This is an optimization exercise on Yosys and OpenROAD, whose aim is small area, not a production implementation.
At most, simulation tests tie the RTL to the original design; equivalence was not proved.
The series may have gaps, and a smaller design here may also do less where the tests do not look.
The RTL of run 2 was laid out without a check of its function.
Power is estimated from default activity; no workload was simulated.

`flow/config.mk`:
```
export PLATFORM = sky130hd
export DESIGN_NAME = risc_v_cpu_optimized
export DESIGN_NICKNAME = risc_v_cpu_optimized
export VERILOG_FILES = /design/flow/design.v
export SDC_FILE = /design/flow/constraint.sdc
export NUM_CORES = 8
export LEC_CHECK = 0
export CAP_MARGIN = 20
export CORE_MARGIN = 2
export CORE_UTILIZATION = 40
export SETUP_SLACK_MARGIN = 0.3
export SLEW_MARGIN = 20
```
`flow/constraint.sdc`:
```
create_clock -name core_clock -period 13.0 [get_ports {clk}]
set_input_delay 2.6000 -clock core_clock [delete_from_list [all_inputs] [get_ports {clk}]]
set_output_delay 2.6000 -clock core_clock [all_outputs]
set_load 0.01 [all_outputs]
```
`flow/design.v`:
```
module immediate_gen_optimized #(
    parameter DATA_WIDTH = 32
) (
    input  wire [DATA_WIDTH-1:0] instruction,
    output wire [DATA_WIDTH-1:0] immediate
);
    wire [6:0] opcode = instruction[6:0];
    wire [31:0] i_imm, s_imm, b_imm, u_imm, j_imm;
    assign i_imm = {{20{instruction[31]}}, instruction[31:20]};
    wire [11:0] s_imm_parts = {instruction[31:25], instruction[11:7]};
    assign s_imm = {{20{instruction[31]}}, s_imm_parts};
    wire [11:0] b_imm_parts = {instruction[31], instruction[7], instruction[30:25], instruction[11:8]};
    assign b_imm = {{19{instruction[31]}}, b_imm_parts, 1'b0};
    assign u_imm = {instruction[31:12], 12'h000};
    wire [19:0] j_imm_parts = {instruction[31], instruction[19:12], instruction[20], instruction[30:21]};
    assign j_imm = {{11{instruction[31]}}, j_imm_parts, 1'b0};
    wire sel_i = (opcode[6:2] == 5'b00000) ||   
                 (opcode[6:2] == 5'b00100) ||   
                 (opcode[6:2] == 5'b11001) ||   
                 (opcode[6:2] == 5'b11100);     
    wire sel_s = (opcode[6:2] == 5'b01000);     
    wire sel_b = (opcode[6:2] == 5'b11000);     
    wire sel_u = (opcode[6:2] == 5'b01101) ||   
                 (opcode[6:2] == 5'b00101);     
    wire sel_j = (opcode[6:2] == 5'b11011);     
    wire [31:0] mux_a = sel_i ? i_imm : s_imm;   
    wire [31:0] mux_b = sel_b ? b_imm : j_imm;   
    wire [31:0] mux_c = sel_u ? u_imm : 32'h0;   
    wire sel_ab = sel_i | sel_s;
    wire sel_cd = sel_b | sel_j;
    wire [31:0] result_ab = sel_ab ? mux_a : mux_b;
    wire [31:0] result_cd = sel_cd ? mux_b : mux_c;
    assign immediate = (sel_i | sel_s | sel_b | sel_j) ? result_ab : result_cd;
endmodule 
module control_unit (
    input  wire [6:0] opcode,
    input  wire [2:0] funct3,
    input  wire [6:0] funct7,
    output reg        reg_write,
    output reg        mem_read,
    output reg        mem_write,
    output reg        branch,
    output reg        jump,
    output reg        alu_src,
    output reg [3:0]  alu_op,
    output reg [1:0]  wb_sel,
    output reg [1:0]  pc_sel
);
    localparam OP_LUI     = 7'b0110111;
    localparam OP_AUIPC   = 7'b0010111;
    localparam OP_JAL     = 7'b1101111;
    localparam OP_JALR    = 7'b1100111;
    localparam OP_BRANCH  = 7'b1100011;
    localparam OP_LOAD    = 7'b0000011;
    localparam OP_STORE   = 7'b0100011;
    localparam OP_IMM     = 7'b0010011;
    localparam OP_REG     = 7'b0110011;
    localparam OP_FENCE   = 7'b0001111;
    localparam OP_SYSTEM  = 7'b1110011;
    localparam ALU_ADD    = 4'b0000;
    localparam ALU_SUB    = 4'b0001;
    localparam ALU_AND    = 4'b0010;
    localparam ALU_OR     = 4'b0011;
    localparam ALU_XOR    = 4'b0100;
    localparam ALU_SLL    = 4'b0101;
    localparam ALU_SRL    = 4'b0110;
    localparam ALU_SRA    = 4'b0111;
    localparam ALU_SLT    = 4'b1000;
    localparam ALU_SLTU   = 4'b1001;
    localparam ALU_PASS_A = 4'b1010;
    localparam ALU_PASS_B = 4'b1011;
    localparam WB_ALU     = 2'b00;
    localparam WB_MEM     = 2'b01;
    localparam WB_PC4     = 2'b10;
    localparam WB_IMM     = 2'b11;
    localparam PC_PLUS4   = 2'b00;
    localparam PC_ALU     = 2'b01;
    localparam PC_IMM     = 2'b10;
    always @(*) begin
        reg_write = 1'b0;
        mem_read  = 1'b0;
        mem_write = 1'b0;
        branch    = 1'b0;
        jump      = 1'b0;
        alu_src   = 1'b0;
        alu_op    = ALU_ADD;
        wb_sel    = WB_ALU;
        pc_sel    = PC_PLUS4;
        case (opcode)
            OP_LUI: begin
                reg_write = 1'b1;
                alu_src   = 1'b1;
                alu_op    = ALU_PASS_B;
                wb_sel    = WB_ALU;
            end
            OP_AUIPC: begin
                reg_write = 1'b1;
                alu_src   = 1'b1;
                alu_op    = ALU_ADD;
                wb_sel    = WB_ALU;
            end
            OP_JAL: begin
                reg_write = 1'b1;
                jump      = 1'b1;
                wb_sel    = WB_PC4;
                pc_sel    = PC_IMM;
            end
            OP_JALR: begin
                reg_write = 1'b1;
                jump      = 1'b1;
                alu_src   = 1'b1;
                alu_op    = ALU_ADD;
                wb_sel    = WB_PC4;
                pc_sel    = PC_ALU;
            end
            OP_BRANCH: begin
                branch = 1'b1;
                alu_src = 1'b0;
                case (funct3)
                    3'b000: alu_op = ALU_SUB;   
                    3'b001: alu_op = ALU_SUB;   
                    3'b100: alu_op = ALU_SLT;   
                    3'b101: alu_op = ALU_SLT;   
                    3'b110: alu_op = ALU_SLTU;  
                    3'b111: alu_op = ALU_SLTU;  
                    default: alu_op = ALU_SUB;
                endcase
            end
            OP_LOAD: begin
                reg_write = 1'b1;
                mem_read  = 1'b1;
                alu_src   = 1'b1;
                alu_op    = ALU_ADD;
                wb_sel    = WB_MEM;
            end
            OP_STORE: begin
                mem_write = 1'b1;
                alu_src   = 1'b1;
                alu_op    = ALU_ADD;
            end
            OP_IMM: begin
                reg_write = 1'b1;
                alu_src   = 1'b1;
                case (funct3)
                    3'b000: alu_op = ALU_ADD;    
                    3'b010: alu_op = ALU_SLT;    
                    3'b011: alu_op = ALU_SLTU;   
                    3'b100: alu_op = ALU_XOR;    
                    3'b110: alu_op = ALU_OR;     
                    3'b111: alu_op = ALU_AND;    
                    3'b001: alu_op = ALU_SLL;    
                    3'b101: begin
                        if (funct7[5])
                            alu_op = ALU_SRA;    
                        else
                            alu_op = ALU_SRL;    
                    end
                    default: alu_op = ALU_ADD;
                endcase
                wb_sel = WB_ALU;
            end
            OP_REG: begin
                reg_write = 1'b1;
                alu_src   = 1'b0;
                case (funct3)
                    3'b000: begin
                        if (funct7[5])
                            alu_op = ALU_SUB;    
                        else
                            alu_op = ALU_ADD;    
                    end
                    3'b001: alu_op = ALU_SLL;    
                    3'b010: alu_op = ALU_SLT;    
                    3'b011: alu_op = ALU_SLTU;   
                    3'b100: alu_op = ALU_XOR;    
                    3'b101: begin
                        if (funct7[5])
                            alu_op = ALU_SRA;    
                        else
                            alu_op = ALU_SRL;    
                    end
                    3'b110: alu_op = ALU_OR;     
                    3'b111: alu_op = ALU_AND;    
                    default: alu_op = ALU_ADD;
                endcase
                wb_sel = WB_ALU;
            end
            OP_FENCE: begin
                reg_write = 1'b0;
            end
            OP_SYSTEM: begin
                case (funct3)
                    3'b000: begin
                        reg_write = 1'b0;
                    end
                    default: begin
                        reg_write = 1'b1;
                        alu_src   = 1'b1;
                        alu_op    = ALU_PASS_B;
                        wb_sel    = WB_ALU;
                    end
                endcase
            end
            default: begin
                reg_write = 1'b0;
                mem_read  = 1'b0;
                mem_write = 1'b0;
                branch    = 1'b0;
                jump      = 1'b0;
            end
        endcase
    end
endmodule 
module register_file #(
    parameter DATA_WIDTH = 32,
    parameter ADDR_WIDTH = 5
) (
    input  wire                  clk,
    input  wire                  rst_n,
    input  wire [ADDR_WIDTH-1:0] rs1_addr,
    input  wire [ADDR_WIDTH-1:0] rs2_addr,
    output wire [DATA_WIDTH-1:0] rs1_data,
    output wire [DATA_WIDTH-1:0] rs2_data,
    input  wire [ADDR_WIDTH-1:0] rd_addr,
    input  wire [DATA_WIDTH-1:0] rd_data,
    input  wire                  reg_we
);
    reg [DATA_WIDTH-1:0] registers [31:1];  
    integer i;
    always @(posedge clk or negedge rst_n) begin
        if (!rst_n) begin
            for (i = 1; i < 32; i = i + 1) begin
                registers[i] <= 32'h00000000;
            end
        end else if (reg_we && rd_addr != 5'b00000) begin
            registers[rd_addr] <= rd_data;
        end
    end
    assign rs1_data = (rs1_addr == 5'b00000) ? 32'h00000000 : registers[rs1_addr];
    assign rs2_data = (rs2_addr == 5'b00000) ? 32'h00000000 : registers[rs2_addr];
endmodule 
module alu_optimized #(
    parameter DATA_WIDTH = 32
) (
    input  wire [DATA_WIDTH-1:0] src1,
    input  wire [DATA_WIDTH-1:0] src2,
    input  wire [3:0]            alu_op,
    output wire [DATA_WIDTH-1:0] result,
    output wire                  zero,
    output wire                  fast_ready,
    output wire                  slow_ready
);
    localparam ALU_ADD    = 4'b0000;
    localparam ALU_SUB    = 4'b0001;
    localparam ALU_AND    = 4'b0010;
    localparam ALU_OR     = 4'b0011;
    localparam ALU_XOR    = 4'b0100;
    localparam ALU_SLL    = 4'b0101;
    localparam ALU_SRL    = 4'b0110;
    localparam ALU_SRA    = 4'b0111;
    localparam ALU_SLT    = 4'b1000;
    localparam ALU_SLTU   = 4'b1001;
    localparam ALU_PASS_A = 4'b1010;
    localparam ALU_PASS_B = 4'b1011;
    wire is_fast_op = (alu_op == ALU_ADD) || (alu_op == ALU_SUB) || 
                      (alu_op == ALU_PASS_A) || (alu_op == ALU_PASS_B);
    wire is_logic_op = (alu_op == ALU_AND) || (alu_op == ALU_OR) || 
                       (alu_op == ALU_XOR);
    wire is_shift_op = (alu_op == ALU_SLL) || (alu_op == ALU_SRL) || 
                       (alu_op == ALU_SRA);
    wire is_compare_op = (alu_op == ALU_SLT) || (alu_op == ALU_SLTU);
    wire [31:0] add_result;
    wire [31:0] sub_result;
    assign add_result = src1 + src2;
    assign sub_result = src1 - src2;
    wire [31:0] and_result = src1 & src2;
    wire [31:0] or_result  = src1 | src2;
    wire [31:0] xor_result = src1 ^ src2;
    wire [31:0] pass_a_result = src1;
    wire [31:0] pass_b_result = src2;
    wire [4:0] shamt = src2[4:0];
    wire signed [31:0] signed_src1 = $signed(src1);
    wire signed [31:0] signed_src2 = $signed(src2);
    wire [31:0] sll_result = src1 << shamt;
    wire [31:0] srl_result = src1 >> shamt;
    wire [31:0] sra_result = $unsigned(signed_src1 >>> shamt);
    wire slt_result  = (signed_src1 < signed_src2);
    wire sltu_result = (src1 < src2);
    wire [31:0] fast_arith_result = (alu_op[0]) ? sub_result : add_result;
    wire [31:0] fast_logic_result = (alu_op[1:0] == 2'b10) ? and_result :
                                   (alu_op[1:0] == 2'b11) ? or_result :
                                                           xor_result;
    wire [31:0] fast_pass_result = (alu_op[0]) ? pass_b_result : pass_a_result;
    wire [31:0] fast_result = (alu_op[3:2] == 2'b00) ? 
                             ((alu_op[1]) ? fast_logic_result : fast_arith_result) :
                             fast_pass_result;
    wire [31:0] shift_result = (alu_op[1:0] == 2'b01) ? sll_result :
                              (alu_op[1:0] == 2'b10) ? srl_result :
                                                      sra_result;
    wire [31:0] compare_result = {31'b0, (alu_op[0]) ? sltu_result : slt_result};
    wire [31:0] slow_result = (alu_op[3]) ? compare_result : shift_result;
    assign result = is_fast_op ? fast_result :
                   is_logic_op ? fast_logic_result :
                   slow_result;
    assign fast_ready = is_fast_op | is_logic_op;
    assign slow_ready = 1'b1;   
    assign zero = (result == 32'h00000000);
endmodule 
module branch_unit_optimized (
    input  wire [31:0] rs1_data,
    input  wire [31:0] rs2_data,
    input  wire [2:0]  funct3,
    output wire        branch_taken,
    output wire        predict_taken
);
    localparam BEQ  = 3'b000;
    localparam BNE  = 3'b001;
    localparam BLT  = 3'b100;
    localparam BGE  = 3'b101;
    localparam BLTU = 3'b110;
    localparam BGEU = 3'b111;
    wire eq_result  = (rs1_data == rs2_data);
    wire ne_result  = ~eq_result;
    wire signed [31:0] signed_rs1 = $signed(rs1_data);
    wire signed [31:0] signed_rs2 = $signed(rs2_data);
    wire slt_result = (signed_rs1 < signed_rs2);
    wire sge_result = ~slt_result;
    wire ult_result = (rs1_data < rs2_data);
    wire uge_result = ~ult_result;
    wire [5:0] comparison_results = {uge_result, ult_result, sge_result, 
                                   slt_result, ne_result, eq_result};
    reg taken_sel;
    always @(*) begin
        case (funct3)
            BEQ:     taken_sel = comparison_results[0];
            BNE:     taken_sel = comparison_results[1];
            BLT:     taken_sel = comparison_results[2];
            BGE:     taken_sel = comparison_results[3];
            BLTU:    taken_sel = comparison_results[4];
            BGEU:    taken_sel = comparison_results[5];
            default: taken_sel = 1'b0;
        endcase
    end
    assign branch_taken = taken_sel;
    assign predict_taken = 1'b1;   
endmodule 
module risc_v_cpu_optimized #(
    parameter DATA_WIDTH = 32,
    parameter ADDR_WIDTH = 32,
    parameter REG_FILE_ADDR_WIDTH = 5
) (
    input  wire                      clk,
    input  wire                      rst_n,
    output wire [ADDR_WIDTH-1:0]     imem_addr,
    output wire                      imem_req,
    input  wire [DATA_WIDTH-1:0]     imem_data,
    input  wire                      imem_ready,
    output wire [ADDR_WIDTH-1:0]     dmem_addr,
    output wire [DATA_WIDTH-1:0]     dmem_wdata,
    output wire [3:0]                dmem_wstrb,
    output wire                      dmem_req,
    output wire                      dmem_we,
    input  wire [DATA_WIDTH-1:0]     dmem_rdata,
    input  wire                      dmem_ready,
    output wire [31:0]               cycle_count,
    output wire [31:0]               instr_count,
    output wire [31:0]               stall_count,
    output wire [31:0]               branch_count,
    output wire [31:0]               branch_taken_count
);
    reg [DATA_WIDTH-1:0] if_pc, id_pc;
    reg [DATA_WIDTH-1:0] if_instruction, id_instruction;
    reg                  if_valid, id_valid;
    wire stall_if, stall_id, flush_if, flush_id;
    wire pipeline_ready;
    wire [6:0]  opcode;
    wire [4:0]  rd, rs1, rs2;
    wire [2:0]  funct3;
    wire [6:0]  funct7;
    wire [31:0] immediate;
    wire        reg_write;
    wire [1:0]  reg_write_src;
    wire        alu_src;
    wire [3:0]  alu_op;
    wire        mem_read, mem_write;
    wire [2:0]  mem_size;
    wire        branch, jump;
    wire        branch_condition;
    wire        fast_ready, slow_ready;
    wire [DATA_WIDTH-1:0] rs1_data, rs2_data, rd_data;
    wire [DATA_WIDTH-1:0] alu_src1, alu_src2, alu_result;
    wire                  alu_zero;
    wire                  branch_taken, predict_taken;
    wire [DATA_WIDTH-1:0] branch_target, jump_target;
    wire [DATA_WIDTH-1:0] next_pc;
    wire [DATA_WIDTH-1:0] mem_result;
    wire [3:0]            mem_strobe;
    reg [31:0] cycle_counter;
    reg [31:0] instr_counter; 
    reg [31:0] stall_counter;
    reg [31:0] branch_counter;
    reg [31:0] branch_taken_counter;
    assign cycle_count = cycle_counter;
    assign instr_count = instr_counter;
    assign stall_count = stall_counter;
    assign branch_count = branch_counter;
    assign branch_taken_count = branch_taken_counter;
    reg [DATA_WIDTH-1:0] pc_reg;
    wire pc_enable = pipeline_ready && imem_ready && !stall_if;
    wire [DATA_WIDTH-1:0] pc_plus_4 = pc_reg + 4;
    assign branch_target = id_pc + immediate;
    assign jump_target = (opcode == 7'b1101111) ? id_pc + immediate :   
                        (opcode == 7'b1100111) ? alu_result :            
                        pc_plus_4;
    assign next_pc = (flush_id) ? branch_target :
                    (jump && id_valid) ? jump_target :
                    pc_plus_4;
    always @(posedge clk or negedge rst_n) begin
        if (!rst_n) begin
            pc_reg <= 32'h00001000;  
        end else if (pc_enable || flush_id) begin
            pc_reg <= next_pc;
        end
    end
    assign imem_addr = pc_reg;
    assign imem_req = !stall_if && rst_n;
    always @(posedge clk or negedge rst_n) begin
        if (!rst_n) begin
            if_pc <= 32'h00001000;
            if_instruction <= 32'h00000013;  
            if_valid <= 1'b0;
        end else if (flush_if) begin
            if_pc <= 32'h00001000;
            if_instruction <= 32'h00000013;
            if_valid <= 1'b0;
        end else if (pc_enable) begin
            if_pc <= pc_reg;
            if_instruction <= imem_data;
            if_valid <= imem_ready;
        end else if (!stall_id) begin
            if_valid <= 1'b0;
        end
    end
    always @(posedge clk or negedge rst_n) begin
        if (!rst_n) begin
            id_pc <= 32'h00001000;
            id_instruction <= 32'h00000013;
            id_valid <= 1'b0;
        end else if (flush_id) begin
            id_pc <= 32'h00001000;
            id_instruction <= 32'h00000013;
            id_valid <= 1'b0;
        end else if (!stall_id) begin
            id_pc <= if_pc;
            id_instruction <= if_instruction;
            id_valid <= if_valid;
        end
    end
    assign mem_size = funct3;
    assign opcode = id_instruction[6:0];
    assign rd     = id_instruction[11:7];
    assign funct3 = id_instruction[14:12];
    assign rs1    = id_instruction[19:15];
    assign rs2    = id_instruction[24:20];
    assign funct7 = id_instruction[31:25];
    immediate_gen_optimized imm_gen (
        .instruction(id_instruction),
        .immediate(immediate)
    );
    control_unit ctrl_unit (
        .opcode(opcode),
        .funct3(funct3),
        .funct7(funct7),
        .reg_write(reg_write),
        .wb_sel(reg_write_src),
        .pc_sel(),
        .alu_src(alu_src),
        .alu_op(alu_op),
        .mem_read(mem_read),
        .mem_write(mem_write),
        .branch(branch),
        .jump(jump)
    );
    register_file reg_file (
        .clk(clk),
        .rst_n(rst_n),
        .rs1_addr(rs1),
        .rs2_addr(rs2),
        .rd_addr(rd),
        .rd_data(rd_data),
        .reg_we(reg_write && id_valid && !stall_id),
        .rs1_data(rs1_data),
        .rs2_data(rs2_data)
    );
    assign alu_src1 = (opcode == 7'b0010111) ? id_pc : rs1_data;   
    assign alu_src2 = alu_src ? immediate : rs2_data;
    alu_optimized alu (
        .src1(alu_src1),
        .src2(alu_src2),
        .alu_op(alu_op),
        .result(alu_result),
        .zero(alu_zero),
        .fast_ready(fast_ready),
        .slow_ready(slow_ready)
    );
    branch_unit_optimized branch_unit (
        .rs1_data(rs1_data),
        .rs2_data(rs2_data), 
        .funct3(funct3),
        .branch_taken(branch_taken),
        .predict_taken(predict_taken)
    );
    assign branch_condition = branch && branch_taken && id_valid;
    assign dmem_addr = alu_result;
    assign dmem_wdata = rs2_data;
    assign dmem_req = (mem_read || mem_write) && id_valid;
    assign dmem_we = mem_write;
    memory_byte_enable mem_be_gen (
        .addr(alu_result[1:0]),
        .mem_size(mem_size),
        .byte_enable(mem_strobe)
    );
    assign dmem_wstrb = mem_strobe;
    memory_load_unit mem_load (
        .addr(alu_result[1:0]),
        .mem_size(mem_size),
        .mem_data(dmem_rdata),
        .load_result(mem_result)
    );
    wire [DATA_WIDTH-1:0] pc_plus_4_wb = id_pc + 4;
    assign rd_data = (reg_write_src == 2'b00) ? alu_result :
                    (reg_write_src == 2'b01) ? mem_result :
                    (reg_write_src == 2'b10) ? pc_plus_4_wb :
                    32'h00000000;
    assign stall_if = !imem_ready || stall_id;
    assign stall_id = (mem_read || mem_write) && !dmem_ready;
    assign flush_if = branch_condition || (jump && id_valid);
    assign flush_id = branch_condition || (jump && id_valid);
    assign pipeline_ready = 1'b1;
    always @(posedge clk or negedge rst_n) begin
        if (!rst_n) begin
            cycle_counter <= 32'h0;
            instr_counter <= 32'h0;
            stall_counter <= 32'h0;
            branch_counter <= 32'h0;
            branch_taken_counter <= 32'h0;
        end else begin
            cycle_counter <= cycle_counter + 1;
            if (id_valid && !stall_id) begin
                instr_counter <= instr_counter + 1;
            end
            if (stall_if || stall_id) begin
                stall_counter <= stall_counter + 1;
            end
            if (branch && id_valid) begin
                branch_counter <= branch_counter + 1;
                if (branch_taken) begin
                    branch_taken_counter <= branch_taken_counter + 1;
                end
            end
        end
    end
endmodule
module memory_byte_enable (
    input  wire [1:0] addr,
    input  wire [2:0] mem_size,
    output reg  [3:0] byte_enable
);
    always @(*) begin
        case (mem_size)
            3'b000:  
                case (addr)
                    2'b00: byte_enable = 4'b0001;
                    2'b01: byte_enable = 4'b0010; 
                    2'b10: byte_enable = 4'b0100;
                    2'b11: byte_enable = 4'b1000;
                endcase
            3'b001:  
                case (addr[1])
                    1'b0: byte_enable = 4'b0011;
                    1'b1: byte_enable = 4'b1100;
                endcase
            3'b010:  
                byte_enable = 4'b1111;
            default:
                byte_enable = 4'b1111;
        endcase
    end
endmodule
module memory_load_unit (
    input  wire [1:0]  addr,
    input  wire [2:0]  mem_size,
    input  wire [31:0] mem_data,
    output reg  [31:0] load_result
);
    always @(*) begin
        case (mem_size)
            3'b000:  
                case (addr)
                    2'b00: load_result = {{24{mem_data[7]}}, mem_data[7:0]};
                    2'b01: load_result = {{24{mem_data[15]}}, mem_data[15:8]};
                    2'b10: load_result = {{24{mem_data[23]}}, mem_data[23:16]};
                    2'b11: load_result = {{24{mem_data[31]}}, mem_data[31:24]};
                endcase
            3'b001:  
                case (addr[1])
                    1'b0: load_result = {{16{mem_data[15]}}, mem_data[15:0]};
                    1'b1: load_result = {{16{mem_data[31]}}, mem_data[31:16]};
                endcase
            3'b010:  
                load_result = mem_data;
            3'b100:  
                case (addr)
                    2'b00: load_result = {24'h0, mem_data[7:0]};
                    2'b01: load_result = {24'h0, mem_data[15:8]};
                    2'b10: load_result = {24'h0, mem_data[23:16]};
                    2'b11: load_result = {24'h0, mem_data[31:24]};
                endcase
            3'b101:  
                case (addr[1])
                    1'b0: load_result = {16'h0, mem_data[15:0]};
                    1'b1: load_result = {16'h0, mem_data[31:16]};
                endcase
            default:
                load_result = mem_data;
        endcase
    end
endmodule 
```
`flow/run.sh`:
```
#!/bin/bash
# synth_recipe.tcl (not shown) runs the flow's synth.tcl, then flattens the netlist and writes it again
# the make line also repeats each setting of config.mk as NAME=value (left out here)
make -C /OpenROAD-flow-scripts/flow DESIGN_CONFIG=/design/flow/config.mk WORK_HOME=/design/flow/orfs CLKGATE_MAP_FILE= SYNTH_SCRIPT=/design/flow/synth_recipe.tcl finish
```
run_1/ff_map.png
(1.5 px per µm) Other sequential cells in the stronger grey, the rest of the logic in the fainter grey.
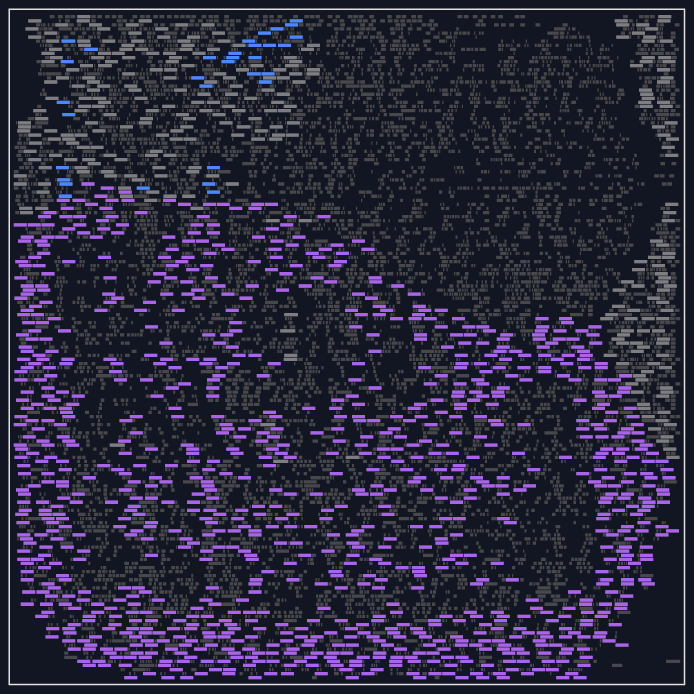
reg_file.registers -> purple  # flops 992
if_instruction -> blue  # flops 32

run_1/route_heat.png
22 x 22 tiles, from black (low) to pale yellow (high), scaled to the fullest tile. Values are wire area over tile area, all layers added.
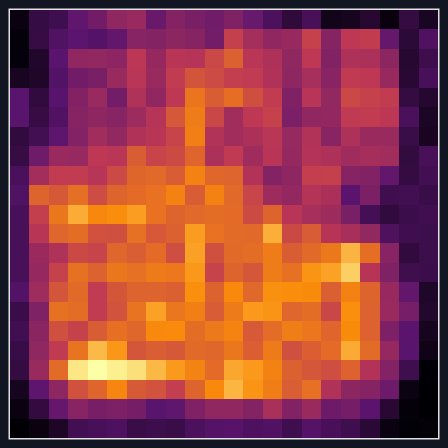
emptiest ninth of the die = north-west
nearly empty tiles = 1.9%
mean over tiles = 0.43
fullest tile = 0.96

==> implementation parameters, run 1 <==
Parameter                              Value

Floorplanning
  Horizontal die dimension ... between 400 and 500 µm
  Starting utilization of the core area ... between 40 and 50%
  Number of top-level pins ... roughly 330
  Site Rows ... 163
  Area inside the core boundary ... just under 200000 µm²
  Total die area ... 202000 µm²
  Height of the die ... 449 µm
  N_taps ... roughly 2600

Setup path
  Worst Setup EP ... dmem_wstrb[2]
  Cell count of the worst reg-to-reg path ... 27
  Launching instance or port of the critical path ... id_instruction[21]
  Most frequent CP cell ... sky130_fd_sc_hd__buf_4
  Crit end category ... output port
  Total number of cells along the worst setup path ... 25
  Internal reg-to-reg setup slack ... 2.43 ns
  Kind of critical path ... flop to output port
  FF-to-FF End ... reg_file.registers[14][21]
  Crit path largest cell delay ... 0.90 ns
  Maximum net fanout on the critical path ... 18
  Crit Reg-Reg Startpoint ... id_instruction[21]
  Slowest CP cell ... sky130_fd_sc_hd__a21oi_1
  CP bufs+invs ... 4
  Required time of the critical path ... 10.40 ns
  Gate family responsible for the most delay along the worst path ... compound AO/OA/AOI/OAI gates

Yosys
  Cells after Synth ... ~9300
  Area fraction in compound gates after synthesis ... 22.4%
  Area fraction of the dominant cell type after synthesis ... 41.2%
  Post-synth EDFFs ... 0
  Yosys cell types ... about 120
  Top-count cell post-synth ... sky130_fd_sc_hd__nand2_1
  XOR/XNOR share of the synthesized area ... slightly below 3%
  Synth area leader ... sky130_fd_sc_hd__dfrtp_1
  Fraction of the mapped netlist area in adder cells ... under 10%
  Number of storage elements in the synthesis netlist ... 1314
  Most used flip-flop cell after synthesis ... sky130_fd_sc_hd__dfrtp_1
  Share of flip-flops with an asynchronous set or reset after synthesis ... 100%
  Sequential cell area fraction in the yosys report ... 41.5%
  Mean area per synthesized cell ... 8.51 µm²
  Combinational family with the most area after synthesis ... compound AO/OA/AOI/OAI gates
  Cell Area, Synth ... 79300 µm²
  Warning count from the yosys run ... 7
  Multiplexer fraction of the synthesized cell area ... under 10%
  Post-synth top cells ... 1314 x sky130_fd_sc_hd__nand2_1, 1305 x sky130_fd_sc_hd__dfrtp_1, 753 x sky130_fd_sc_hd__o21ai_0

Power
  Power dissipated in combinational cells ... roughly 3.8 mW
  Portion of total power attributed to the clock network ... 35.0%
  Power attributed to the clock group ... 4.64 mW
  Switching power as a share of total power ... around two fifths
  Pwr top ... sequential cells
  Total power consumption of the routed design ... 13.3 mW
  Sequential cell fraction of total power ... 36.5%
  Net switching component of the power ... approximately 5 mW
  Leakage ... 40.4 nW
  Power in sequential cells ... 4.83 mW
  Cell internal power dissipation ... 8.21 mW
  IR Drop Worst-Case VDD ... 0.130 mV
  Combinational power share ... between 20% and 30%

Clock network
  Number of buffers inserted to repair setup after CTS ... 0
  Buffer cell driving the clock tree root ... sky130_fd_sc_hd__clkbuf_16
  Skew-Pair Late Insertion Delay ... 0.87 ns
  Clock Tree Buf Depth ... 3
  Count of hold-fix buffers inserted at cts ... 0
  Resize count post-CTS ... 0
  H-Tree Depth ... 4
  Clock Pin Slew Worst Setup and Hold Paths ... approximately 0.060 ns
  Clock buffers created by TritonCTS ... 150

Global route
  GR met3 Demand/Resource ... 16.3%
  Layer with the highest usage ... met2
  Global-route congestion overflow total ... 0
  Number of antenna violations at the first check in global routing ... 37
  GR Util met2 ... 63.1%
  First-pass GRT wire length ... 654 mm
  Met1 Track Usage GR ... 60.2%
  Pin count of the biggest net entering global routing ... 161

STA
  Hold slack ... 0.461 ns
  Worst-case clock skew ... 0.0644 ns
  Final period demand of the worst path ... 12.44 ns
  Post-route clock period utilization ... a little over nine tenths
  Total negative slack for setup checks ... 0 ns
  Number of hold violations in the final report ... 0
  Worst Tran Pin Value ... 1.32 ns
  Fmax ... slightly above 80 MHz
  Post-route setup slack ... 0.563 ns
  Unrepaired setup endpoints after global routing ... false
  Number of setup violations in the final report ... 0
  Slew HR ... 11.0%
  Max-slew violation total from the final report ... 0

Job
  Number of max-cap violations ... 0

Finish
  Cell class ranked first by area ... multi-input gates
  Non-clock inverters ... about 170
  Layout Cells excl Fill ... 12200
  Finished Cell Area ... roughly 92000 µm²
  Area Overhead vs Synth ... 15.9%
  Final Net Count ... 9608
  Post-route core utilization ... 46.6%
  Proportion of layout cells with a drive suffix above 1 ... 11.5%
  Most frequent cells in the layout ... 1297 x sky130_fd_sc_hd__dfrtp_1, 1295 x sky130_fd_sc_hd__nand2_1, 750 x sky130_fd_sc_hd__o21ai_0
  Register with the highest flop count ... reg_file.registers
  Number of non-clock buffers ... 707
  Area of the multi-input gates ... 43300 µm²
  Clock buf count ... about 210
  Sequential share of cell area ... 35.8%
  Clock buf/inv share ... about 5.8%
  Multi-input combinational cell count ... 7031
  Fillers ... 19300
  Antenna Diode Count ... 26
  Max FFs per register ... 992
  Share of cell area taken by multi-input logic gates ... a little under half
  Most common library cell in the layout ignoring fill and taps ... sky130_fd_sc_hd__dfrtp_1

Detailed routing
  Antenna-violating nets left ... 0
  Total DRC errors in the routed layout ... 0
  DR vias/cell ... roughly 7
  Initial detailed-routing violation count ... approximately 15000
  Top metal layer carrying routed signals ... met5
  Met2 layer wire length in the routed design ... roughly 190 mm
  Routed met1 length ... 186 mm

Placement
  Post-Place Cells ... 11900
  HPWL after DPL ... 337 mm
  Post-Place Worst Slack ... about 2 ns
  Routability-driven placement congestion ratio ... 1.07
  Count of port buffers added during placement ... 330

Min path
  Startpoint of the most critical hold path ... instr_counter[31]
  Endpoint of the worst hold-timing path ... instr_counter[31]
  Classification of the worst-slack hold path ... flop to flop
  Instance count along the most critical hold path ... 1

Status
  Status ... no timing/DRC/antenna violations
run_1/layers.png
(1 px per µm)
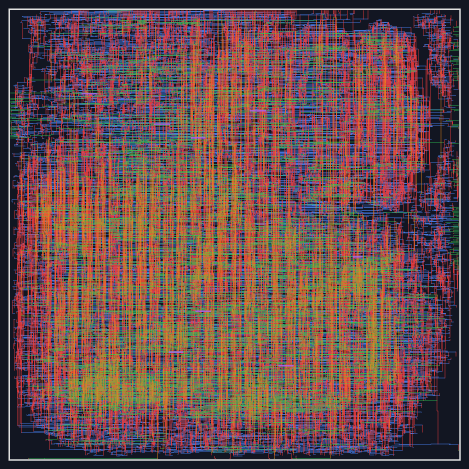
M3 -> green  # wire length 63.4 mm
M2 -> red  # wire length 189 mm
M1 -> blue  # wire length 186 mm
M5 -> purple  # wire length 105 µm
M4 -> orange  # wire length 41.4 mm
final wirelength: 480 mm
GRT Overall Usage: 45.9%
average wire length per cell after detail routing: 39.5 µm
detailed-route via count: 85100

run_1/cts.png
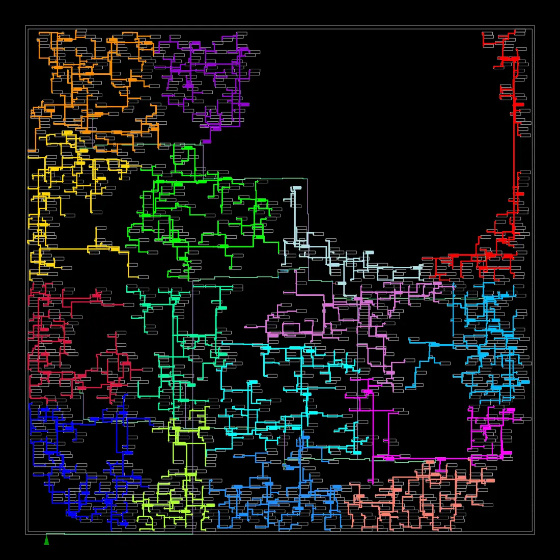
sequential cell count: 1314
clock sink count: 1314

==> run 2: a larger rewrite; changed files in full <==
==> flow/design.v <==
module immediate_gen_optimized (
    input  wire [31:7] i,
    input  wire        m,
    input  wire [2:0]  k,
    output wire [31:0] imm
);
    wire fs = m & k[0];                      
    wire fb = !m & (k == 3'd5);              
    wire fu = !m & (k == 3'd2 || k == 3'd4); 
    wire fj = !m & (k == 3'd6);              
    wire s = i[31];
    assign imm[0]     = (fs | fb | fu | fj) ? (fs & i[7]) : i[20];
    assign imm[4:1]   = fu ? 4'b0 : (fs | fb) ? i[11:8] : i[24:21];
    assign imm[10:5]  = fu ? 6'b0 : i[30:25];
    assign imm[11]    = fu ? 1'b0 : fb ? i[7] : fj ? i[20] : s;
    assign imm[19:12] = (fu | fj) ? i[19:12] : {8{s}};
    assign imm[30:20] = fu ? i[30:20] : {11{s}};
    assign imm[31]    = s;
endmodule
module control_unit (
    input  wire [31:0] instr,
    output wire        m,
    output reg  [2:0]  k,
    output wire [4:0]  rd
);
    wire [6:0] op = instr[6:0];
    wire is_load  = (op == 7'b0000011);
    wire is_store = (op == 7'b0100011);
    wire is_csr   = (op == 7'b1110011) && (instr[14:12] != 3'b000);
    reg  known;
    always @(*) begin
        known = 1'b1;
        k     = 3'd0;
        case (op)
            7'b0010011: k = 3'd0;
            7'b0110011: k = 3'd1;
            7'b0110111: k = 3'd2;
            7'b0010111: k = 3'd4;
            7'b1100011: k = 3'd5;
            7'b1101111: k = 3'd6;
            7'b1100111: k = 3'd7;
            7'b0000011: k = 3'd0;
            7'b0100011: k = 3'd1;
            default: begin
                k     = is_csr ? 3'd3 : 3'd0;
                known = is_csr;
            end
        endcase
    end
    assign m  = is_load | is_store;
    assign rd = known ? instr[11:7] : 5'd0;
endmodule
module rf_aoi222 (
    input  wire a1, a2, b1, b2, c1, c2,
    output wire y
);
    assign y = ~((a1 & a2) | (b1 & b2) | (c1 & c2));
endmodule
module rf_read_port (
    input  wire [31:1]     sel,
    input  wire [32*32-1:0] q,       
    output wire [31:0]     data
);
    genvar b, g;
    generate for (b = 0; b < 32; b = b + 1) begin : bt
        wire [10:0] n;
        for (g = 0; g < 10; g = g + 1) begin : grp
            rf_aoi222 u (
                .a1(sel[3*g+1]), .a2(q[32*(3*g+1)+b]),
                .b1(sel[3*g+2]), .b2(q[32*(3*g+2)+b]),
                .c1(sel[3*g+3]), .c2(q[32*(3*g+3)+b]),
                .y(n[g])
            );
        end
        assign n[10] = ~(sel[31] & q[32*31+b]);
        assign data[b] = ~&n;
    end endgenerate
endmodule
module alu_optimized (
    input  wire [31:0] a,
    input  wire [31:0] b,
    input  wire [2:0]  f3,
    input  wire        sub,      
    input  wire        alt,      
    input  wire        passb,    
    output wire [31:0] sum,
    output wire [31:0] result,
    output wire        eq,
    output wire        lt,
    output wire        ltu
);
    assign sum = a + (b ^ {32{sub}}) + {31'b0, sub};
    wire diff_neg = sum[31];
    wire sgn_ne   = a[31] ^ b[31];
    assign lt  = sgn_ne ? a[31] : diff_neg;
    assign ltu = sgn_ne ? b[31] : diff_neg;
    wire [31:0] x = a ^ b;
    assign eq = ~|x;
    wire left = !f3[2];
    wire [31:0] ar;
    genvar g;
    generate for (g = 0; g < 32; g = g + 1) begin : rev
        assign ar[g] = left ? a[31-g] : a[g];
    end endgenerate
    wire fill = alt & a[31];
    wire [31:0] sh = $signed({fill, ar}) >>> b[4:0];
    wire [31:0] shr;
    generate for (g = 0; g < 32; g = g + 1) begin : rev2
        assign shr[g] = left ? sh[31-g] : sh[g];
    end endgenerate
    reg [31:0] r;
    always @(*) begin
        case (f3)
            3'b000: r = sum;
            3'b001: r = shr;
            3'b010: r = {31'b0, lt};
            3'b011: r = {31'b0, ltu};
            3'b100: r = x;
            3'b101: r = shr;
            3'b110: r = a | b;
            default: r = a & b;
        endcase
    end
    assign result = passb ? b : r;
endmodule
module branch_unit_optimized (
    input  wire [2:0] funct3,
    input  wire       eq,
    input  wire       lt,
    input  wire       ltu,
    output wire       taken
);
    assign taken = funct3[2] ? ((funct3[1] ? ltu : lt) ^ funct3[0])
                             : (!funct3[1] & (eq ^ funct3[0]));
endmodule
module risc_v_cpu_optimized #(
    parameter DATA_WIDTH = 32,
    parameter ADDR_WIDTH = 32,
    parameter REG_FILE_ADDR_WIDTH = 5
) (
    input  wire                      clk,
    input  wire                      rst_n,
    output wire [ADDR_WIDTH-1:0]     imem_addr,
    output wire                      imem_req,
    input  wire [DATA_WIDTH-1:0]     imem_data,
    input  wire                      imem_ready,
    output wire [ADDR_WIDTH-1:0]     dmem_addr,
    output wire [DATA_WIDTH-1:0]     dmem_wdata,
    output wire [3:0]                dmem_wstrb,
    output wire                      dmem_req,
    output wire                      dmem_we,
    input  wire [DATA_WIDTH-1:0]     dmem_rdata,
    input  wire                      dmem_ready,
    output wire [31:0]               cycle_count,
    output wire [31:0]               instr_count,
    output wire [31:0]               stall_count,
    output wire [31:0]               branch_count,
    output wire [31:0]               branch_taken_count
);
    reg [31:0] pc;
    reg        if_v, id_v;
    reg        if_m, id_m;
    reg [2:0]  if_k, id_k;
    reg [31:7] if_i, id_i;
    reg [31:0] cyc_q, ins_q, stl_q, brc_q, brt_q;
    wire       f_m;
    wire [2:0] f_k;
    wire [4:0] f_rd;
    control_unit pre (
        .instr(imem_data),
        .m(f_m),
        .k(f_k),
        .rd(f_rd)
    );
    wire [2:0] f3  = id_i[14:12];
    wire [4:0] rd  = id_i[11:7];
    wire [4:0] rs1 = id_i[19:15];
    wire [4:0] rs2 = id_i[24:20];
    wire c_store  = id_m & id_k[0];
    wire c_opimm  = !id_m & (id_k == 3'd0);
    wire c_op     = !id_m & (id_k == 3'd1);
    wire c_lui_sys= !id_m & (id_k[2:1] == 2'b01);
    wire c_auipc  = !id_m & (id_k == 3'd4);
    wire c_branch = !id_m & (id_k == 3'd5);
    wire c_jump   = !id_m & (id_k[2:1] == 2'b11);
    wire stall_id = id_m & !dmem_ready;
    wire fetch    = imem_ready & !stall_id;
    wire [31:0] imm;
    immediate_gen_optimized immgen (
        .i(id_i),
        .m(id_m),
        .k(id_k),
        .imm(imm)
    );
    wire [31:0] rs1_data, rs2_data, rd_data;
    wire        wr = id_v & !stall_id & !c_store & !c_branch & (rd != 5'd0);
    reg  [31:1]      vld;
    wire [31:1]      rf_we, sel1, sel2;
    wire [32*32-1:0] rf_q;
    assign rf_q[31:0] = 32'b0;
    genvar gr;
    generate for (gr = 1; gr < 32; gr = gr + 1) begin : R
        reg [31:0] q;
        assign rf_we[gr] = wr && (rd == gr);
        always @(posedge clk)
            if (rf_we[gr]) q <= rd_data;
        always @(posedge clk or negedge rst_n)
            if (!rst_n) vld[gr] <= 1'b0;
            else if (rf_we[gr]) vld[gr] <= 1'b1;
        assign rf_q[32*gr +: 32] = q;
        assign sel1[gr] = vld[gr] && (rs1 == gr);
        assign sel2[gr] = vld[gr] && (rs2 == gr);
    end endgenerate
    rf_read_port rp1 (.sel(sel1), .q(rf_q), .data(rs1_data));
    rf_read_port rp2 (.sel(sel2), .q(rf_q), .data(rs2_data));
    wire use_imm = id_m | c_opimm | c_lui_sys;
    wire [31:0] src2 = use_imm ? imm : rs2_data;
    wire alu_f3_on = c_op | c_opimm;
    wire [2:0] alu_f3 = alu_f3_on ? f3 : 3'b000;
    wire sub = c_branch | (alu_f3_on & (f3[2:1] == 2'b01)) |
               (c_op & (f3 == 3'b000) & id_i[30]);
    wire [31:0] sum, alu_result;
    wire eq, lt, ltu;
    alu_optimized alu (
        .a(rs1_data),
        .b(src2),
        .f3(alu_f3),
        .sub(sub),
        .alt(id_i[30]),
        .passb(c_lui_sys),
        .sum(sum),
        .result(alu_result),
        .eq(eq),
        .lt(lt),
        .ltu(ltu)
    );
    wire taken;
    branch_unit_optimized bru (
        .funct3(f3),
        .eq(eq),
        .lt(lt),
        .ltu(ltu),
        .taken(taken)
    );
    wire [29:0] id_pc_w = pc[31:2] - {if_v, !if_v};
    wire [31:0] id_pc   = {id_pc_w, pc[1:0]};
    wire [31:0] target  = id_pc + imm;
    wire [29:0] link_w  = pc[31:2] - {29'b0, if_v};
    wire [31:0] link    = {link_w, pc[1:0]};
    wire flush = id_v & (c_jump | (c_branch & taken));
    assign dmem_addr  = sum;
    assign dmem_wdata = rs2_data;
    assign dmem_req   = id_m & id_v;
    assign dmem_we    = id_k[0];
    wire [1:0] ba = sum[1:0];
    reg  [3:0] wstrb;
    always @(*) begin
        case (f3)
            3'b000:  wstrb = 4'b0001 << ba;
            3'b001:  wstrb = ba[1] ? 4'b1100 : 4'b0011;
            default: wstrb = 4'b1111;
        endcase
    end
    assign dmem_wstrb = wstrb;
    wire [15:0] half  = ba[1] ? dmem_rdata[31:16] : dmem_rdata[15:0];
    wire [7:0]  byte_ = ba[0] ? half[15:8] : half[7:0];
    wire        ld_word = f3[1];
    wire        ld_half = f3[0];
    wire        ld_fill = !f3[2] & (ld_half ? half[15] : byte_[7]);
    wire [31:0] ld_data;
    assign ld_data[7:0]   = ld_word ? dmem_rdata[7:0]  : ld_half ? half[7:0] : byte_;
    assign ld_data[15:8]  = ld_word ? dmem_rdata[15:8] : ld_half ? half[15:8] : {8{ld_fill}};
    assign ld_data[31:16] = ld_word ? dmem_rdata[31:16] : {16{ld_fill}};
    assign rd_data = id_m    ? ld_data :
                     c_jump  ? link :
                     c_auipc ? target :
                               alu_result;
    always @(posedge clk or negedge rst_n) begin
        if (!rst_n) begin
            pc <= 32'h00001000;
        end else if (flush) begin
            pc <= target;
        end else if (fetch) begin
            pc <= pc + 32'd4;
        end
    end
    always @(posedge clk or negedge rst_n) begin
        if (!rst_n) begin
            if_v <= 1'b0;
            if_m <= 1'b0;
            id_v <= 1'b0;
            id_m <= 1'b0;
        end else if (!stall_id) begin
            if_v <= fetch & !flush;
            if_m <= flush ? 1'b0 : fetch ? f_m : if_m;
            id_v <= if_v & !flush;
            id_m <= if_m & !flush;
        end
    end
    always @(posedge clk) begin
        if (!stall_id) begin
            if_k <= f_k;
            if_i <= {imem_data[31:12], f_rd};
            id_k <= if_k;
            id_i <= if_i;
        end
    end
    assign imem_addr = pc;
    assign imem_req  = fetch & rst_n;
    always @(posedge clk or negedge rst_n) begin
        if (!rst_n) begin
            cyc_q <= 32'h0;
            ins_q <= 32'h0;
            stl_q <= 32'h0;
            brc_q <= 32'h0;
            brt_q <= 32'h0;
        end else begin
            cyc_q <= cyc_q + 32'd1;
            ins_q <= ins_q + {31'b0, id_v & !stall_id};
            stl_q <= stl_q + {31'b0, !imem_ready | stall_id};
            brc_q <= brc_q + {31'b0, id_v & c_branch};
            brt_q <= brt_q + {31'b0, id_v & c_branch & taken};
        end
    end
    assign cycle_count        = cyc_q;
    assign instr_count        = ins_q;
    assign stall_count        = stl_q;
    assign branch_count       = brc_q;
    assign branch_taken_count = brt_q;
endmodule
==> flow/config.mk <==
export PLATFORM = sky130hd
export DESIGN_NAME = risc_v_cpu_optimized
export DESIGN_NICKNAME = risc_v_cpu_optimized
export VERILOG_FILES = /design/flow/design.v
export SDC_FILE = /design/flow/constraint.sdc
export NUM_CORES = 8
export LEC_CHECK = 0
export CAP_MARGIN = 20
export CORE_MARGIN = 2
export CORE_UTILIZATION = 40
export SETUP_SLACK_MARGIN = 0.3
export SLEW_MARGIN = 20
export SYNTH_HIERARCHICAL = 1
run_2/ff_map.png
(1.5 px per µm) Other sequential cells in the stronger grey, the rest of the logic in the fainter grey.
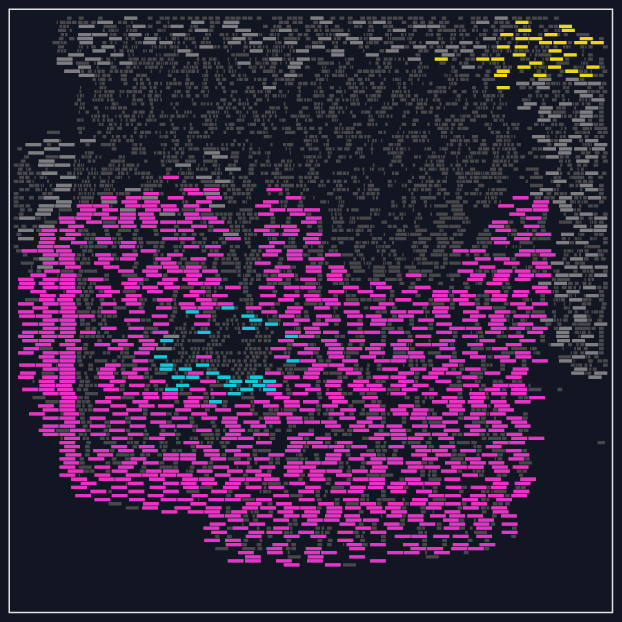
brt_q -> yellow  # flops 32, where north-east
vld -> cyan  # flops 31
R.q -> magenta  # flops 992
not coloured = 220

run_2/route_heat.png
(1 px per µm) 20 x 20 tiles, from black (low) to pale yellow (high), scaled to the fullest tile. Values are wire area over tile area, all layers added.
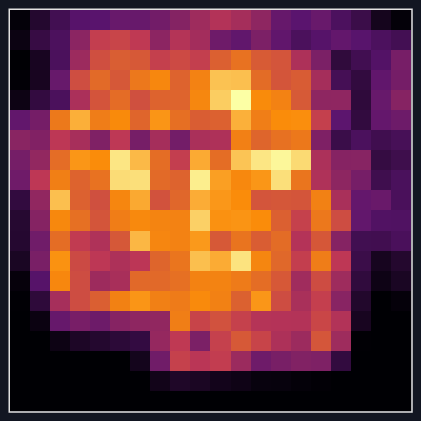
fullest tile = 0.73
mean over tiles = 0.30
emptiest ninth of the die = south-west
tiles over half the peak = 42%
average wire length per cell after detail routing: 36.2 µm
final wirelength: 269 mm
detailed-route via count: 52400
GRT Overall Usage: 32.2%

run_2/cts.png
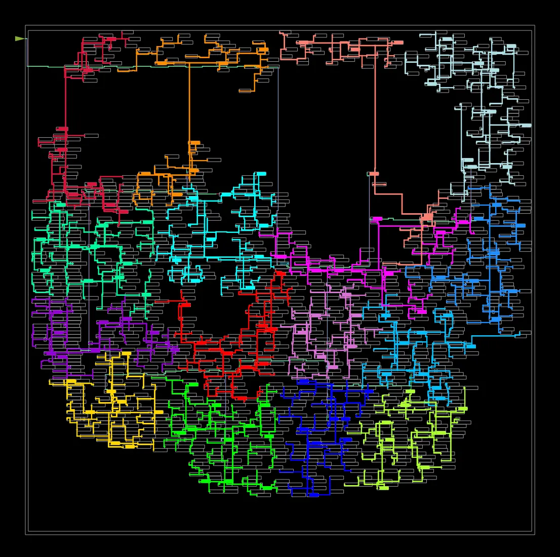
buffer cell driving the clock tree root: sky130_fd_sc_hd__clkbuf_16
H-Tree Depth: 4
clock sink count: 1275
sequential cell count: 1275
clock buffers created by TritonCTS: 137

run_2/layers.png
(1 px per µm)
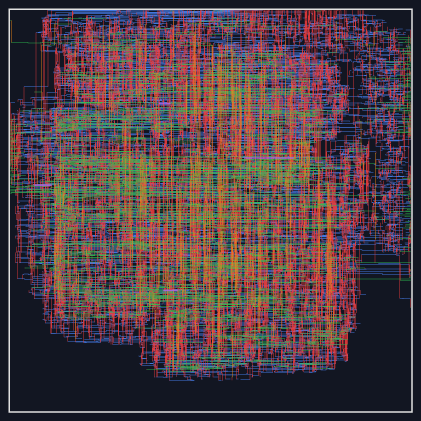
M3 -> green  # wire length 41.3 mm
M5 -> purple  # wire length 86.5 µm
M4 -> orange  # wire length 13700 µm
M1 -> blue  # wire length 102 mm
M2 -> red  # wire length 112 mm

==> implementation parameters, run 2 <==
Parameter                              Value

Setup path
  Slowest CP cell ... sky130_fd_sc_hd__and3_2
  CP bufs+invs ... 2 (-2)
  Crit end category ... output port
  Crit Reg-Reg Startpoint ... id_i[20]
  FF-to-FF End ... brt_q[30]
  Internal reg-to-reg setup slack ... 3.79 ns (+1.36 ns)
  Nature of the critical path startpoint ... flop
  Kind of critical path ... flop to output port
  Cell count of the worst reg-to-reg path ... 28 (+3.7%)
  Required time of the critical path ... 10.40 ns (about the same)
  Gate family responsible for the most delay along the worst path ... simple AND/OR/NAND/NOR gates
  Crit path largest cell delay ... 0.95 ns (+0.05 ns)
  Maximum net fanout on the critical path ... 36 (+18)
  Launching instance or port of the critical path ... id_i[20]
  Total number of cells along the worst setup path ... 18 (-28%)
  Worst Setup EP ... dmem_addr[31]

Placement
  Routability-driven placement congestion ratio ... 1.05 (-1.7%)
  Post-Place Worst Slack ... 3.77 ns (+1.78 ns)
  Post-Place Cells ... 7203 (-39%)
  Count of port buffers added during placement ... 330 (unchanged)
  HPWL after DPL ... 180 mm (-47%)

Clock network
  Resize count post-CTS ... 0 (unchanged)
  Clock Pin Slew Worst Setup and Hold Paths ... 0.06 ns (about the same)
  TritonCTS clock tree ... built
  Number of buffers inserted to repair setup after CTS ... 0 (unchanged)
  Clock Tree Buf Depth ... 3 (unchanged)
  Count of hold-fix buffers inserted at cts ... 0 (unchanged)
  Skew-Pair Late Insertion Delay ... 0.80 ns (-0.07 ns)

STA
  Worst-case clock skew ... 0.0423 ns (-0.0221 ns)
  Fmax ... 96.4 MHz (+20%)
  Post-route setup slack ... 2.63 ns (+2.06 ns)
  Number of setup violations in the final report ... 0 (unchanged)
  Slew HR ... 19.6% (+8.6 points)
  Max-slew violation total from the final report ... 0 (unchanged)
  Total negative slack for setup checks ... 0 ns (unchanged)
  Hold slack ... 0.417 ns (-0.0434 ns)
  Post-route clock period utilization ... 79.8% (-16 points)
  Worst Tran Pin Value ... 1.20 ns (-0.116 ns)
  Unrepaired setup endpoints after global routing ... false
  Number of hold violations in the final report ... 0 (unchanged)
  Final period demand of the worst path ... 10.37 ns (-2.06 ns)

Finish
  Clock buf/inv share ... 5.88% (+0.12 points)
  Max FFs per register ... 992 (unchanged)
  Cell class ranked first by area ... registers
  Most frequent cells in the layout ... 1048 x sky130_fd_sc_hd__edfxtp_1, 641 x sky130_fd_sc_hd__a222oi_1, 332 x sky130_fd_sc_hd__nand2_1
  Area Overhead vs Synth ... 17.7%
  Proportion of layout cells with a drive suffix above 1 ... 11.9% (+0.40 points)
  Number of non-clock buffers ... 493 (-30%)
  Most common library cell in the layout ignoring fill and taps ... sky130_fd_sc_hd__edfxtp_1
  Finished Cell Area ... 74300 µm² (-19%)
  Post-route core utilization ... 47.5% (+0.93 points)
  Area of the multi-input gates ... 25200 µm² (-42%)
  Clock buf count ... 172 (-16%)
  Antenna Diode Count ... 2 (-92%)
  Final Net Count ... 5495 (-43%)
  Multi-input combinational cell count ... 3252 (-54%)
  Non-clock inverters ... 125 (-25%)
  Sequential share of cell area ... 50.0% (+14 points)
  Layout Cells excl Fill ... 7451 (-39%)
  Register with the highest flop count ... R.q
  Fillers ... 13800 (-28%)
  Share of cell area taken by multi-input logic gates ... 33.9% (-13 points)

Status
  Status ... no timing/DRC/antenna violations

Global route
  Number of antenna violations at the first check in global routing ... 14 (-62%)
  Layer with the highest usage ... met2
  GR Util met2 ... 46.1% (-17 points)
  Met1 Track Usage GR ... 43.7% (-16 points)
  First-pass GRT wire length ... 373 mm (-43%)
  Global-route congestion overflow total ... 0 (unchanged)
  GR met3 Demand/Resource ... 11.8% (-4.6 points)
  Pin count of the biggest net entering global routing ... 132 (-18%)

Floorplanning
  Horizontal die dimension ... 401 µm (-11%)
  Area inside the core boundary ... 156000 µm² (-21%)
  Total die area ... 161000 µm² (-20%)
  Site Rows ... 145 (-11%)
  Starting utilization of the core area ... 40.4% (+0.16 points)
  Height of the die ... 401 µm (-11%)
  Number of top-level pins ... 331 (unchanged)
  N_taps ... 2058 (-22%)

Detailed routing
  Total DRC errors in the routed layout ... 0 (unchanged)
  Initial detailed-routing violation count ... 12000 (-20%)
  Top metal layer carrying routed signals ... met5
  DR vias/cell ... 7.04 (+0.48%)
  Routed met1 length ... 102 mm (-45%)
  Antenna-violating nets left ... 0 (unchanged)
  Met2 layer wire length in the routed design ... 112 mm (-41%)

Yosys
  Cell Area, Synth ... 63100 µm² (-20%)
  Warning count from the yosys run ... 9 (+2)
  Cells after Synth ... 4812 (-48%)
  Mean area per synthesized cell ... 13.1 µm² (+54%)

Power
  Combinational power share ... 26.5% (-2.0 points)
  Total power consumption of the routed design ... 12.2 mW (-8.2%)
  Leakage ... 26.9 nW (-33%)
  IR Drop Worst-Case VDD ... 0.145 mV (+11%)
  Pwr top ... sequential cells
  Portion of total power attributed to the clock network ... 31.7% (-3.3 points)
  Sequential cell fraction of total power ... 41.8% (+5.3 points)
  Power attributed to the clock group ... 3.86 mW (-17%)
  Cell internal power dissipation ... 8.05 mW (-1.9%)
  Power dissipated in combinational cells ... 3.23 mW (-15%)
  Switching power as a share of total power ... 33.8% (-4.3 points)
  Net switching component of the power ... 4.11 mW (-19%)
  Power in sequential cells ... 5.08 mW (+5.2%)

Min path
  Instance count along the most critical hold path ... 0 (-1)
  Classification of the worst-slack hold path ... flop to flop
  Endpoint of the worst hold-timing path ... id_i[25]
  Startpoint of the most critical hold path ... if_i[25]

Job
  Number of max-cap violations ... 0 (unchanged)
## Run 3: files that changed since run 2, shown whole
removed: flow/run.sh
==> flow/design.v <==
module immediate_gen_optimized (
    input  wire [31:7] i,
    input  wire        m,
    input  wire [2:0]  k,
    output wire [31:0] imm
);
    wire fs = m & k[0];                      
    wire fb = !m & (k == 3'd5);              
    wire fu = !m & (k == 3'd2 || k == 3'd4); 
    wire fj = !m & (k == 3'd6);              
    wire s = i[31];
    assign imm[0]     = (fs | fb | fu | fj) ? (fs & i[7]) : i[20];
    assign imm[4:1]   = fu ? 4'b0 : (fs | fb) ? i[11:8] : i[24:21];
    assign imm[10:5]  = fu ? 6'b0 : i[30:25];
    assign imm[11]    = fu ? 1'b0 : fb ? i[7] : fj ? i[20] : s;
    assign imm[19:12] = (fu | fj) ? i[19:12] : {8{s}};
    assign imm[30:20] = fu ? i[30:20] : {11{s}};
    assign imm[31]    = s;
endmodule
module control_unit (
    input  wire [31:0] instr,
    output wire        m,
    output reg  [2:0]  k,
    output wire [4:0]  rd
);
    wire [6:0] op = instr[6:0];
    wire is_load  = (op == 7'b0000011);
    wire is_store = (op == 7'b0100011);
    wire is_csr   = (op == 7'b1110011) && (instr[14:12] != 3'b000);
    reg  known;
    always @(*) begin
        known = 1'b1;
        k     = 3'd0;
        case (op)
            7'b0010011: k = 3'd0;
            7'b0110011: k = 3'd1;
            7'b0110111: k = 3'd2;
            7'b0010111: k = 3'd4;
            7'b1100011: k = 3'd5;
            7'b1101111: k = 3'd6;
            7'b1100111: k = 3'd7;
            7'b0000011: k = 3'd0;
            7'b0100011: k = 3'd1;
            default: begin
                k     = is_csr ? 3'd3 : 3'd0;
                known = is_csr;
            end
        endcase
    end
    assign m  = is_load | is_store;
    assign rd = known ? instr[11:7] : 5'd0;
endmodule
module rf_read_port (
    input  wire [31:1]     sel,
    input  wire [32*32-1:0] q,       
    output wire [31:0]     data
);
    genvar b, g;
    generate for (b = 0; b < 32; b = b + 1) begin : bt
        wire [10:0] n;
        for (g = 0; g < 10; g = g + 1) begin : grp
            c_a222oi u (
                .a1(sel[3*g+1]), .a2(q[32*(3*g+1)+b]),
                .b1(sel[3*g+2]), .b2(q[32*(3*g+2)+b]),
                .c1(sel[3*g+3]), .c2(q[32*(3*g+3)+b]),
                .y(n[g])
            );
        end
        c_nand2 u31 (.a(sel[31]), .b(q[32*31+b]), .y(n[10]));
        wire h0, h1, h2;
        c_nand4 o0 (.a(n[0]), .b(n[1]), .c(n[2]), .d(n[3]), .y(h0));
        c_nand4 o1 (.a(n[4]), .b(n[5]), .c(n[6]), .d(n[7]), .y(h1));
        c_nand3 o2 (.a(n[8]), .b(n[9]), .c(n[10]), .y(h2));
        c_or3   o3 (.a(h0), .b(h1), .c(h2), .y(data[b]));
    end endgenerate
endmodule
module c_xor2  (input wire a, b, output wire y); assign y = a ^ b;  endmodule
module c_xnor2 (input wire a, b, output wire y); assign y = ~(a ^ b); endmodule
module c_and2  (input wire a, b, output wire y); assign y = a & b;  endmodule
module c_or2   (input wire a, b, output wire y); assign y = a | b;  endmodule
module c_nand2 (input wire a, b, output wire y); assign y = ~(a & b); endmodule
module c_a21o  (input wire a1, a2, b1, output wire y); assign y = (a1 & a2) | b1; endmodule
module c_a21oi (input wire a1, a2, b1, output wire y); assign y = ~((a1 & a2) | b1); endmodule
module c_a22oi (input wire a1, a2, b1, b2, output wire y); assign y = ~((a1 & a2) | (b1 & b2)); endmodule
module c_a222oi (input wire a1, a2, b1, b2, c1, c2, output wire y);
    assign y = ~((a1 & a2) | (b1 & b2) | (c1 & c2));
endmodule
module c_and4  (input wire a, b, c, d, output wire y); assign y = a & b & c & d; endmodule
module c_nand3 (input wire a, b, c, output wire y); assign y = ~(a & b & c); endmodule
module c_nand4 (input wire a, b, c, d, output wire y); assign y = ~(a & b & c & d); endmodule
module c_or3   (input wire a, b, c, output wire y); assign y = a | b | c; endmodule
module c_mux2i (input wire a0, a1, s, output wire y); assign y = ~(s ? a1 : a0); endmodule
module c_ha (input wire a, b, output wire s, co); assign s = a ^ b; assign co = a & b; endmodule
module add_ripple #(parameter N = 32) (
    input  wire [N-1:0] x,
    input  wire [N-1:0] y,
    input  wire         cin,
    output wire [N-1:0] s,
    output wire [N-1:0] p,
    output wire [N-1:0] g
);
    wire [N:0] c;
    assign c[0] = cin;
    genvar i;
    generate for (i = 0; i < N; i = i + 1) begin : b
        c_xor2 up (.a(x[i]), .b(y[i]), .y(p[i]));
        c_and2 ug (.a(x[i]), .b(y[i]), .y(g[i]));
        c_a21o uc (.a1(p[i]), .a2(c[i]), .b1(g[i]), .y(c[i+1]));
        c_xor2 us (.a(p[i]), .b(c[i]), .y(s[i]));
    end endgenerate
endmodule
module add_cla32 (
    input  wire [31:0] x,
    input  wire [31:0] y,
    input  wire        cin,
    output wire [31:0] s,
    output wire [31:0] p,
    output wire [31:0] g
);
    wire [32:0] c;
    wire [8:0]  bc;           
    assign bc[0] = cin;
    genvar i, k;
    generate for (i = 0; i < 32; i = i + 1) begin : pg
        c_xor2 up (.a(x[i]), .b(y[i]), .y(p[i]));
        c_and2 ug (.a(x[i]), .b(y[i]), .y(g[i]));
        c_xor2 us (.a(p[i]), .b(c[i]), .y(s[i]));
    end endgenerate
    generate for (k = 0; k < 8; k = k + 1) begin : blk
        assign c[4*k] = bc[k];
        c_a21o c1 (.a1(p[4*k]),   .a2(c[4*k]),   .b1(g[4*k]),   .y(c[4*k+1]));
        c_a21o c2 (.a1(p[4*k+1]), .a2(c[4*k+1]), .b1(g[4*k+1]), .y(c[4*k+2]));
        c_a21o c3 (.a1(p[4*k+2]), .a2(c[4*k+2]), .b1(g[4*k+2]), .y(c[4*k+3]));
        if (k < 7) begin : la
            wire bp, t1, t2, bg;
            c_and4 ubp (.a(p[4*k]), .b(p[4*k+1]), .c(p[4*k+2]), .d(p[4*k+3]), .y(bp));
            c_a21o ut1 (.a1(p[4*k+1]), .a2(g[4*k]),   .b1(g[4*k+1]), .y(t1));
            c_a21o ut2 (.a1(p[4*k+2]), .a2(t1),       .b1(g[4*k+2]), .y(t2));
            c_a21o ubg (.a1(p[4*k+3]), .a2(t2),       .b1(g[4*k+3]), .y(bg));
            c_a21o ubc (.a1(bp),       .a2(bc[k]),    .b1(bg),       .y(bc[k+1]));
        end
    end endgenerate
endmodule
module inc_ripple #(parameter N = 32) (
    input  wire [N-1:0] q,
    input  wire         inc,
    output wire [N-1:0] s
);
    wire [N:0] c;
    assign c[0] = inc;
    genvar i;
    generate for (i = 0; i < N; i = i + 1) begin : b
        if (i == N - 1) begin : top
            c_xor2 ux (.a(q[i]), .b(c[i]), .y(s[i]));
        end else begin : h
            c_ha u (.a(q[i]), .b(c[i]), .s(s[i]), .co(c[i+1]));
        end
    end endgenerate
endmodule
module alu_optimized (
    input  wire [31:0] a,
    input  wire [31:0] rs2,
    input  wire [31:0] imm,
    input  wire        use_imm,
    input  wire        sub,
    input  wire        left,      
    input  wire        fill,      
    output wire [31:0] sum,
    output wire [31:0] p,         
    output wire [31:0] g,         
    output wire [31:0] shr,       
    output wire        eq,        
    output wire        lt,
    output wire        ltu
);
    wire [31:0] bn, bp;
    genvar i;
    generate for (i = 0; i < 32; i = i + 1) begin : src
        c_mux2i um (.a0(rs2[i]), .a1(imm[i]), .s(use_imm), .y(bn[i]));
        c_xnor2 ux (.a(bn[i]), .b(sub), .y(bp[i]));
    end endgenerate
    add_cla32 add (.x(a), .y(bp), .cin(sub), .s(sum), .p(p), .g(g));
    assign eq  = &p;
    wire sgn_ne = ~p[31];
    assign lt  = sgn_ne ? a[31]  : sum[31];
    assign ltu = sgn_ne ? ~a[31] : sum[31];
    wire [31:0] x0n;      
    generate for (i = 0; i < 32; i = i + 1) begin : rv
        c_mux2i u (.a0(a[i]), .a1(a[31-i]), .s(left), .y(x0n[i]));
    end endgenerate
    wire [31:0] st [0:5];
    assign st[0] = x0n;
    genvar k;
    generate for (k = 0; k < 5; k = k + 1) begin : stg
        wire fk = (k % 2 == 0) ? ~fill : fill;    
        for (i = 0; i < 32; i = i + 1) begin : m
            if (i + (1 << k) < 32) begin : in
                c_mux2i u (.a0(st[k][i + (1 << k)]), .a1(st[k][i]), .s(bn[k]), .y(st[k+1][i]));
            end else begin : fl
                c_mux2i u (.a0(fk), .a1(st[k][i]), .s(bn[k]), .y(st[k+1][i]));
            end
        end
    end endgenerate
    assign shr = st[5];
endmodule
module branch_unit_optimized (
    input  wire [2:0] funct3,
    input  wire       eq,
    input  wire       lt,
    input  wire       ltu,
    output wire       taken
);
    assign taken = funct3[2] ? ((funct3[1] ? ltu : lt) ^ funct3[0])
                             : (!funct3[1] & (eq ^ funct3[0]));
endmodule
module risc_v_cpu_optimized #(
    parameter DATA_WIDTH = 32,
    parameter ADDR_WIDTH = 32,
    parameter REG_FILE_ADDR_WIDTH = 5
) (
    input  wire                      clk,
    input  wire                      rst_n,
    output wire [ADDR_WIDTH-1:0]     imem_addr,
    output wire                      imem_req,
    input  wire [DATA_WIDTH-1:0]     imem_data,
    input  wire                      imem_ready,
    output wire [ADDR_WIDTH-1:0]     dmem_addr,
    output wire [DATA_WIDTH-1:0]     dmem_wdata,
    output wire [3:0]                dmem_wstrb,
    output wire                      dmem_req,
    output wire                      dmem_we,
    input  wire [DATA_WIDTH-1:0]     dmem_rdata,
    input  wire                      dmem_ready,
    output wire [31:0]               cycle_count,
    output wire [31:0]               instr_count,
    output wire [31:0]               stall_count,
    output wire [31:0]               branch_count,
    output wire [31:0]               branch_taken_count
);
    genvar gi;
    reg [31:0] lnk;           
    reg        if_v, id_v;
    reg        if_m, id_m;
    reg [2:0]  if_k, id_k;
    reg [31:7] if_i, id_i;
    reg [31:0] cyc_q, ins_q, stl_q, brc_q, brt_q;
    reg        brt_p;         
    wire       f_m;
    wire [2:0] f_k;
    wire [4:0] f_rd;
    control_unit pre (.instr(imem_data), .m(f_m), .k(f_k), .rd(f_rd));
    wire [2:0] f3  = id_i[14:12];
    wire [4:0] rd  = id_i[11:7];
    wire [4:0] rs1 = id_i[19:15];
    wire [4:0] rs2 = id_i[24:20];
    wire c_load   = id_m & !id_k[0];
    wire c_store  = id_m & id_k[0];
    wire c_opimm  = !id_m & (id_k == 3'd0);
    wire c_op     = !id_m & (id_k == 3'd1);
    wire c_lui_sys= !id_m & (id_k[2:1] == 2'b01);
    wire c_auipc  = !id_m & (id_k == 3'd4);
    wire c_branch = !id_m & (id_k == 3'd5);
    wire c_jump   = !id_m & (id_k[2:1] == 2'b11);
    wire c_alu    = c_op | c_opimm;
    wire stall_id = id_m & !dmem_ready;
    wire fetch    = imem_ready & !stall_id;
    wire [31:0] imm;
    immediate_gen_optimized immgen (.i(id_i), .m(id_m), .k(id_k), .imm(imm));
    wire [31:0]      rs1_data, rs2_data, rd_data;
    wire             wr = id_v & !stall_id & !c_store & !c_branch & (rd != 5'd0);
    reg  [31:1]      vld;
    wire [31:1]      rf_we, sel1, sel2;
    wire [32*32-1:0] rf_q;
    wire             rd1_en = !c_lui_sys;      
    assign rf_q[31:0] = 32'b0;
    generate for (gi = 1; gi < 32; gi = gi + 1) begin : R
        reg [31:0] q;
        assign rf_we[gi] = wr && (rd == gi);
        always @(posedge clk)
            if (rf_we[gi]) q <= rd_data;
        always @(posedge clk or negedge rst_n)
            if (!rst_n) vld[gi] <= 1'b0;
            else if (rf_we[gi]) vld[gi] <= 1'b1;
        assign rf_q[32*gi +: 32] = q;
        assign sel1[gi] = vld[gi] && rd1_en && (rs1 == gi);
        assign sel2[gi] = vld[gi] && (rs2 == gi);
    end endgenerate
    rf_read_port rp1 (.sel(sel1), .q(rf_q), .data(rs1_data));
    rf_read_port rp2 (.sel(sel2), .q(rf_q), .data(rs2_data));
    wire use_imm = id_m | c_opimm | c_lui_sys;
    wire sub = c_branch | (c_alu & (f3[2:1] == 2'b01)) |
               (c_op & (f3 == 3'b000) & id_i[30]);
    wire [31:0] sum, p, g, shr;
    wire eq, lt, ltu;
    alu_optimized alu (
        .a(rs1_data), .rs2(rs2_data), .imm(imm),
        .use_imm(use_imm), .sub(sub),
        .left(!f3[2]), .fill(f3[2] & id_i[30] & rs1_data[31]),
        .sum(sum), .p(p), .g(g), .shr(shr),
        .eq(eq), .lt(lt), .ltu(ltu)
    );
    wire taken;
    branch_unit_optimized bru (.funct3(f3), .eq(eq), .lt(lt), .ltu(ltu), .taken(taken));
    wire flush = id_v & (c_jump | (c_branch & taken));
    wire [31:0] pc;
    assign pc[1:0] = lnk[1:0];
    inc_ripple #(30) pcinc (.q(lnk[31:2]), .inc(if_v), .s(pc[31:2]));
    wire [31:0] tx;       
    wire [32:0] ty;
    assign ty[0] = 1'b0;
    generate for (gi = 0; gi < 32; gi = gi + 1) begin : csa
        if (gi < 2) begin : lo
            c_xor2 ux (.a(lnk[gi]), .b(imm[gi]), .y(tx[gi]));
            c_and2 uy (.a(lnk[gi]), .b(imm[gi]), .y(ty[gi+1]));
        end else begin : hi
            c_xnor2 ux (.a(lnk[gi]), .b(imm[gi]), .y(tx[gi]));
            c_or2   uy (.a(lnk[gi]), .b(imm[gi]), .y(ty[gi+1]));
        end
    end endgenerate
    wire [31:0] target;
    wire [31:1] tp_unused, tg_unused;
    assign target[0] = tx[0];
    add_ripple #(31) tadd (.x(tx[31:1]), .y(ty[31:1]), .cin(1'b0),
                           .s(target[31:1]), .p(tp_unused), .g(tg_unused));
    assign dmem_addr  = sum;
    assign dmem_wdata = rs2_data;
    assign dmem_req   = id_m & id_v;
    assign dmem_we    = id_k[0];
    wire [1:0] ba = sum[1:0];
    reg  [3:0] wstrb;
    always @(*) begin
        case (f3)
            3'b000:  wstrb = 4'b0001 << ba;
            3'b001:  wstrb = ba[1] ? 4'b1100 : 4'b0011;
            default: wstrb = 4'b1111;
        endcase
    end
    assign dmem_wstrb = wstrb;
    wire ld_word = f3[1];
    wire ld_half = !f3[1] & f3[0];
    wire ld_byte = !f3[1] & !f3[0];
    wire e_l0 = c_load & (ld_word | (ld_half & !ba[1]) | (ld_byte & (ba == 2'd0)));
    wire e_l1 = c_load & ld_byte & (ba == 2'd1);
    wire e_l2 = c_load & ((ld_half & ba[1]) | (ld_byte & (ba == 2'd2)));
    wire e_l3 = c_load & ld_byte & (ba == 2'd3);
    wire e_h0 = c_load & (ld_word | (ld_half & !ba[1]));
    wire e_h1 = c_load & ld_half & ba[1];
    wire e_w  = c_load & ld_word;
    wire sbit = ld_half ? (ba[1] ? dmem_rdata[31] : dmem_rdata[15])
                        : (ba[1] ? (ba[0] ? dmem_rdata[31] : dmem_rdata[23])
                                 : (ba[0] ? dmem_rdata[15] : dmem_rdata[7]));
    wire e_fhi  = c_load & !ld_word & !f3[2];              
    wire e_fmid = e_fhi & ld_byte;                          
    wire e_sum  = (c_alu & (f3 == 3'b000)) | c_lui_sys;
    wire e_shr  = c_alu & (f3[1:0] == 2'b01) & f3[2];
    wire e_shl  = c_alu & (f3[1:0] == 2'b01) & !f3[2];
    wire e_xo   = c_alu & f3[2] & !f3[0];                  
    wire e_ao   = c_alu & f3[2] & f3[1];                   
    wire e_slt  = c_alu & (f3[2:1] == 2'b01);
    wire slt_v  = f3[0] ? ltu : lt;
    generate for (gi = 0; gi < 32; gi = gi + 1) begin : wb
        wire n0, n1, n2;
        wire lx;
        c_a222oi u0 (.a1(e_sum), .a2(sum[gi]), .b1(e_shr), .b2(shr[gi]),
                     .c1(e_shl), .c2(shr[31-gi]), .y(n0));
        c_a222oi u1 (.a1(c_jump), .a2(lnk[gi]), .b1(c_auipc), .b2(target[gi]),
                     .c1(e_xo), .c2(p[gi]), .y(n1));
        if (gi < 8) begin : b0
            wire n3, n4;
            c_a222oi u2 (.a1(e_ao), .a2(g[gi]), .b1(e_l0), .b2(dmem_rdata[gi]),
                         .c1(e_l1), .c2(dmem_rdata[gi+8]), .y(n2));
            if (gi == 0) begin : s
                c_a222oi u3 (.a1(e_l2), .a2(dmem_rdata[gi+16]), .b1(e_l3), .b2(dmem_rdata[gi+24]),
                             .c1(e_slt), .c2(slt_v), .y(n3));
            end else begin : ns
                c_a22oi  u3 (.a1(e_l2), .a2(dmem_rdata[gi+16]), .b1(e_l3), .b2(dmem_rdata[gi+24]), .y(n3));
            end
            c_nand4 uo (.a(n0), .b(n1), .c(n2), .d(n3), .y(rd_data[gi]));
        end else if (gi < 16) begin : b1
            wire n3;
            c_a222oi u2 (.a1(e_ao), .a2(g[gi]), .b1(e_h0), .b2(dmem_rdata[gi]),
                         .c1(e_h1), .c2(dmem_rdata[gi+16]), .y(n2));
            c_nand2  u3 (.a(e_fmid), .b(sbit), .y(n3));
            c_nand4 uo (.a(n0), .b(n1), .c(n2), .d(n3), .y(rd_data[gi]));
        end else begin : b2
            c_a222oi u2 (.a1(e_ao), .a2(g[gi]), .b1(e_w), .b2(dmem_rdata[gi]),
                         .c1(e_fhi), .c2(sbit), .y(n2));
            c_nand3 uo (.a(n0), .b(n1), .c(n2), .y(rd_data[gi]));
        end
    end endgenerate
    always @(posedge clk or negedge rst_n) begin
        if (!rst_n) begin
            lnk <= 32'h00001000;
        end else if (flush) begin
            lnk <= target;
        end else if (!stall_id) begin
            lnk <= pc;
        end
    end
    always @(posedge clk or negedge rst_n) begin
        if (!rst_n) begin
            if_v <= 1'b0;
            if_m <= 1'b0;
            id_v <= 1'b0;
            id_m <= 1'b0;
        end else if (!stall_id) begin
            if_v <= fetch & !flush;
            if_m <= flush ? 1'b0 : fetch ? f_m : if_m;
            id_v <= if_v & !flush;
            id_m <= if_m & !flush;
        end
    end
    always @(posedge clk) begin
        if (!stall_id) begin
            if_k <= f_k;
            if_i <= {imem_data[31:12], f_rd};
            id_k <= if_k;
            id_i <= if_i;
        end
    end
    assign imem_addr = pc;
    assign imem_req  = fetch & rst_n;
    wire [31:0] cyc_n, ins_n, stl_n, brc_n, brt_n;
    inc_ripple #(32) ic0 (.q(cyc_q), .inc(1'b1),                      .s(cyc_n));
    inc_ripple #(32) ic1 (.q(ins_q), .inc(id_v & !stall_id),          .s(ins_n));
    inc_ripple #(32) ic2 (.q(stl_q), .inc(!imem_ready | stall_id),    .s(stl_n));
    inc_ripple #(32) ic3 (.q(brc_q), .inc(id_v & c_branch),           .s(brc_n));
    inc_ripple #(32) ic4 (.q(brt_q), .inc(brt_p),                     .s(brt_n));
    always @(posedge clk or negedge rst_n) begin
        if (!rst_n) begin
            cyc_q <= 32'h0;
            ins_q <= 32'h0;
            stl_q <= 32'h0;
            brc_q <= 32'h0;
            brt_q <= 32'h0;
            brt_p <= 1'b0;
        end else begin
            cyc_q <= cyc_n;
            ins_q <= ins_n;
            stl_q <= stl_n;
            brc_q <= brc_n;
            brt_q <= brt_n;
            brt_p <= id_v & c_branch & taken;
        end
    end
    assign cycle_count        = cyc_q;
    assign instr_count        = ins_q;
    assign stall_count        = stl_q;
    assign branch_count       = brc_q;
    assign branch_taken_count = brt_n;
endmodule
==> flow/flow/run.sh <==
#!/bin/bash
# Standard layout (standard.sh: the standard synthesis and ORFS flow)
# with two changes: input/output ports are buffered with buf_1 instead of
# the resizer's default pick, and the clock tree uses clkbuf_8 buffers with
# explicit sink clusters and no dummy loads.
set -euo pipefail
export BUFFER_PORTS_ARGS="-buffer_cell sky130_fd_sc_hd__buf_1"
export CTS_ARGS="-sink_clustering_enable -repair_clock_nets -dont_use_dummy_load -buf_list sky130_fd_sc_hd__clkbuf_8 -sink_clustering_size 18 -sink_clustering_max_diameter 50"
bash standard.sh > standard.log 2>&1
==> flow/standard.sh <==
#!/bin/bash
# synth_recipe.tcl (not shown) runs the flow's synth.tcl, then flattens the netlist and writes it again
# the make line also repeats each setting of config.mk as NAME=value (left out here)
make -C /OpenROAD-flow-scripts/flow DESIGN_CONFIG=/design/flow/config.mk WORK_HOME=/design/flow/orfs CLKGATE_MAP_FILE= SYNTH_SCRIPT=/design/flow/synth_recipe.tcl "${@:-finish}"
==> flow/config.mk <==
export PLATFORM = sky130hd
export DESIGN_NAME = risc_v_cpu_optimized
export DESIGN_NICKNAME = risc_v_cpu_optimized
export VERILOG_FILES = /design/flow/design.v
export SDC_FILE = /design/flow/constraint.sdc
export NUM_CORES = 8
export LEC_CHECK = 0
export CAP_MARGIN = 20
export CORE_MARGIN = 2
export CORE_UTILIZATION = 60
export SETUP_SLACK_MARGIN = 0.2
export SLEW_MARGIN = 20
export SYNTH_HIERARCHICAL = 1
run_3/ff_map.png
(2 px per µm) Other sequential cells in the stronger grey, the rest of the logic in the fainter grey.
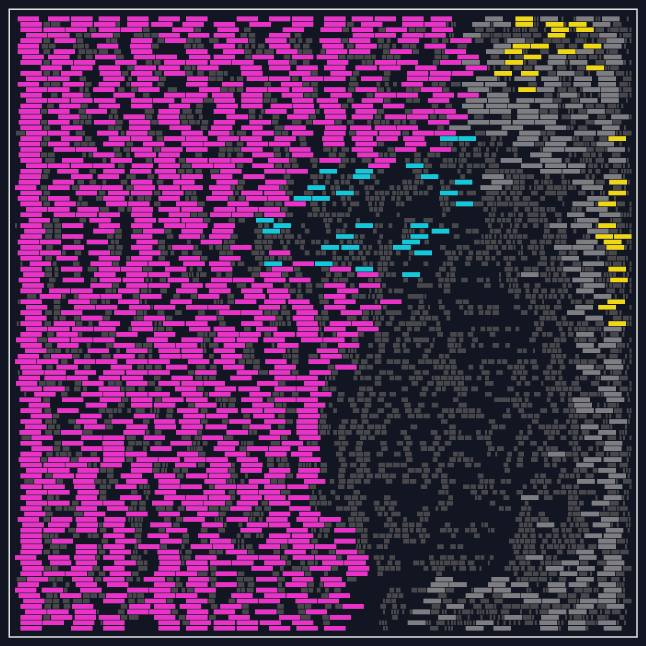
vld -> cyan  # flops 31
R.q -> magenta  # flops 992
brt_q -> yellow  # flops 32
not coloured = 221

run_3/cts.png
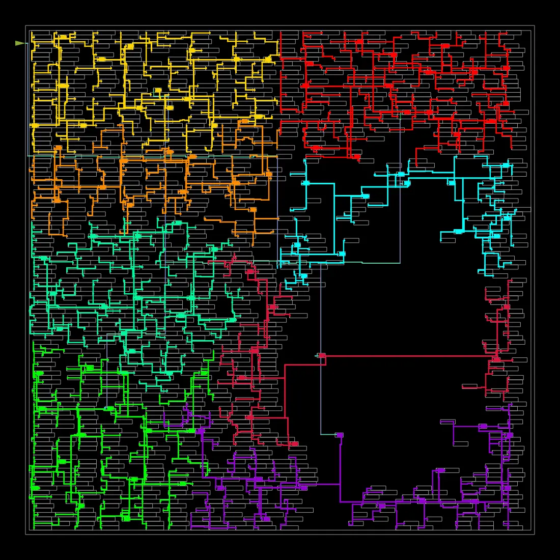
clock buffers created by TritonCTS: 108
clock sink count: 1276
H-Tree Depth: 3
sequential cell count: 1276

==> implementation parameters, run 3 <==
Parameter                              Value

Detailed routing
  Final wirelength ... 218 mm (-19%)
  Met2 layer wire length in the routed design ... 92.1 mm (-18%)
  Total DRC errors in the routed layout ... 0 (unchanged)
  Top metal layer carrying routed signals ... met5
  Antenna-violating nets left ... 0 (unchanged)
  DR vias/cell ... 8.08 (+15%)
  Routed met1 length ... 72.2 mm (-29%)
  Initial detailed-routing violation count ... 10800 (-10%)

Finish
  Register with the highest flop count ... R.q
  Layout Cells excl Fill ... 5468 (-27%)
  Most common library cell in the layout ignoring fill and taps ... sky130_fd_sc_hd__edfxtp_1
  Cell class ranked first by area ... registers
  Clock buf/inv share ... 2.36% (-3.5 points)
  Non-clock inverters ... 12 (-90%)
  Max FFs per register ... 992 (unchanged)
  Most frequent cells in the layout ... 1048 x sky130_fd_sc_hd__edfxtp_1, 738 x sky130_fd_sc_hd__a222oi_1, 329 x sky130_fd_sc_hd__buf_1
  Clock buf count ... 108 (-37%)
  Number of non-clock buffers ... 483 (-2.0%)
  Finished Cell Area ... 63000 µm² (-15%)
  Final Net Count ... 4445 (-19%)
  Share of cell area taken by multi-input logic gates ... 32.1% (-1.7 points)
  Antenna Diode Count ... 12 (+10)
  Sequential share of cell area ... 59.1% (+9.1 points)
  Post-route core utilization ... 66.4% (+19 points)
  Fillers ... 6703 (-52%)
  Multi-input combinational cell count ... 2312 (-29%)
  Proportion of layout cells with a drive suffix above 1 ... 9.11% (-2.8 points)

Power
  Power dissipated in combinational cells ... 2.29 mW (-29%)
  Total power consumption of the routed design ... 9.24 mW (-24%)
  Leakage ... 24.3 nW (-9.9%)
  Pwr top ... sequential cells
  Combinational power share ... 24.7% (-1.8 points)
  Portion of total power attributed to the clock network ... 21.4% (-10 points)
  Cell internal power dissipation ... 6.24 mW (-23%)
  Power attributed to the clock group ... 1.98 mW (-49%)

Setup path
  Gate family responsible for the most delay along the worst path ... simple AND/OR/NAND/NOR gates
  Kind of critical path ... flop to output port
  Cell count of the worst reg-to-reg path ... 38 (+36%)
  Total number of cells along the worst setup path ... 24 (+6)
  Crit path largest cell delay ... 0.85 ns (-0.10 ns)
  CP bufs+invs ... 3 (+1)
  Maximum net fanout on the critical path ... 33 (-8.3%)
  FF-to-FF End ... R[17].q[31]
  Nature of the critical path startpoint ... flop
  Crit end category ... output port
  Worst Setup EP ... dmem_addr[31]
  Crit Reg-Reg Startpoint ... id_k[1]
  Launching instance or port of the critical path ... id_i[22]
  Required time of the critical path ... 10.40 ns (about the same)
  Internal reg-to-reg setup slack ... 3.42 ns (-0.37 ns)

STA
  Fmax ... 91.6 MHz (-4.9%)
  Worst Tran Pin Value ... 1.13 ns (-0.0747 ns)
  Number of setup violations in the final report ... 0 (unchanged)
  Hold slack ... 0.414 ns (-0.00341 ns)
  Number of hold violations in the final report ... 0 (unchanged)
  Post-route setup slack ... 2.09 ns (-0.539 ns)
  Final period demand of the worst path ... 10.91 ns (+0.539 ns)
  Unrepaired setup endpoints after global routing ... false
  Worst-case clock skew ... 0.142 ns (+0.0999 ns)
  Slew HR ... 24.6% (+5.0 points)
  Total negative slack for setup checks ... 0 ns (unchanged)

Floorplanning
  Total die area ... 98100 µm² (-39%)
  Number of top-level pins ... 331 (unchanged)
  Area inside the core boundary ... 94900 µm² (-39%)
  Site Rows ... 113 (-22%)
  N_taps ... 1265 (-39%)
  Height of the die ... 313 µm (-22%)
  Horizontal die dimension ... 313 µm (-22%)

Global route
  Layer with the highest usage ... met2
  GRT Overall Usage ... 43.2% (+11 points)
  GR met3 Demand/Resource ... 14.1% (+2.3 points)
  GR Util met2 ... 62.1% (+16 points)
  Global-route congestion overflow total ... 0 (unchanged)
  Number of antenna violations at the first check in global routing ... 19 (+5)
  First-pass GRT wire length ... 302 mm (-19%)

Min path
  Instance count along the most critical hold path ... 0 (unchanged)
  Startpoint of the most critical hold path ... if_i[18]
  Endpoint of the worst hold-timing path ... id_i[18]
  Classification of the worst-slack hold path ... flop to flop

Yosys
  Cell Area, Synth ... 57400 µm² (-9.1%)
  Cells after Synth ... 3634 (-24%)
  Warning count from the yosys run ... 9 (unchanged)

Clock network
  Number of buffers inserted to repair setup after CTS ... 0 (unchanged)
  TritonCTS clock tree ... built
  Skew-Pair Late Insertion Delay ... 0.87 ns (+0.07 ns)
  Resize count post-CTS ... 0 (unchanged)
  Count of hold-fix buffers inserted at cts ... 0 (unchanged)
  Clock Tree Buf Depth ... 3 (unchanged)
  Clock Pin Slew Worst Setup and Hold Paths ... 0.09 ns (+0.03 ns)

Placement
  Count of port buffers added during placement ... 330 (unchanged)
  Post-Place Worst Slack ... 2.60 ns (-1.17 ns)
  Post-Place Cells ... 5348 (-26%)
  Routability-driven placement congestion ratio ... 0.986 (-6.2%)

Job
  Number of max-cap violations ... 0 (unchanged)

Status
  Status ... no timing/DRC/antenna violations
run_3/layers.png
(1 px per µm)
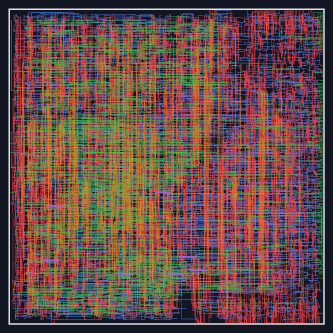
M2 -> red  # wire length 92.1 mm
M3 -> green  # wire length 34.7 mm
M4 -> orange  # wire length 18800 µm
M5 -> purple  # wire length 104 µm
M1 -> blue  # wire length 72.2 mm

run_3/route_heat.png
(1 px per µm) 31 x 31 tiles, from black (low) to pale yellow (high), scaled to the fullest tile. Values are wire area over tile area, all layers added.
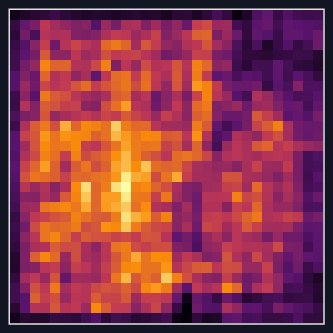
nearly empty tiles = 0.20%
mean over tiles = 0.41
emptiest ninth of the die = north-east
tiles over half the peak = 38%
fullest tile = 0.95
average wire length per cell after detail routing: 39.9 µm
detailed-route via count: 44200

--- run 4 (diff from run 3) ---
--- a/flow/design.v
+++ b/flow/design.v
@@ -193,11 +193,12 @@
     genvar k;
     generate for (k = 0; k < 5; k = k + 1) begin : stg
         wire fk = (k % 2 == 0) ? ~fill : fill;    
+        wire sfk = ~bn[k] & fk;                   
         for (i = 0; i < 32; i = i + 1) begin : m
             if (i + (1 << k) < 32) begin : in
                 c_mux2i u (.a0(st[k][i + (1 << k)]), .a1(st[k][i]), .s(bn[k]), .y(st[k+1][i]));
             end else begin : fl
-                c_mux2i u (.a0(fk), .a1(st[k][i]), .s(bn[k]), .y(st[k+1][i]));
+                c_a21oi u (.a1(bn[k]), .a2(st[k][i]), .b1(sfk), .y(st[k+1][i]));
             end
         end
     end endgenerate
==> flow/flow/run.sh (replaced) <==
#!/bin/bash
# Standard layout (standard.sh: the standard synthesis and ORFS flow)
# with these changes:
#  - input/output ports are buffered with buf_1 instead of the resizer's
#    default pick;
#  - the clock tree uses clkbuf_4 buffers with explicit sink clusters and
#    no dummy loads;
#  - after global routing, gates on paths with positive slack are
#    downsized (ORFS RECOVER_POWER).
set -euo pipefail
export BUFFER_PORTS_ARGS="-buffer_cell sky130_fd_sc_hd__buf_1"
export CTS_ARGS="-sink_clustering_enable -repair_clock_nets -dont_use_dummy_load -buf_list sky130_fd_sc_hd__clkbuf_4 -sink_clustering_size 10 -sink_clustering_max_diameter 35"
export RECOVER_POWER=100
bash standard.sh > standard.log 2>&1
run_4/cts.png
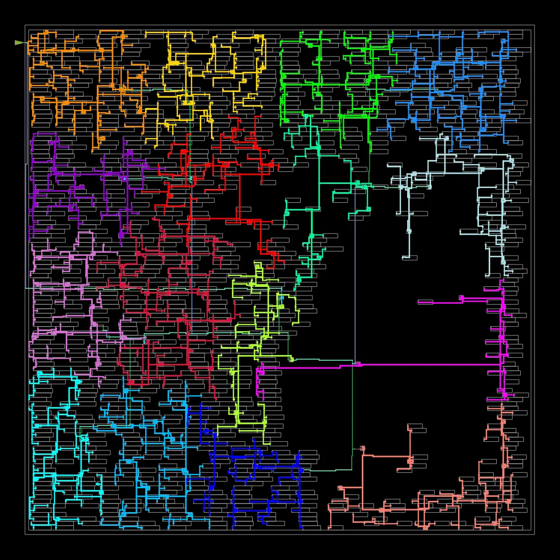
clock buffers created by TritonCTS: 179
H-Tree Depth: 4
buffer cell driving the clock tree root: sky130_fd_sc_hd__clkbuf_4

run_4/layers.png
(1 px per µm)
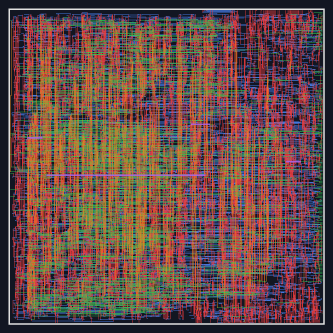
M1 -> blue  # wire length 70.1 mm
M4 -> orange  # wire length 19300 µm
M5 -> purple  # wire length 202 µm
M2 -> red  # wire length 91.8 mm
M3 -> green  # wire length 34.2 mm

run_4/ff_map.png
(2 px per µm) Other sequential cells in the stronger grey, the rest of the logic in the fainter grey.
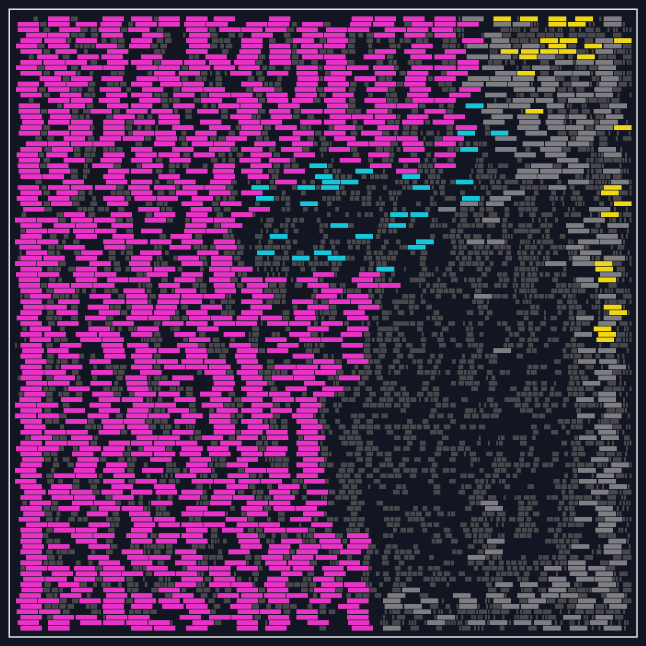
brt_q -> yellow  # flops 32
R.q -> magenta  # flops 992
vld -> cyan  # flops 31
not coloured = 221
Storage cell area: 37200 µm²
power in sequential cells: 5.03 mW
post-route core utilization: 65.9%
sequential share of cell area: 59.5%

run_4/route_heat.png
(1 px per µm) 31 x 31 tiles, from black (low) to pale yellow (high), scaled to the fullest tile. Values are wire area over tile area, all layers added.
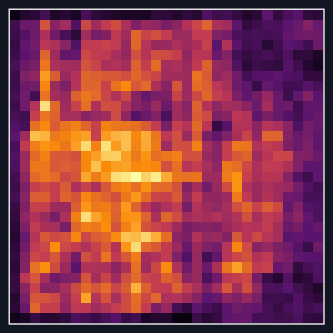
mean over tiles = 0.41
emptiest ninth of the die = north-east
tiles over half the peak = 38%
fullest tile = 0.95
final wirelength: 216 mm
GRT Overall Usage: 43.0%
detailed-route via count: 44500
average wire length per cell after detail routing: 38.8 µm

==> implementation parameters, run 4 <==
Parameter                              Value

Global route
  GR Util met2 ... 63.3% (+1.1 points)
  GR met3 Demand/Resource ... 13.8% (-0.22 points)
  First-pass GRT wire length ... 300 mm (-0.49%)
  Layer with the highest usage ... met2
  Global-route congestion overflow total ... 0 (unchanged)

Yosys
  Warning count from the yosys run ... 9 (unchanged)
  Cells after Synth ... 3638 (+0.11%)

STA
  Post-route setup slack ... 1.41 ns (-0.683 ns)
  Number of hold violations in the final report ... 0 (unchanged)
  Hold slack ... 0.389 ns (-0.0246 ns)
  Slew HR ... -366% (-390 points)
  Worst-case clock skew ... 0.214 ns (+0.0714 ns)
  Max-slew violation total from the final report ... 2207
  Fmax ... 86.2 MHz (-5.9%)
  Unrepaired setup endpoints after global routing ... false
  Final period demand of the worst path ... 11.59 ns (+0.683 ns)
  Worst Tran Pin Value ... 6.99 ns (+5.86 ns)

Power
  Power attributed to the clock group ... 1.88 mW (-5%)
  Leakage ... 23.9 nW (-1.7%)
  Power dissipated in combinational cells ... 2.26 mW (about the same)
  Combinational power share ... 24.6% (about the same)
  Portion of total power attributed to the clock network ... 20.5% (-0.9 points)
  Pwr top ... sequential cells

Min path
  Classification of the worst-slack hold path ... flop to flop
  Instance count along the most critical hold path ... 0 (unchanged)

Clock network
  Clock sink count ... 1276 (unchanged)
  Skew-Pair Late Insertion Delay ... 1.23 ns (+0.36 ns)
  TritonCTS clock tree ... built
  Number of buffers inserted to repair setup after CTS ... 0 (unchanged)
  Clock Tree Buf Depth ... 3 (unchanged)

Setup path
  Total number of cells along the worst setup path ... 18 (-25%)
  Gate family responsible for the most delay along the worst path ... simple AND/OR/NAND/NOR gates
  CP bufs+invs ... 2 (-1)
  Maximum net fanout on the critical path ... 20 (-39%)
  Crit Reg-Reg Startpoint ... id_k[1]
  Cell count of the worst reg-to-reg path ... 26 (-32%)
  Kind of critical path ... flop to output port
  Crit path largest cell delay ... 1.00 ns (+0.15 ns)
  Worst Setup EP ... dmem_addr[31]
  FF-to-FF End ... lnk[0]
  Nature of the critical path startpoint ... flop
  Crit end category ... output port

Floorplanning
  Area inside the core boundary ... 94900 µm² (unchanged)
  Total die area ... 98100 µm² (about the same)
  Site Rows ... 113 (unchanged)
  N_taps ... 1265 (unchanged)

Finish
  Finished Cell Area ... 62500 µm² (-0.73%)
  Share of cell area taken by multi-input logic gates ... 32.2% (+0.083 points)
  Multi-input combinational cell count ... 2317 (+0.22%)
  Most frequent cells in the layout ... 1048 x sky130_fd_sc_hd__edfxtp_1, 738 x sky130_fd_sc_hd__a222oi_1, 325 x sky130_fd_sc_hd__buf_1
  Clock buf/inv share ... 2.15% (-0.21 points)
  Final Net Count ... 4524 (+1.8%)
  Most common library cell in the layout ignoring fill and taps ... sky130_fd_sc_hd__edfxtp_1
  Non-clock inverters ... 11 (-1)
  Register with the highest flop count ... R.q

Placement
  Routability-driven placement congestion ratio ... 0.984 (-0.14%)
  Post-Place Cells ... 5356 (+0.15%)
  Post-Place Worst Slack ... 3.21 ns (+0.606 ns)
  Count of port buffers added during placement ... 330 (unchanged)

Status
  Layout violations ..... capacitance limit, slew limit
  Status ... failed layout checks

Detailed routing
  Total DRC errors in the routed layout ... 0 (unchanged)
  Top metal layer carrying routed signals ... met5
  Met2 layer wire length in the routed design ... 91.8 mm (-0.35%)
  DR vias/cell ... 8.00 (-1.0%)
  Routed met1 length ... 70.1 mm (-2.9%)

Job
  Number of max-cap violations ... 65 (+65)
--- run 5 (diff from run 4) ---
--- a/flow/design.v
+++ b/flow/design.v
@@ -4,18 +4,37 @@
     input  wire [2:0]  k,
     output wire [31:0] imm
 );
-    wire fs = m & k[0];                      
-    wire fb = !m & (k == 3'd5);              
-    wire fu = !m & (k == 3'd2 || k == 3'd4); 
-    wire fj = !m & (k == 3'd6);              
-    wire s = i[31];
-    assign imm[0]     = (fs | fb | fu | fj) ? (fs & i[7]) : i[20];
-    assign imm[4:1]   = fu ? 4'b0 : (fs | fb) ? i[11:8] : i[24:21];
-    assign imm[10:5]  = fu ? 6'b0 : i[30:25];
-    assign imm[11]    = fu ? 1'b0 : fb ? i[7] : fj ? i[20] : s;
-    assign imm[19:12] = (fu | fj) ? i[19:12] : {8{s}};
-    assign imm[30:20] = fu ? i[30:20] : {11{s}};
-    assign imm[31]    = s;
+    wire fS  = m & k[0];                                
+    wire fB  = !m & (k == 3'd5);                        
+    wire fU  = !m & (k == 3'd2 || k == 3'd4);           
+    wire fJ  = !m & (k == 3'd6);                        
+    wire fI  = !(fS | fB | fU | fJ);                    
+    wire fIS = fI | fS;
+    wire fIJ = fI | fJ;
+    wire fSB = fS | fB;
+    wire fUJ = fU | fJ;
+    wire s   = i[31];
+    wire s_nU  = s & !fU;                               
+    wire s_nUJ = s & !fUJ;                              
+    wire nU    = !fU;
+    genvar b;
+    c_a22o u0 (.a1(fI), .a2(i[20]), .b1(fS), .b2(i[7]), .y(imm[0]));
+    generate for (b = 1; b < 5; b = b + 1) begin : lo
+        c_a22o u (.a1(fIJ), .a2(i[b+20]), .b1(fSB), .b2(i[b+7]), .y(imm[b]));
+    end endgenerate
+    generate for (b = 5; b < 11; b = b + 1) begin : md
+        c_and2 u (.a(nU), .b(i[b+20]), .y(imm[b]));
+    end endgenerate
+    wire n11;
+    c_a222oi u11 (.a1(fIS), .a2(s), .b1(fB), .b2(i[7]), .c1(fJ), .c2(i[20]), .y(n11));
+    c_inv    u11i (.a(n11), .y(imm[11]));
+    generate for (b = 12; b < 20; b = b + 1) begin : hi
+        c_a21o u (.a1(fUJ), .a2(i[b]), .b1(s_nUJ), .y(imm[b]));
+    end endgenerate
+    generate for (b = 20; b < 31; b = b + 1) begin : up
+        c_a21o u (.a1(fU), .a2(i[b]), .b1(s_nU), .y(imm[b]));
+    end endgenerate
+    assign imm[31] = s;
 endmodule
 module control_unit (
     input  wire [31:0] instr,
@@ -74,18 +93,21 @@
         c_or3   o3 (.a(h0), .b(h1), .c(h2), .y(data[b]));
     end endgenerate
 endmodule
+module c_inv   (input wire a, output wire y); assign y = ~a; endmodule
 module c_xor2  (input wire a, b, output wire y); assign y = a ^ b;  endmodule
 module c_xnor2 (input wire a, b, output wire y); assign y = ~(a ^ b); endmodule
 module c_and2  (input wire a, b, output wire y); assign y = a & b;  endmodule
 module c_or2   (input wire a, b, output wire y); assign y = a | b;  endmodule
 module c_nand2 (input wire a, b, output wire y); assign y = ~(a & b); endmodule
 module c_a21o  (input wire a1, a2, b1, output wire y); assign y = (a1 & a2) | b1; endmodule
+module c_a22o  (input wire a1, a2, b1, b2, output wire y); assign y = (a1 & a2) | (b1 & b2); endmodule
 module c_a21oi (input wire a1, a2, b1, output wire y); assign y = ~((a1 & a2) | b1); endmodule
 module c_a22oi (input wire a1, a2, b1, b2, output wire y); assign y = ~((a1 & a2) | (b1 & b2)); endmodule
 module c_a222oi (input wire a1, a2, b1, b2, c1, c2, output wire y);
     assign y = ~((a1 & a2) | (b1 & b2) | (c1 & c2));
 endmodule
 module c_and4  (input wire a, b, c, d, output wire y); assign y = a & b & c & d; endmodule
+module c_and3  (input wire a, b, c, output wire y); assign y = a & b & c; endmodule
 module c_nand3 (input wire a, b, c, output wire y); assign y = ~(a & b & c); endmodule
 module c_nand4 (input wire a, b, c, d, output wire y); assign y = ~(a & b & c & d); endmodule
 module c_or3   (input wire a, b, c, output wire y); assign y = a | b | c; endmodule
@@ -268,23 +290,37 @@
     wire [31:0] imm;
     immediate_gen_optimized immgen (.i(id_i), .m(id_m), .k(id_k), .imm(imm));
     wire [31:0]      rs1_data, rs2_data, rd_data;
-    wire             wr = id_v & !stall_id & !c_store & !c_branch & (rd != 5'd0);
+    wire             wr = id_v & !stall_id & !c_store & !c_branch;    
     reg  [31:1]      vld;
     wire [31:1]      rf_we, sel1, sel2;
     wire [32*32-1:0] rf_q;
     wire             rd1_en = !c_lui_sys;      
     assign rf_q[31:0] = 32'b0;
+    wire [3:0] a1l, a2l, wl;
+    wire [7:0] a1h, a2h, wh;
+    generate for (gi = 0; gi < 4; gi = gi + 1) begin : pdl
+        assign a1l[gi] = rd1_en && (rs1[1:0] == gi);
+        assign a2l[gi] = (rs2[1:0] == gi);
+        assign wl[gi]  = wr && (rd[1:0] == gi);
+    end endgenerate
+    generate for (gi = 0; gi < 8; gi = gi + 1) begin : pdh
+        assign a1h[gi] = (rs1[4:2] == gi);
+        assign a2h[gi] = (rs2[4:2] == gi);
+        assign wh[gi]  = (rd[4:2] == gi);
+    end endgenerate
     generate for (gi = 1; gi < 32; gi = gi + 1) begin : R
         reg [31:0] q;
-        assign rf_we[gi] = wr && (rd == gi);
+        wire vld_n;
+        c_and2 uw (.a(wl[gi % 4]), .b(wh[gi / 4]), .y(rf_we[gi]));
+        c_or2  uv (.a(vld[gi]), .b(rf_we[gi]), .y(vld_n));
         always @(posedge clk)
             if (rf_we[gi]) q <= rd_data;
         always @(posedge clk or negedge rst_n)
             if (!rst_n) vld[gi] <= 1'b0;
-            else if (rf_we[gi]) vld[gi] <= 1'b1;
+            else vld[gi] <= vld_n;
         assign rf_q[32*gi +: 32] = q;
-        assign sel1[gi] = vld[gi] && rd1_en && (rs1 == gi);
-        assign sel2[gi] = vld[gi] && (rs2 == gi);
+        c_and3 u1 (.a(vld[gi]), .b(a1l[gi % 4]), .c(a1h[gi / 4]), .y(sel1[gi]));
+        c_and3 u2 (.a(vld[gi]), .b(a2l[gi % 4]), .c(a2h[gi / 4]), .y(sel2[gi]));
     end endgenerate
     rf_read_port rp1 (.sel(sel1), .q(rf_q), .data(rs1_data));
     rf_read_port rp2 (.sel(sel2), .q(rf_q), .data(rs2_data));
@@ -389,13 +425,19 @@
             c_nand3 uo (.a(n0), .b(n1), .c(n2), .y(rd_data[gi]));
         end
     end endgenerate
+    wire        lnk_go = !flush & !stall_id;
+    wire [31:0] lnk_n;
+    generate for (gi = 0; gi < 32; gi = gi + 1) begin : ln
+        wire y;
+        c_a222oi um (.a1(flush), .a2(target[gi]), .b1(stall_id), .b2(lnk[gi]),
+                     .c1(lnk_go), .c2(pc[gi]), .y(y));
+        c_inv    ui (.a(y), .y(lnk_n[gi]));
+    end endgenerate
     always @(posedge clk or negedge rst_n) begin
         if (!rst_n) begin
             lnk <= 32'h00001000;
-        end else if (flush) begin
-            lnk <= target;
-        end else if (!stall_id) begin
-            lnk <= pc;
+        end else begin
+            lnk <= lnk_n;
         end
     end
     always @(posedge clk or negedge rst_n) begin
==> flow/flow/run.sh (replaced) <==
#!/bin/bash
# Standard layout (standard.sh: the standard synthesis and ORFS flow)
# with these changes:
#  - input/output ports are buffered with buf_1 instead of the resizer's
#    default pick;
#  - the clock tree uses clkbuf_4 buffers with explicit sink clusters and
#    no dummy loads.
set -euo pipefail
export BUFFER_PORTS_ARGS="-buffer_cell sky130_fd_sc_hd__buf_1"
export CTS_ARGS="-sink_clustering_enable -repair_clock_nets -dont_use_dummy_load -buf_list sky130_fd_sc_hd__clkbuf_4 -sink_clustering_size 10 -sink_clustering_max_diameter 35"
bash standard.sh > standard.log 2>&1
run_5/cts.png
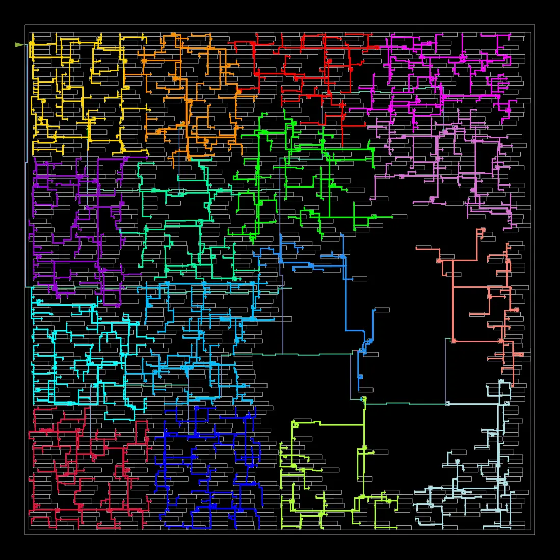
clock buffers created by TritonCTS: 180

run_5/ff_map.png
(2 px per µm) Other sequential cells in the stronger grey, the rest of the logic in the fainter grey.
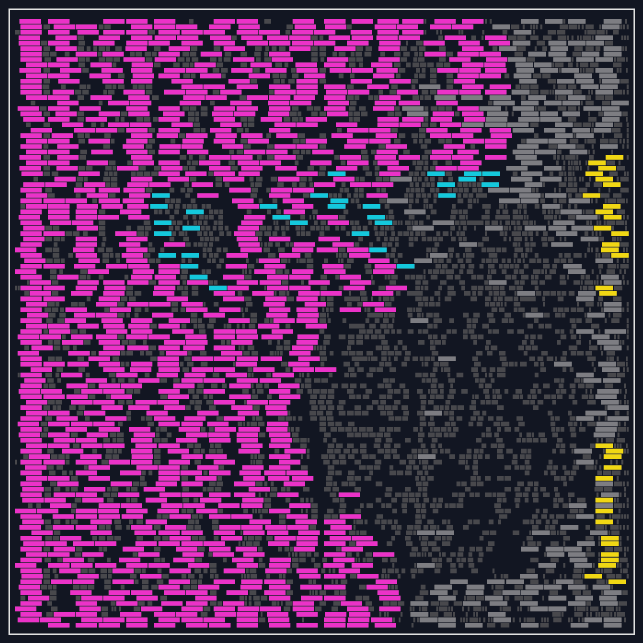
vld -> cyan  # flops 31
brt_q -> yellow  # flops 32, where a column on the right
R.q -> magenta  # flops 992
post-route core utilization: 66.4%
power in sequential cells: 4.99 mW
sequential share of cell area: 59.8%

==> implementation parameters, run 5 <==
Parameter                              Value

Finish
  Cell class ranked first by area ... registers
  Most frequent cells in the layout ... 1048 x sky130_fd_sc_hd__edfxtp_1, 770 x sky130_fd_sc_hd__a222oi_1, 329 x sky130_fd_sc_hd__buf_1
  Proportion of layout cells with a drive suffix above 1 ... 10.1%
  Max FFs per register ... 992
  Non-clock inverters ... 44 (+33)
  Clock buf/inv share ... 2.17% (+0.022 points)
  Most common library cell in the layout ignoring fill and taps ... sky130_fd_sc_hd__edfxtp_1
  Storage cell area ... 37200 µm² (unchanged)
  Antenna Diode Count ... 20
  Clock buf count ... 180
  Register with the highest flop count ... R.q
  Area Overhead vs Synth ... 9.49%
  Finished Cell Area ... 62200 µm² (-0.46%)
  Layout Cells excl Fill ... 5504
  Area of the multi-input gates ... between 15000 and 20000 µm²
  Number of non-clock buffers ... 468
  Non-Clock Buffer Area Fraction ... around 3.7%
  Fillers ... 6707
  Multi-input combinational cell count ... 2262 (-2.4%)
  Final Net Count ... 4484 (-0.88%)
  Sequential cell count ... 1276
  Share of cell area taken by multi-input logic gates ... 31.5% (-0.72 points)

STA
  Max-slew violation total from the final report ... 0 (-100%)
  Worst Tran Pin Value ... 1.16 ns (-5.83 ns)
  Worst-case clock skew ... 0.207 ns (-0.00636 ns)
  Number of setup violations in the final report ... 0
  Fmax ... 89.5 MHz (+3.8%)
  Total negative slack for setup checks ... 0 ns
  Hold slack ... 0.386 ns (-0.00355 ns)
  Slew HR ... 22.8% (+390 points)
  Unrepaired setup endpoints after global routing ... false
  Final period demand of the worst path ... 11.17 ns (-0.421 ns)
  Post-route setup slack ... 1.83 ns (+0.421 ns)
  Post-route clock period utilization ... a little under nine tenths
  Number of hold violations in the final report ... 0 (unchanged)

Global route
  GR Util met2 ... 63.3% (+0.063 points)
  Layer with the highest usage ... met2
  Number of global-route vias before repair ... 41900
  First-pass GRT wire length ... 302 mm (+0.51%)
  Met1 Track Usage GR ... 57.5%
  Number of antenna violations at the first check in global routing ... 18
  Global-route congestion overflow total ... 0 (unchanged)
  GR met3 Demand/Resource ... 13.7% (-0.17 points)
  Pin count of the biggest net entering global routing ... 88

Clock network
  TritonCTS clock tree ... built
  Count of hold-fix buffers inserted at cts ... 0
  Clock Tree Buf Depth ... 3 (unchanged)
  H-Tree Depth ... 4 (unchanged)
  Number of buffers inserted to repair setup after CTS ... 0 (unchanged)
  Resize count post-CTS ... 0
  Clock Pin Slew Worst Setup and Hold Paths ... roughly 0.10 ns
  Buffer cell driving the clock tree root ... sky130_fd_sc_hd__clkbuf_4
  Skew-Pair Late Insertion Delay ... 1.21 ns (-0.02 ns)
  Clock sink count ... 1276 (unchanged)

Setup path
  Crit path largest cell delay ... 0.56 ns (-0.44 ns)
  Crit end category ... output port
  Worst Setup EP ... dmem_addr[31]
  Most frequent CP cell ... sky130_fd_sc_hd__a21o_1
  FF-to-FF End ... R[28].q[30]
  CP bufs+invs ... 3 (+1)
  Total number of cells along the worst setup path ... 26 (+8)
  Maximum net fanout on the critical path ... 34 (+70%)
  Gate family responsible for the most delay along the worst path ... compound AO/OA/AOI/OAI gates
  Nature of the critical path startpoint ... flop
  Kind of critical path ... flop to output port
  Internal reg-to-reg setup slack ... just over 3 ns
  Required time of the critical path ... 10.40 ns
  Data arrival time of the critical path ... 8.57 ns
  Crit Reg-Reg Startpoint ... id_m
  Launching instance or port of the critical path ... id_i[23]
  Slowest CP cell ... sky130_fd_sc_hd__and3_1
  Cell count of the worst reg-to-reg path ... 37 (+42%)

Power
  Power attributed to the clock group ... 1.91 mW (about the same)
  Net switching component of the power ... 3.09 mW
  Power density relative to cell area ... 148 nW/µm²
  Portion of total power attributed to the clock network ... 20.7% (+0.2 points)
  Pwr top ... sequential cells
  Total power consumption of the routed design ... 9.22 mW
  IR Drop Worst-Case VDD ... 0.117 mV
  Cell internal power dissipation ... 6.13 mW
  Power dissipated in combinational cells ... 2.32 mW (+3%)
  Sequential cell fraction of total power ... about 54%
  Leakage ... 24.3 nW (+2.0%)
  Switching power as a share of total power ... about a third
  Combinational power share ... 25.2% (+0.6 points)

Yosys
  Cell Area, Synth ... 56800 µm²
  Cells after Synth ... 3590 (-1.3%)
  Mean area per synthesized cell ... 15.8 µm²
  Warning count from the yosys run ... 9 (unchanged)

Floorplanning
  Horizontal die dimension ... 312 µm
  Number of top-level pins ... 331
  N_taps ... 1254 (-0.87%)
  Starting utilization of the core area ... just over 60%
  Area inside the core boundary ... 93600 µm² (-1.3%)
  Site Rows ... 112 (-0.88%)
  Height of the die ... 312 µm
  Total die area ... 97200 µm² (-0.90%)

Placement
  Placed Instance Area ... about 60000 µm²
  Routability-driven placement congestion ratio ... 1.00 (+1.8%)
  Post-Place Cells ... 5304 (-0.97%)
  Count of port buffers added during placement ... 330 (unchanged)
  HPWL after DPL ... 143 mm
  Post-Place Worst Slack ... 3.27 ns (+0.0657 ns)

Status
  Status ... no timing/DRC/antenna violations

Min path
  Startpoint of the most critical hold path ... if_k[2]
  Instance count along the most critical hold path ... 0 (unchanged)
  Endpoint of the worst hold-timing path ... id_k[2]
  Classification of the worst-slack hold path ... flop to flop

Detailed routing
  Met2 layer wire length in the routed design ... 91.9 mm (about the same)
  Routed length on met3 ... 36.0 mm
  Detailed-route via count ... 44300 (-0.34%)
  Total DRC errors in the routed layout ... 0 (unchanged)
  DR vias/cell ... 8.05 (+0.63%)
  Number of detailed-routing iterations run before antenna repair ... 15
  Antenna-violating nets left ... 0
  Top metal layer carrying routed signals ... met5
  Initial detailed-routing violation count ... 12000
  Routed met1 length ... 72.5 mm (+3.4%)
  Final wirelength ... 217 mm (+0.70%)

Job
  Number of max-cap violations ... 0 (-100%)
run_5/route_heat.png
(1 px per µm) 31 x 31 tiles, from black (low) to pale yellow (high), scaled to the fullest tile. Values are wire area over tile area, all layers added.
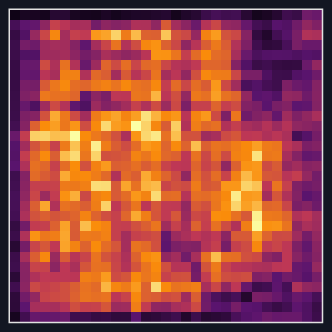
fullest tile = 0.84
tiles over half the peak = 52%
emptiest ninth of the die = north-east

run_5/layers.png
(1 px per µm)
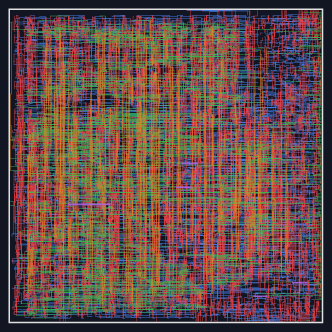
M1 -> blue  # wire length 72.5 mm
M3 -> green  # wire length 36.0 mm
M4 -> orange  # wire length 16600 µm
M5 -> purple  # wire length 95.7 µm
M2 -> red  # wire length 91.9 mm
average wire length per cell after detail routing: 39.4 µm
GRT Overall Usage: 43.5%

--- run 6 (diff from run 5) ---
--- a/flow/flow/run.sh
+++ b/flow/flow/run.sh
@@ -7,5 +7,5 @@
 #    no dummy loads.
 set -euo pipefail
 export BUFFER_PORTS_ARGS="-buffer_cell sky130_fd_sc_hd__buf_1"
-export CTS_ARGS="-sink_clustering_enable -repair_clock_nets -dont_use_dummy_load -buf_list sky130_fd_sc_hd__clkbuf_4 -sink_clustering_size 10 -sink_clustering_max_diameter 35"
+export CTS_ARGS="-sink_clustering_enable -repair_clock_nets -dont_use_dummy_load -buf_list sky130_fd_sc_hd__clkbuf_4 -sink_clustering_size 10 -sink_clustering_max_diameter 45"
 bash standard.sh > standard.log 2>&1
run_6/route_heat.png
(1 px per µm) 31 x 31 tiles, from black (low) to pale yellow (high), scaled to the fullest tile. Values are wire area over tile area, all layers added.
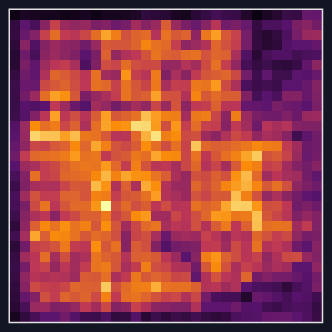
tiles over half the peak = 47%
fullest tile = 0.89
mean over tiles = 0.41
emptiest ninth of the die = north-east
GRT Overall Usage: 43.4%
average wire length per cell after detail routing: 39.5 µm
detailed-route via count: 44400
final wirelength: 217 mm

run_6/cts.png
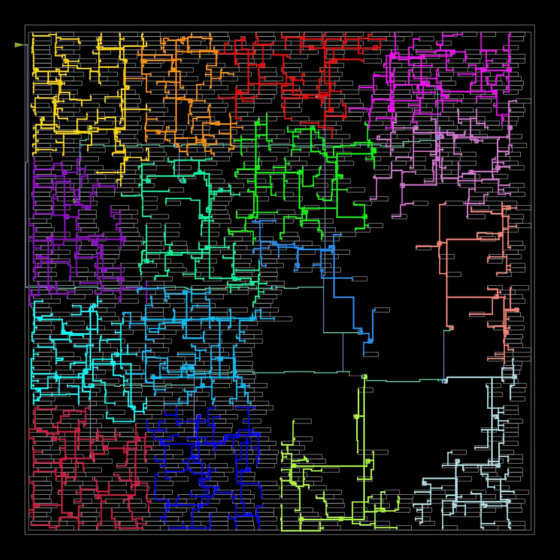
clock buffers created by TritonCTS: 157

==> implementation parameters, run 6 <==
Parameter                              Value

Status
  Status ... no timing/DRC/antenna violations

STA
  Max-slew violation total from the final report ... 0 (unchanged)
  Unrepaired setup endpoints after global routing ... false
  Final period demand of the worst path ... 11.25 ns (+0.0813 ns)
  Hold slack ... 0.414 ns (+0.0284 ns)
  Post-route clock period utilization ... 86.6% (+0.63 points)
  Total negative slack for setup checks ... 0 ns (unchanged)
  Number of hold violations in the final report ... 0 (unchanged)
  Post-route setup slack ... 1.75 ns (-0.0813 ns)
  Slew HR ... 22.0% (-0.74 points)
  Number of setup violations in the final report ... 0 (unchanged)

Finish
  Register with the highest flop count ... R.q
  Number of non-clock buffers ... 468 (unchanged)
  Non-Clock Buffer Area Fraction ... 3.69% (+0.0096 points)
  Proportion of layout cells with a drive suffix above 1 ... 9.58% (-0.49 points)
  Area of the multi-input gates ... 19600 µm² (about the same)
  Non-clock inverters ... 44 (unchanged)
  Multi-input combinational cell count ... 2262 (unchanged)
  Post-route core utilization ... 66.3% (-0.17 points)
  Final Net Count ... 4461 (-0.51%)
  Max FFs per register ... 992 (unchanged)
  Layout Cells excl Fill ... 5485 (-0.35%)
  Most common library cell in the layout ignoring fill and taps ... sky130_fd_sc_hd__edfxtp_1
  Most frequent cells in the layout ... 1048 x sky130_fd_sc_hd__edfxtp_1, 770 x sky130_fd_sc_hd__a222oi_1, 329 x sky130_fd_sc_hd__buf_1
  Storage cell area ... 37200 µm² (unchanged)
  Area Overhead vs Synth ... 9.20%
  Sequential cell count ... 1276 (unchanged)
  Finished Cell Area ... 62000 µm² (-0.26%)
  Clock buf count ... 157 (-13%)
  Sequential share of cell area ... 59.9% (+0.16 points)
  Share of cell area taken by multi-input logic gates ... 31.6% (+0.084 points)

Detailed routing
  Met2 layer wire length in the routed design ... 92.0 mm (about the same)
  Total DRC errors in the routed layout ... 0 (unchanged)
  Top metal layer carrying routed signals ... met5
  Routed length on met3 ... 35.2 mm (-2.4%)
  Initial detailed-routing violation count ... 12200 (+1.3%)
  Routed met1 length ... 72.8 mm (+0.37%)
  Antenna-violating nets left ... 0 (unchanged)
  DR vias/cell ... 8.10 (+0.59%)

Yosys
  Cell Area, Synth ... 56800 µm² (unchanged)
  Mean area per synthesized cell ... 15.8 µm² (unchanged)
  Warning count from the yosys run ... 9 (unchanged)
  Cells after Synth ... 3590 (unchanged)

Setup path
  Most frequent CP cell ... sky130_fd_sc_hd__a21o_1
  Kind of critical path ... flop to output port
  Crit end category ... output port
  FF-to-FF End ... R[31].q[30]
  Worst Setup EP ... dmem_addr[31]
  Total number of cells along the worst setup path ... 26 (unchanged)
  Maximum net fanout on the critical path ... 34 (unchanged)
  Crit Reg-Reg Startpoint ... id_m
  Slowest CP cell ... sky130_fd_sc_hd__and3_1
  Crit path largest cell delay ... 0.57 ns (about the same)
  CP bufs+invs ... 3 (unchanged)
  Required time of the critical path ... 10.40 ns (about the same)
  Cell count of the worst reg-to-reg path ... 36 (-2.7%)
  Internal reg-to-reg setup slack ... 3.17 ns (+0.10 ns)
  Data arrival time of the critical path ... 8.65 ns (+0.08 ns)

Clock network
  Number of buffers inserted to repair setup after CTS ... 0 (unchanged)
  TritonCTS clock tree ... built
  Clock Pin Slew Worst Setup and Hold Paths ... 0.11 ns (about the same)
  Skew-Pair Late Insertion Delay ... 1.20 ns (about the same)
  Resize count post-CTS ... 0 (unchanged)
  Clock Tree Buf Depth ... 3 (unchanged)
  Count of hold-fix buffers inserted at cts ... 0 (unchanged)
  Buffer cell driving the clock tree root ... sky130_fd_sc_hd__clkbuf_4
  H-Tree Depth ... 4 (unchanged)
  Clock sink count ... 1276 (unchanged)

Floorplanning
  Number of top-level pins ... 331 (unchanged)
  Height of the die ... 312 µm (unchanged)
  Total die area ... 97200 µm² (unchanged)
  Horizontal die dimension ... 312 µm (unchanged)
  Starting utilization of the core area ... 60.7% (unchanged)
  Area inside the core boundary ... 93600 µm² (unchanged)
  Site Rows ... 112 (unchanged)

Min path
  Startpoint of the most critical hold path ... if_k[2]
  Instance count along the most critical hold path ... 0 (unchanged)
  Classification of the worst-slack hold path ... flop to flop
  Endpoint of the worst hold-timing path ... id_k[2]

Placement
  Routability-driven placement congestion ratio ... 1.00 (unchanged)
  Placed Instance Area ... 60800 µm² (unchanged)
  HPWL after DPL ... 143 mm (unchanged)
  Post-Place Worst Slack ... 3.27 ns (unchanged)
  Count of port buffers added during placement ... 330 (unchanged)

Power
  Power density relative to cell area ... 147 nW/µm² (-0.73%)
  Power dissipated in combinational cells ... 2.33 mW (about the same)
  Portion of total power attributed to the clock network ... 19.8% (-0.9 points)
  Power in sequential cells ... 5.00 mW (about the same)
  Power attributed to the clock group ... 1.81 mW (-5%)
  Switching power as a share of total power ... 33.7% (+0.19 points)
  IR Drop Worst-Case VDD ... 0.0952 mV (-19%)
  Combinational power share ... 25.5% (+0.3 points)
  Pwr top ... sequential cells

Global route
  Number of antenna violations at the first check in global routing ... 16 (-2)
  Pin count of the biggest net entering global routing ... 88 (unchanged)
  Met1 Track Usage GR ... 57.8% (+0.33 points)
  GR Util met2 ... 63.4% (+0.12 points)
  GR met3 Demand/Resource ... 12.8% (-0.93 points)
  First-pass GRT wire length ... 301 mm (-0.20%)
  Layer with the highest usage ... met2

Job
  Number of max-cap violations ... 0 (unchanged)
run_6/ff_map.png
(2 px per µm) Other sequential cells in the stronger grey, the rest of the logic in the fainter grey.
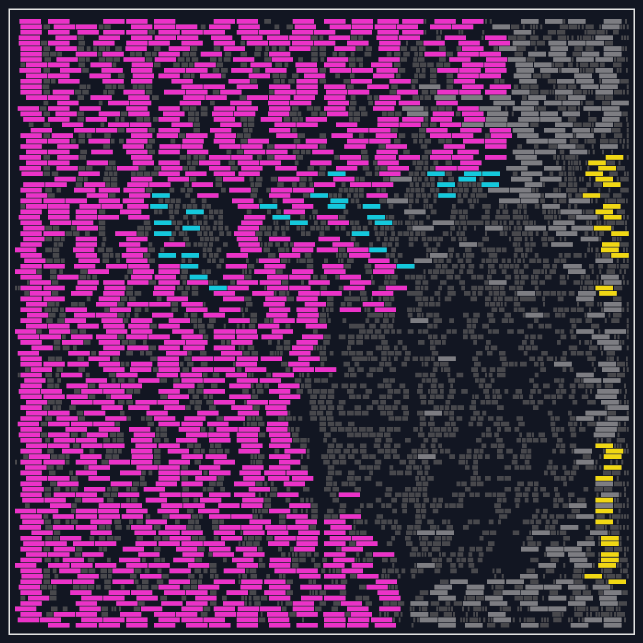
R.q -> magenta  # flops 992
brt_q -> yellow  # flops 32, where a column on the right
vld -> cyan  # flops 31

run_6/layers.png
(1 px per µm)
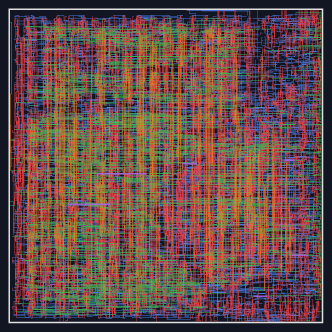
M4 -> orange  # wire length 16600 µm
M2 -> red  # wire length 92.0 mm
M1 -> blue  # wire length 72.8 mm
M3 -> green  # wire length 35.2 mm
M5 -> purple  # wire length 136 µm

--- run 7 (diff from run 6) ---
--- a/flow/design.v
+++ b/flow/design.v
@@ -163,6 +163,44 @@
         end
     end endgenerate
 endmodule
+module add_ripple_nc #(parameter N = 32) (
+    input  wire [N-1:0] x,
+    input  wire [N-1:0] y,
+    output wire [N-1:0] s
+);
+    wire [N:0] c;
+    genvar i;
+    generate for (i = 0; i < N; i = i + 1) begin : b
+        wire p, g;
+        c_xor2 up (.a(x[i]), .b(y[i]), .y(p));
+        if (i == 0) begin : f
+            assign s[i] = p;
+            c_and2 ug (.a(x[i]), .b(y[i]), .y(c[i+1]));
+        end else begin : r
+            if (i < N - 1) begin : cc
+                c_and2 ug (.a(x[i]), .b(y[i]), .y(g));
+                c_a21o uc (.a1(p), .a2(c[i]), .b1(g), .y(c[i+1]));
+            end
+            c_xor2 us (.a(p), .b(c[i]), .y(s[i]));
+        end
+    end endgenerate
+endmodule
+module inc1_ripple #(parameter N = 32) (
+    input  wire [N-1:0] q,
+    output wire [N-1:0] s
+);
+    wire [N:0] c;
+    genvar i;
+    c_inv u0 (.a(q[0]), .y(s[0]));
+    assign c[1] = q[0];
+    generate for (i = 1; i < N; i = i + 1) begin : b
+        if (i == N - 1) begin : top
+            c_xor2 ux (.a(q[i]), .b(c[i]), .y(s[i]));
+        end else begin : h
+            c_ha u (.a(q[i]), .b(c[i]), .s(s[i]), .co(c[i+1]));
+        end
+    end endgenerate
+endmodule
 module inc_ripple #(parameter N = 32) (
     input  wire [N-1:0] q,
     input  wire         inc,
@@ -355,10 +393,8 @@
         end
     end endgenerate
     wire [31:0] target;
-    wire [31:1] tp_unused, tg_unused;
     assign target[0] = tx[0];
-    add_ripple #(31) tadd (.x(tx[31:1]), .y(ty[31:1]), .cin(1'b0),
-                           .s(target[31:1]), .p(tp_unused), .g(tg_unused));
+    add_ripple_nc #(31) tadd (.x(tx[31:1]), .y(ty[31:1]), .s(target[31:1]));
     assign dmem_addr  = sum;
     assign dmem_wdata = rs2_data;
     assign dmem_req   = id_m & id_v;
@@ -397,13 +433,12 @@
     wire slt_v  = f3[0] ? ltu : lt;
     generate for (gi = 0; gi < 32; gi = gi + 1) begin : wb
         wire n0, n1, n2;
-        wire lx;
         c_a222oi u0 (.a1(e_sum), .a2(sum[gi]), .b1(e_shr), .b2(shr[gi]),
                      .c1(e_shl), .c2(shr[31-gi]), .y(n0));
         c_a222oi u1 (.a1(c_jump), .a2(lnk[gi]), .b1(c_auipc), .b2(target[gi]),
                      .c1(e_xo), .c2(p[gi]), .y(n1));
         if (gi < 8) begin : b0
-            wire n3, n4;
+            wire n3;
             c_a222oi u2 (.a1(e_ao), .a2(g[gi]), .b1(e_l0), .b2(dmem_rdata[gi]),
                          .c1(e_l1), .c2(dmem_rdata[gi+8]), .y(n2));
             if (gi == 0) begin : s
@@ -464,7 +499,7 @@
     assign imem_addr = pc;
     assign imem_req  = fetch & rst_n;
     wire [31:0] cyc_n, ins_n, stl_n, brc_n, brt_n;
-    inc_ripple #(32) ic0 (.q(cyc_q), .inc(1'b1),                      .s(cyc_n));
+    inc1_ripple #(32) ic0 (.q(cyc_q), .s(cyc_n));
     inc_ripple #(32) ic1 (.q(ins_q), .inc(id_v & !stall_id),          .s(ins_n));
     inc_ripple #(32) ic2 (.q(stl_q), .inc(!imem_ready | stall_id),    .s(stl_n));
     inc_ripple #(32) ic3 (.q(brc_q), .inc(id_v & c_branch),           .s(brc_n));
run_7/route_heat.png
(1 px per µm) 31 x 31 tiles, from black (low) to pale yellow (high), scaled to the fullest tile. Values are wire area over tile area, all layers added.
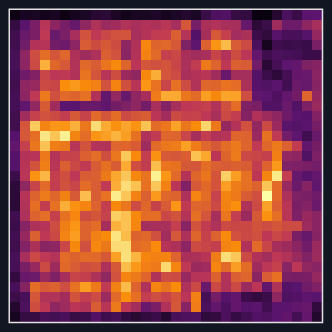
tiles over half the peak = 52%
densest ninth of the die = centre
mean over tiles = 0.42
final wirelength: 220 mm
GRT Overall Usage: 44.4%
average wire length per cell after detail routing: 40.1 µm
detailed-route via count: 44500

run_7/cts.png
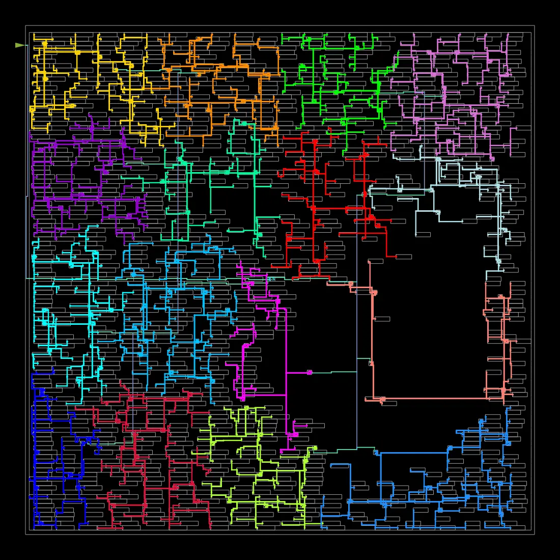

run_7/layers.png
(1 px per µm)
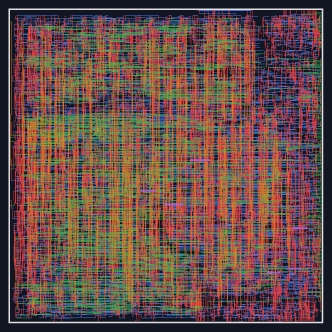
M3 -> green  # wire length 36.4 mm
M5 -> purple  # wire length 88.3 µm
M1 -> blue  # wire length 72.2 mm
M4 -> orange  # wire length 18100 µm
M2 -> red  # wire length 93.3 mm

run_7/ff_map.png
(2 px per µm) Other sequential cells in the stronger grey, the rest of the logic in the fainter grey.
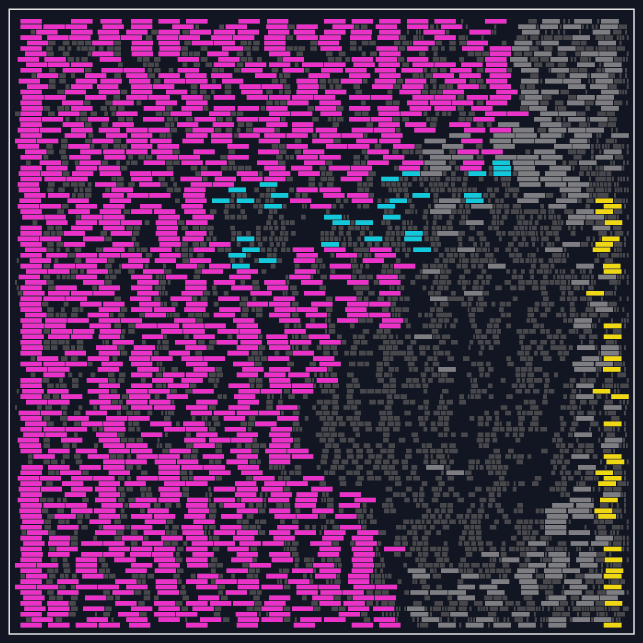
R.q -> magenta  # flops 992
vld -> cyan  # flops 31
brt_q -> yellow  # flops 32
not coloured = 221

==> implementation parameters, run 7 <==
Parameter                              Value

Setup path
  CP bufs+invs ... 3 (unchanged)
  Crit end category ... output port
  Launching instance or port of the critical path ... id_i[24]
  Kind of critical path ... flop to output port
  Maximum net fanout on the critical path ... 34 (unchanged)
  Nature of the critical path startpoint ... flop
  Total number of cells along the worst setup path ... 26 (unchanged)
  Crit Reg-Reg Startpoint ... id_i[24]
  Data arrival time of the critical path ... 8.37 ns (-0.28 ns)
  FF-to-FF End ... lnk[31]
  Slowest CP cell ... sky130_fd_sc_hd__and3_1
  Most frequent CP cell ... sky130_fd_sc_hd__a21o_1
  Worst Setup EP ... dmem_addr[31]
  Gate family responsible for the most delay along the worst path ... compound AO/OA/AOI/OAI gates
  Internal reg-to-reg setup slack ... 3.14 ns (-0.03 ns)
  Cell count of the worst reg-to-reg path ... 37 (+2.8%)
  Required time of the critical path ... 10.40 ns (about the same)
  Crit path largest cell delay ... 0.56 ns (about the same)

Power
  Sequential cell fraction of total power ... a little under three fifths
  Leakage ... ~24 nW
  Cell internal power dissipation ... 6.03 mW
  Total power consumption of the routed design ... 9.03 mW
  Combinational power share ... 25.0% (-0.5 points)
  Power density relative to cell area ... 146 nW/µm² (-1.1%)
  IR Drop Worst-Case VDD ... 0.0970 mV (+1.9%)
  Pwr top ... sequential cells
  Power attributed to the clock group ... 1.80 mW (about the same)
  Power in sequential cells ... 4.97 mW (about the same)
  Portion of total power attributed to the clock network ... 20.0% (+0.2 points)
  Switching power as a share of total power ... 33.3% (-0.44 points)
  Net switching component of the power ... roughly 3 mW
  Power dissipated in combinational cells ... 2.26 mW (-3%)

Placement
  Routability-driven placement congestion ratio ... 1.04 (+3.7%)
  Post-Place Cells ... 5309
  HPWL after DPL ... 143 mm (-0.11%)
  Count of port buffers added during placement ... 330 (unchanged)
  Placed Instance Area ... 60800 µm² (about the same)
  Post-Place Worst Slack ... 3.07 ns (-0.206 ns)

Clock network
  Buffer cell driving the clock tree root ... sky130_fd_sc_hd__clkbuf_4
  Number of buffers inserted to repair setup after CTS ... 0 (unchanged)
  Clock buffers created by TritonCTS ... 157 (unchanged)
  Clock Pin Slew Worst Setup and Hold Paths ... 0.10 ns (about the same)
  Clock sink count ... 1276 (unchanged)
  H-Tree Depth ... 4 (unchanged)
  Resize count post-CTS ... 0 (unchanged)
  TritonCTS clock tree ... built
  Count of hold-fix buffers inserted at cts ... 0 (unchanged)
  Clock Tree Buf Depth ... 3 (unchanged)
  Skew-Pair Late Insertion Delay ... 1.18 ns (-0.02 ns)

Finish
  Max FFs per register ... 992 (unchanged)
  Register with the highest flop count ... R.q
  Cell class ranked first by area ... registers
  Clock buf count ... 157 (unchanged)
  Non-Clock Buffer Area Fraction ... 3.80% (+0.11 points)
  Area Overhead vs Synth ... 9.26% (about the same)
  Non-clock inverters ... 45 (+2.3%)
  Final Net Count ... 4465 (+0.090%)
  Area of the multi-input gates ... 19600 µm² (-0.23%)
  Storage cell area ... 37200 µm² (unchanged)
  Number of non-clock buffers ... 478 (+2.1%)
  Finished Cell Area ... 62000 µm² (about the same)
  Most frequent cells in the layout ... 1048 x sky130_fd_sc_hd__edfxtp_1, 770 x sky130_fd_sc_hd__a222oi_1, 329 x sky130_fd_sc_hd__buf_1
  Clock buf/inv share ... ~1.9%
  Share of cell area taken by multi-input logic gates ... 31.5% (-0.076 points)
  Sequential share of cell area ... 59.9% (about the same)
  Multi-input combinational cell count ... 2256 (-0.27%)
  Fillers ... 6822
  Post-route core utilization ... 66.3% (about the same)
  Layout Cells excl Fill ... 5482 (-0.055%)
  Sequential cell count ... 1276 (unchanged)
  Antenna Diode Count ... 16
  Proportion of layout cells with a drive suffix above 1 ... 9.83% (+0.25 points)
  Most common library cell in the layout ignoring fill and taps ... sky130_fd_sc_hd__edfxtp_1

STA
  Unrepaired setup endpoints after global routing ... false
  Number of setup violations in the final report ... 0 (unchanged)
  Hold slack ... 0.387 ns (-0.0274 ns)
  Fmax ... 91.2 MHz
  Worst Tran Pin Value ... about 1.2 ns
  Post-route clock period utilization ... 84.4% (-2.2 points)
  Worst-case clock skew ... 0.164 ns
  Final period demand of the worst path ... 10.97 ns (-0.284 ns)
  Total negative slack for setup checks ... 0 ns (unchanged)
  Number of hold violations in the final report ... 0 (unchanged)
  Max-slew violation total from the final report ... 0 (unchanged)
  Slew HR ... 20.8% (-1.3 points)
  Post-route setup slack ... 2.03 ns (+0.284 ns)

Min path
  Endpoint of the worst hold-timing path ... id_i[19]
  Instance count along the most critical hold path ... 0 (unchanged)
  Startpoint of the most critical hold path ... if_i[19]
  Classification of the worst-slack hold path ... flop to flop

Floorplanning
  Starting utilization of the core area ... 60.7% (about the same)
  Total die area ... 97100 µm² (about the same)
  Horizontal die dimension ... 312 µm (about the same)
  Height of the die ... 312 µm (about the same)
  Number of top-level pins ... 331 (unchanged)
  Site Rows ... 112 (unchanged)
  Area inside the core boundary ... 93600 µm² (unchanged)
  N_taps ... 1254

Global route
  Number of global-route vias before repair ... 42700
  Global-route congestion overflow total ... 0
  GR Util met2 ... 64.8% (+1.3 points)
  First-pass GRT wire length ... 306 mm (+1.8%)
  GR met3 Demand/Resource ... 14.3% (+1.5 points)
  Met1 Track Usage GR ... 57.4% (-0.41 points)
  Layer with the highest usage ... met2
  Pin count of the biggest net entering global routing ... 84 (-4.5%)
  Number of antenna violations at the first check in global routing ... 16 (unchanged)

Yosys
  Cells after Synth ... 3587 (-0.084%)
  Mean area per synthesized cell ... 15.8 µm² (about the same)
  Cell Area, Synth ... 56800 µm² (about the same)
  Warning count from the yosys run ... 9 (unchanged)

Detailed routing
  Initial detailed-routing violation count ... 11300 (-7.3%)
  Antenna-violating nets left ... 0 (unchanged)
  DR vias/cell ... 8.11 (+0.15%)
  Met2 layer wire length in the routed design ... 93.3 mm (+1.5%)
  Total DRC errors in the routed layout ... 0 (unchanged)
  Routed length on met3 ... 36.4 mm (+3.3%)
  Top metal layer carrying routed signals ... met5
  Routed met1 length ... 72.2 mm (-0.74%)
  Number of detailed-routing iterations run before antenna repair ... 14

Status
  Status ... no timing/DRC/antenna violations

Job
  Number of max-cap violations ... 0 (unchanged)

re-timing with driven ports:
The results above use ideal ports. As a check the final layouts listed here were re-extracted and re-timed, cells and wires unchanged.
Step 1 assumes that a clkbuf_16 drives the clock port and a buf_2 every other input.
Step 2 also shifts input and output timing later by t, the mid clock arrival at the registers, as if the neighbouring blocks saw the same clock.
Slacks: ideal ports / drivers / drivers and shift; pairs: ideal ports / drivers.
run	t (ns)	slack for setup (ns)	worst setup path at the end
run 1	0.926	0.563 / 0.469 / 1.395	register to output
run 2	0.869	2.627 / 2.539 / 3.408	register to output
run 3	0.866	2.089 / 2.018 / 2.525	input to register
run 4	1.194	1.406 / 1.331 / 1.784	input, reset recovery
run 5	1.175	1.827 / 1.761 / 2.936	register to output
run 6	1.177	1.746 / 1.679 / 2.856	register to output
run 7	1.164	2.030 / 1.965 / 3.125	input to register
Setup slack includes reset recovery checks.
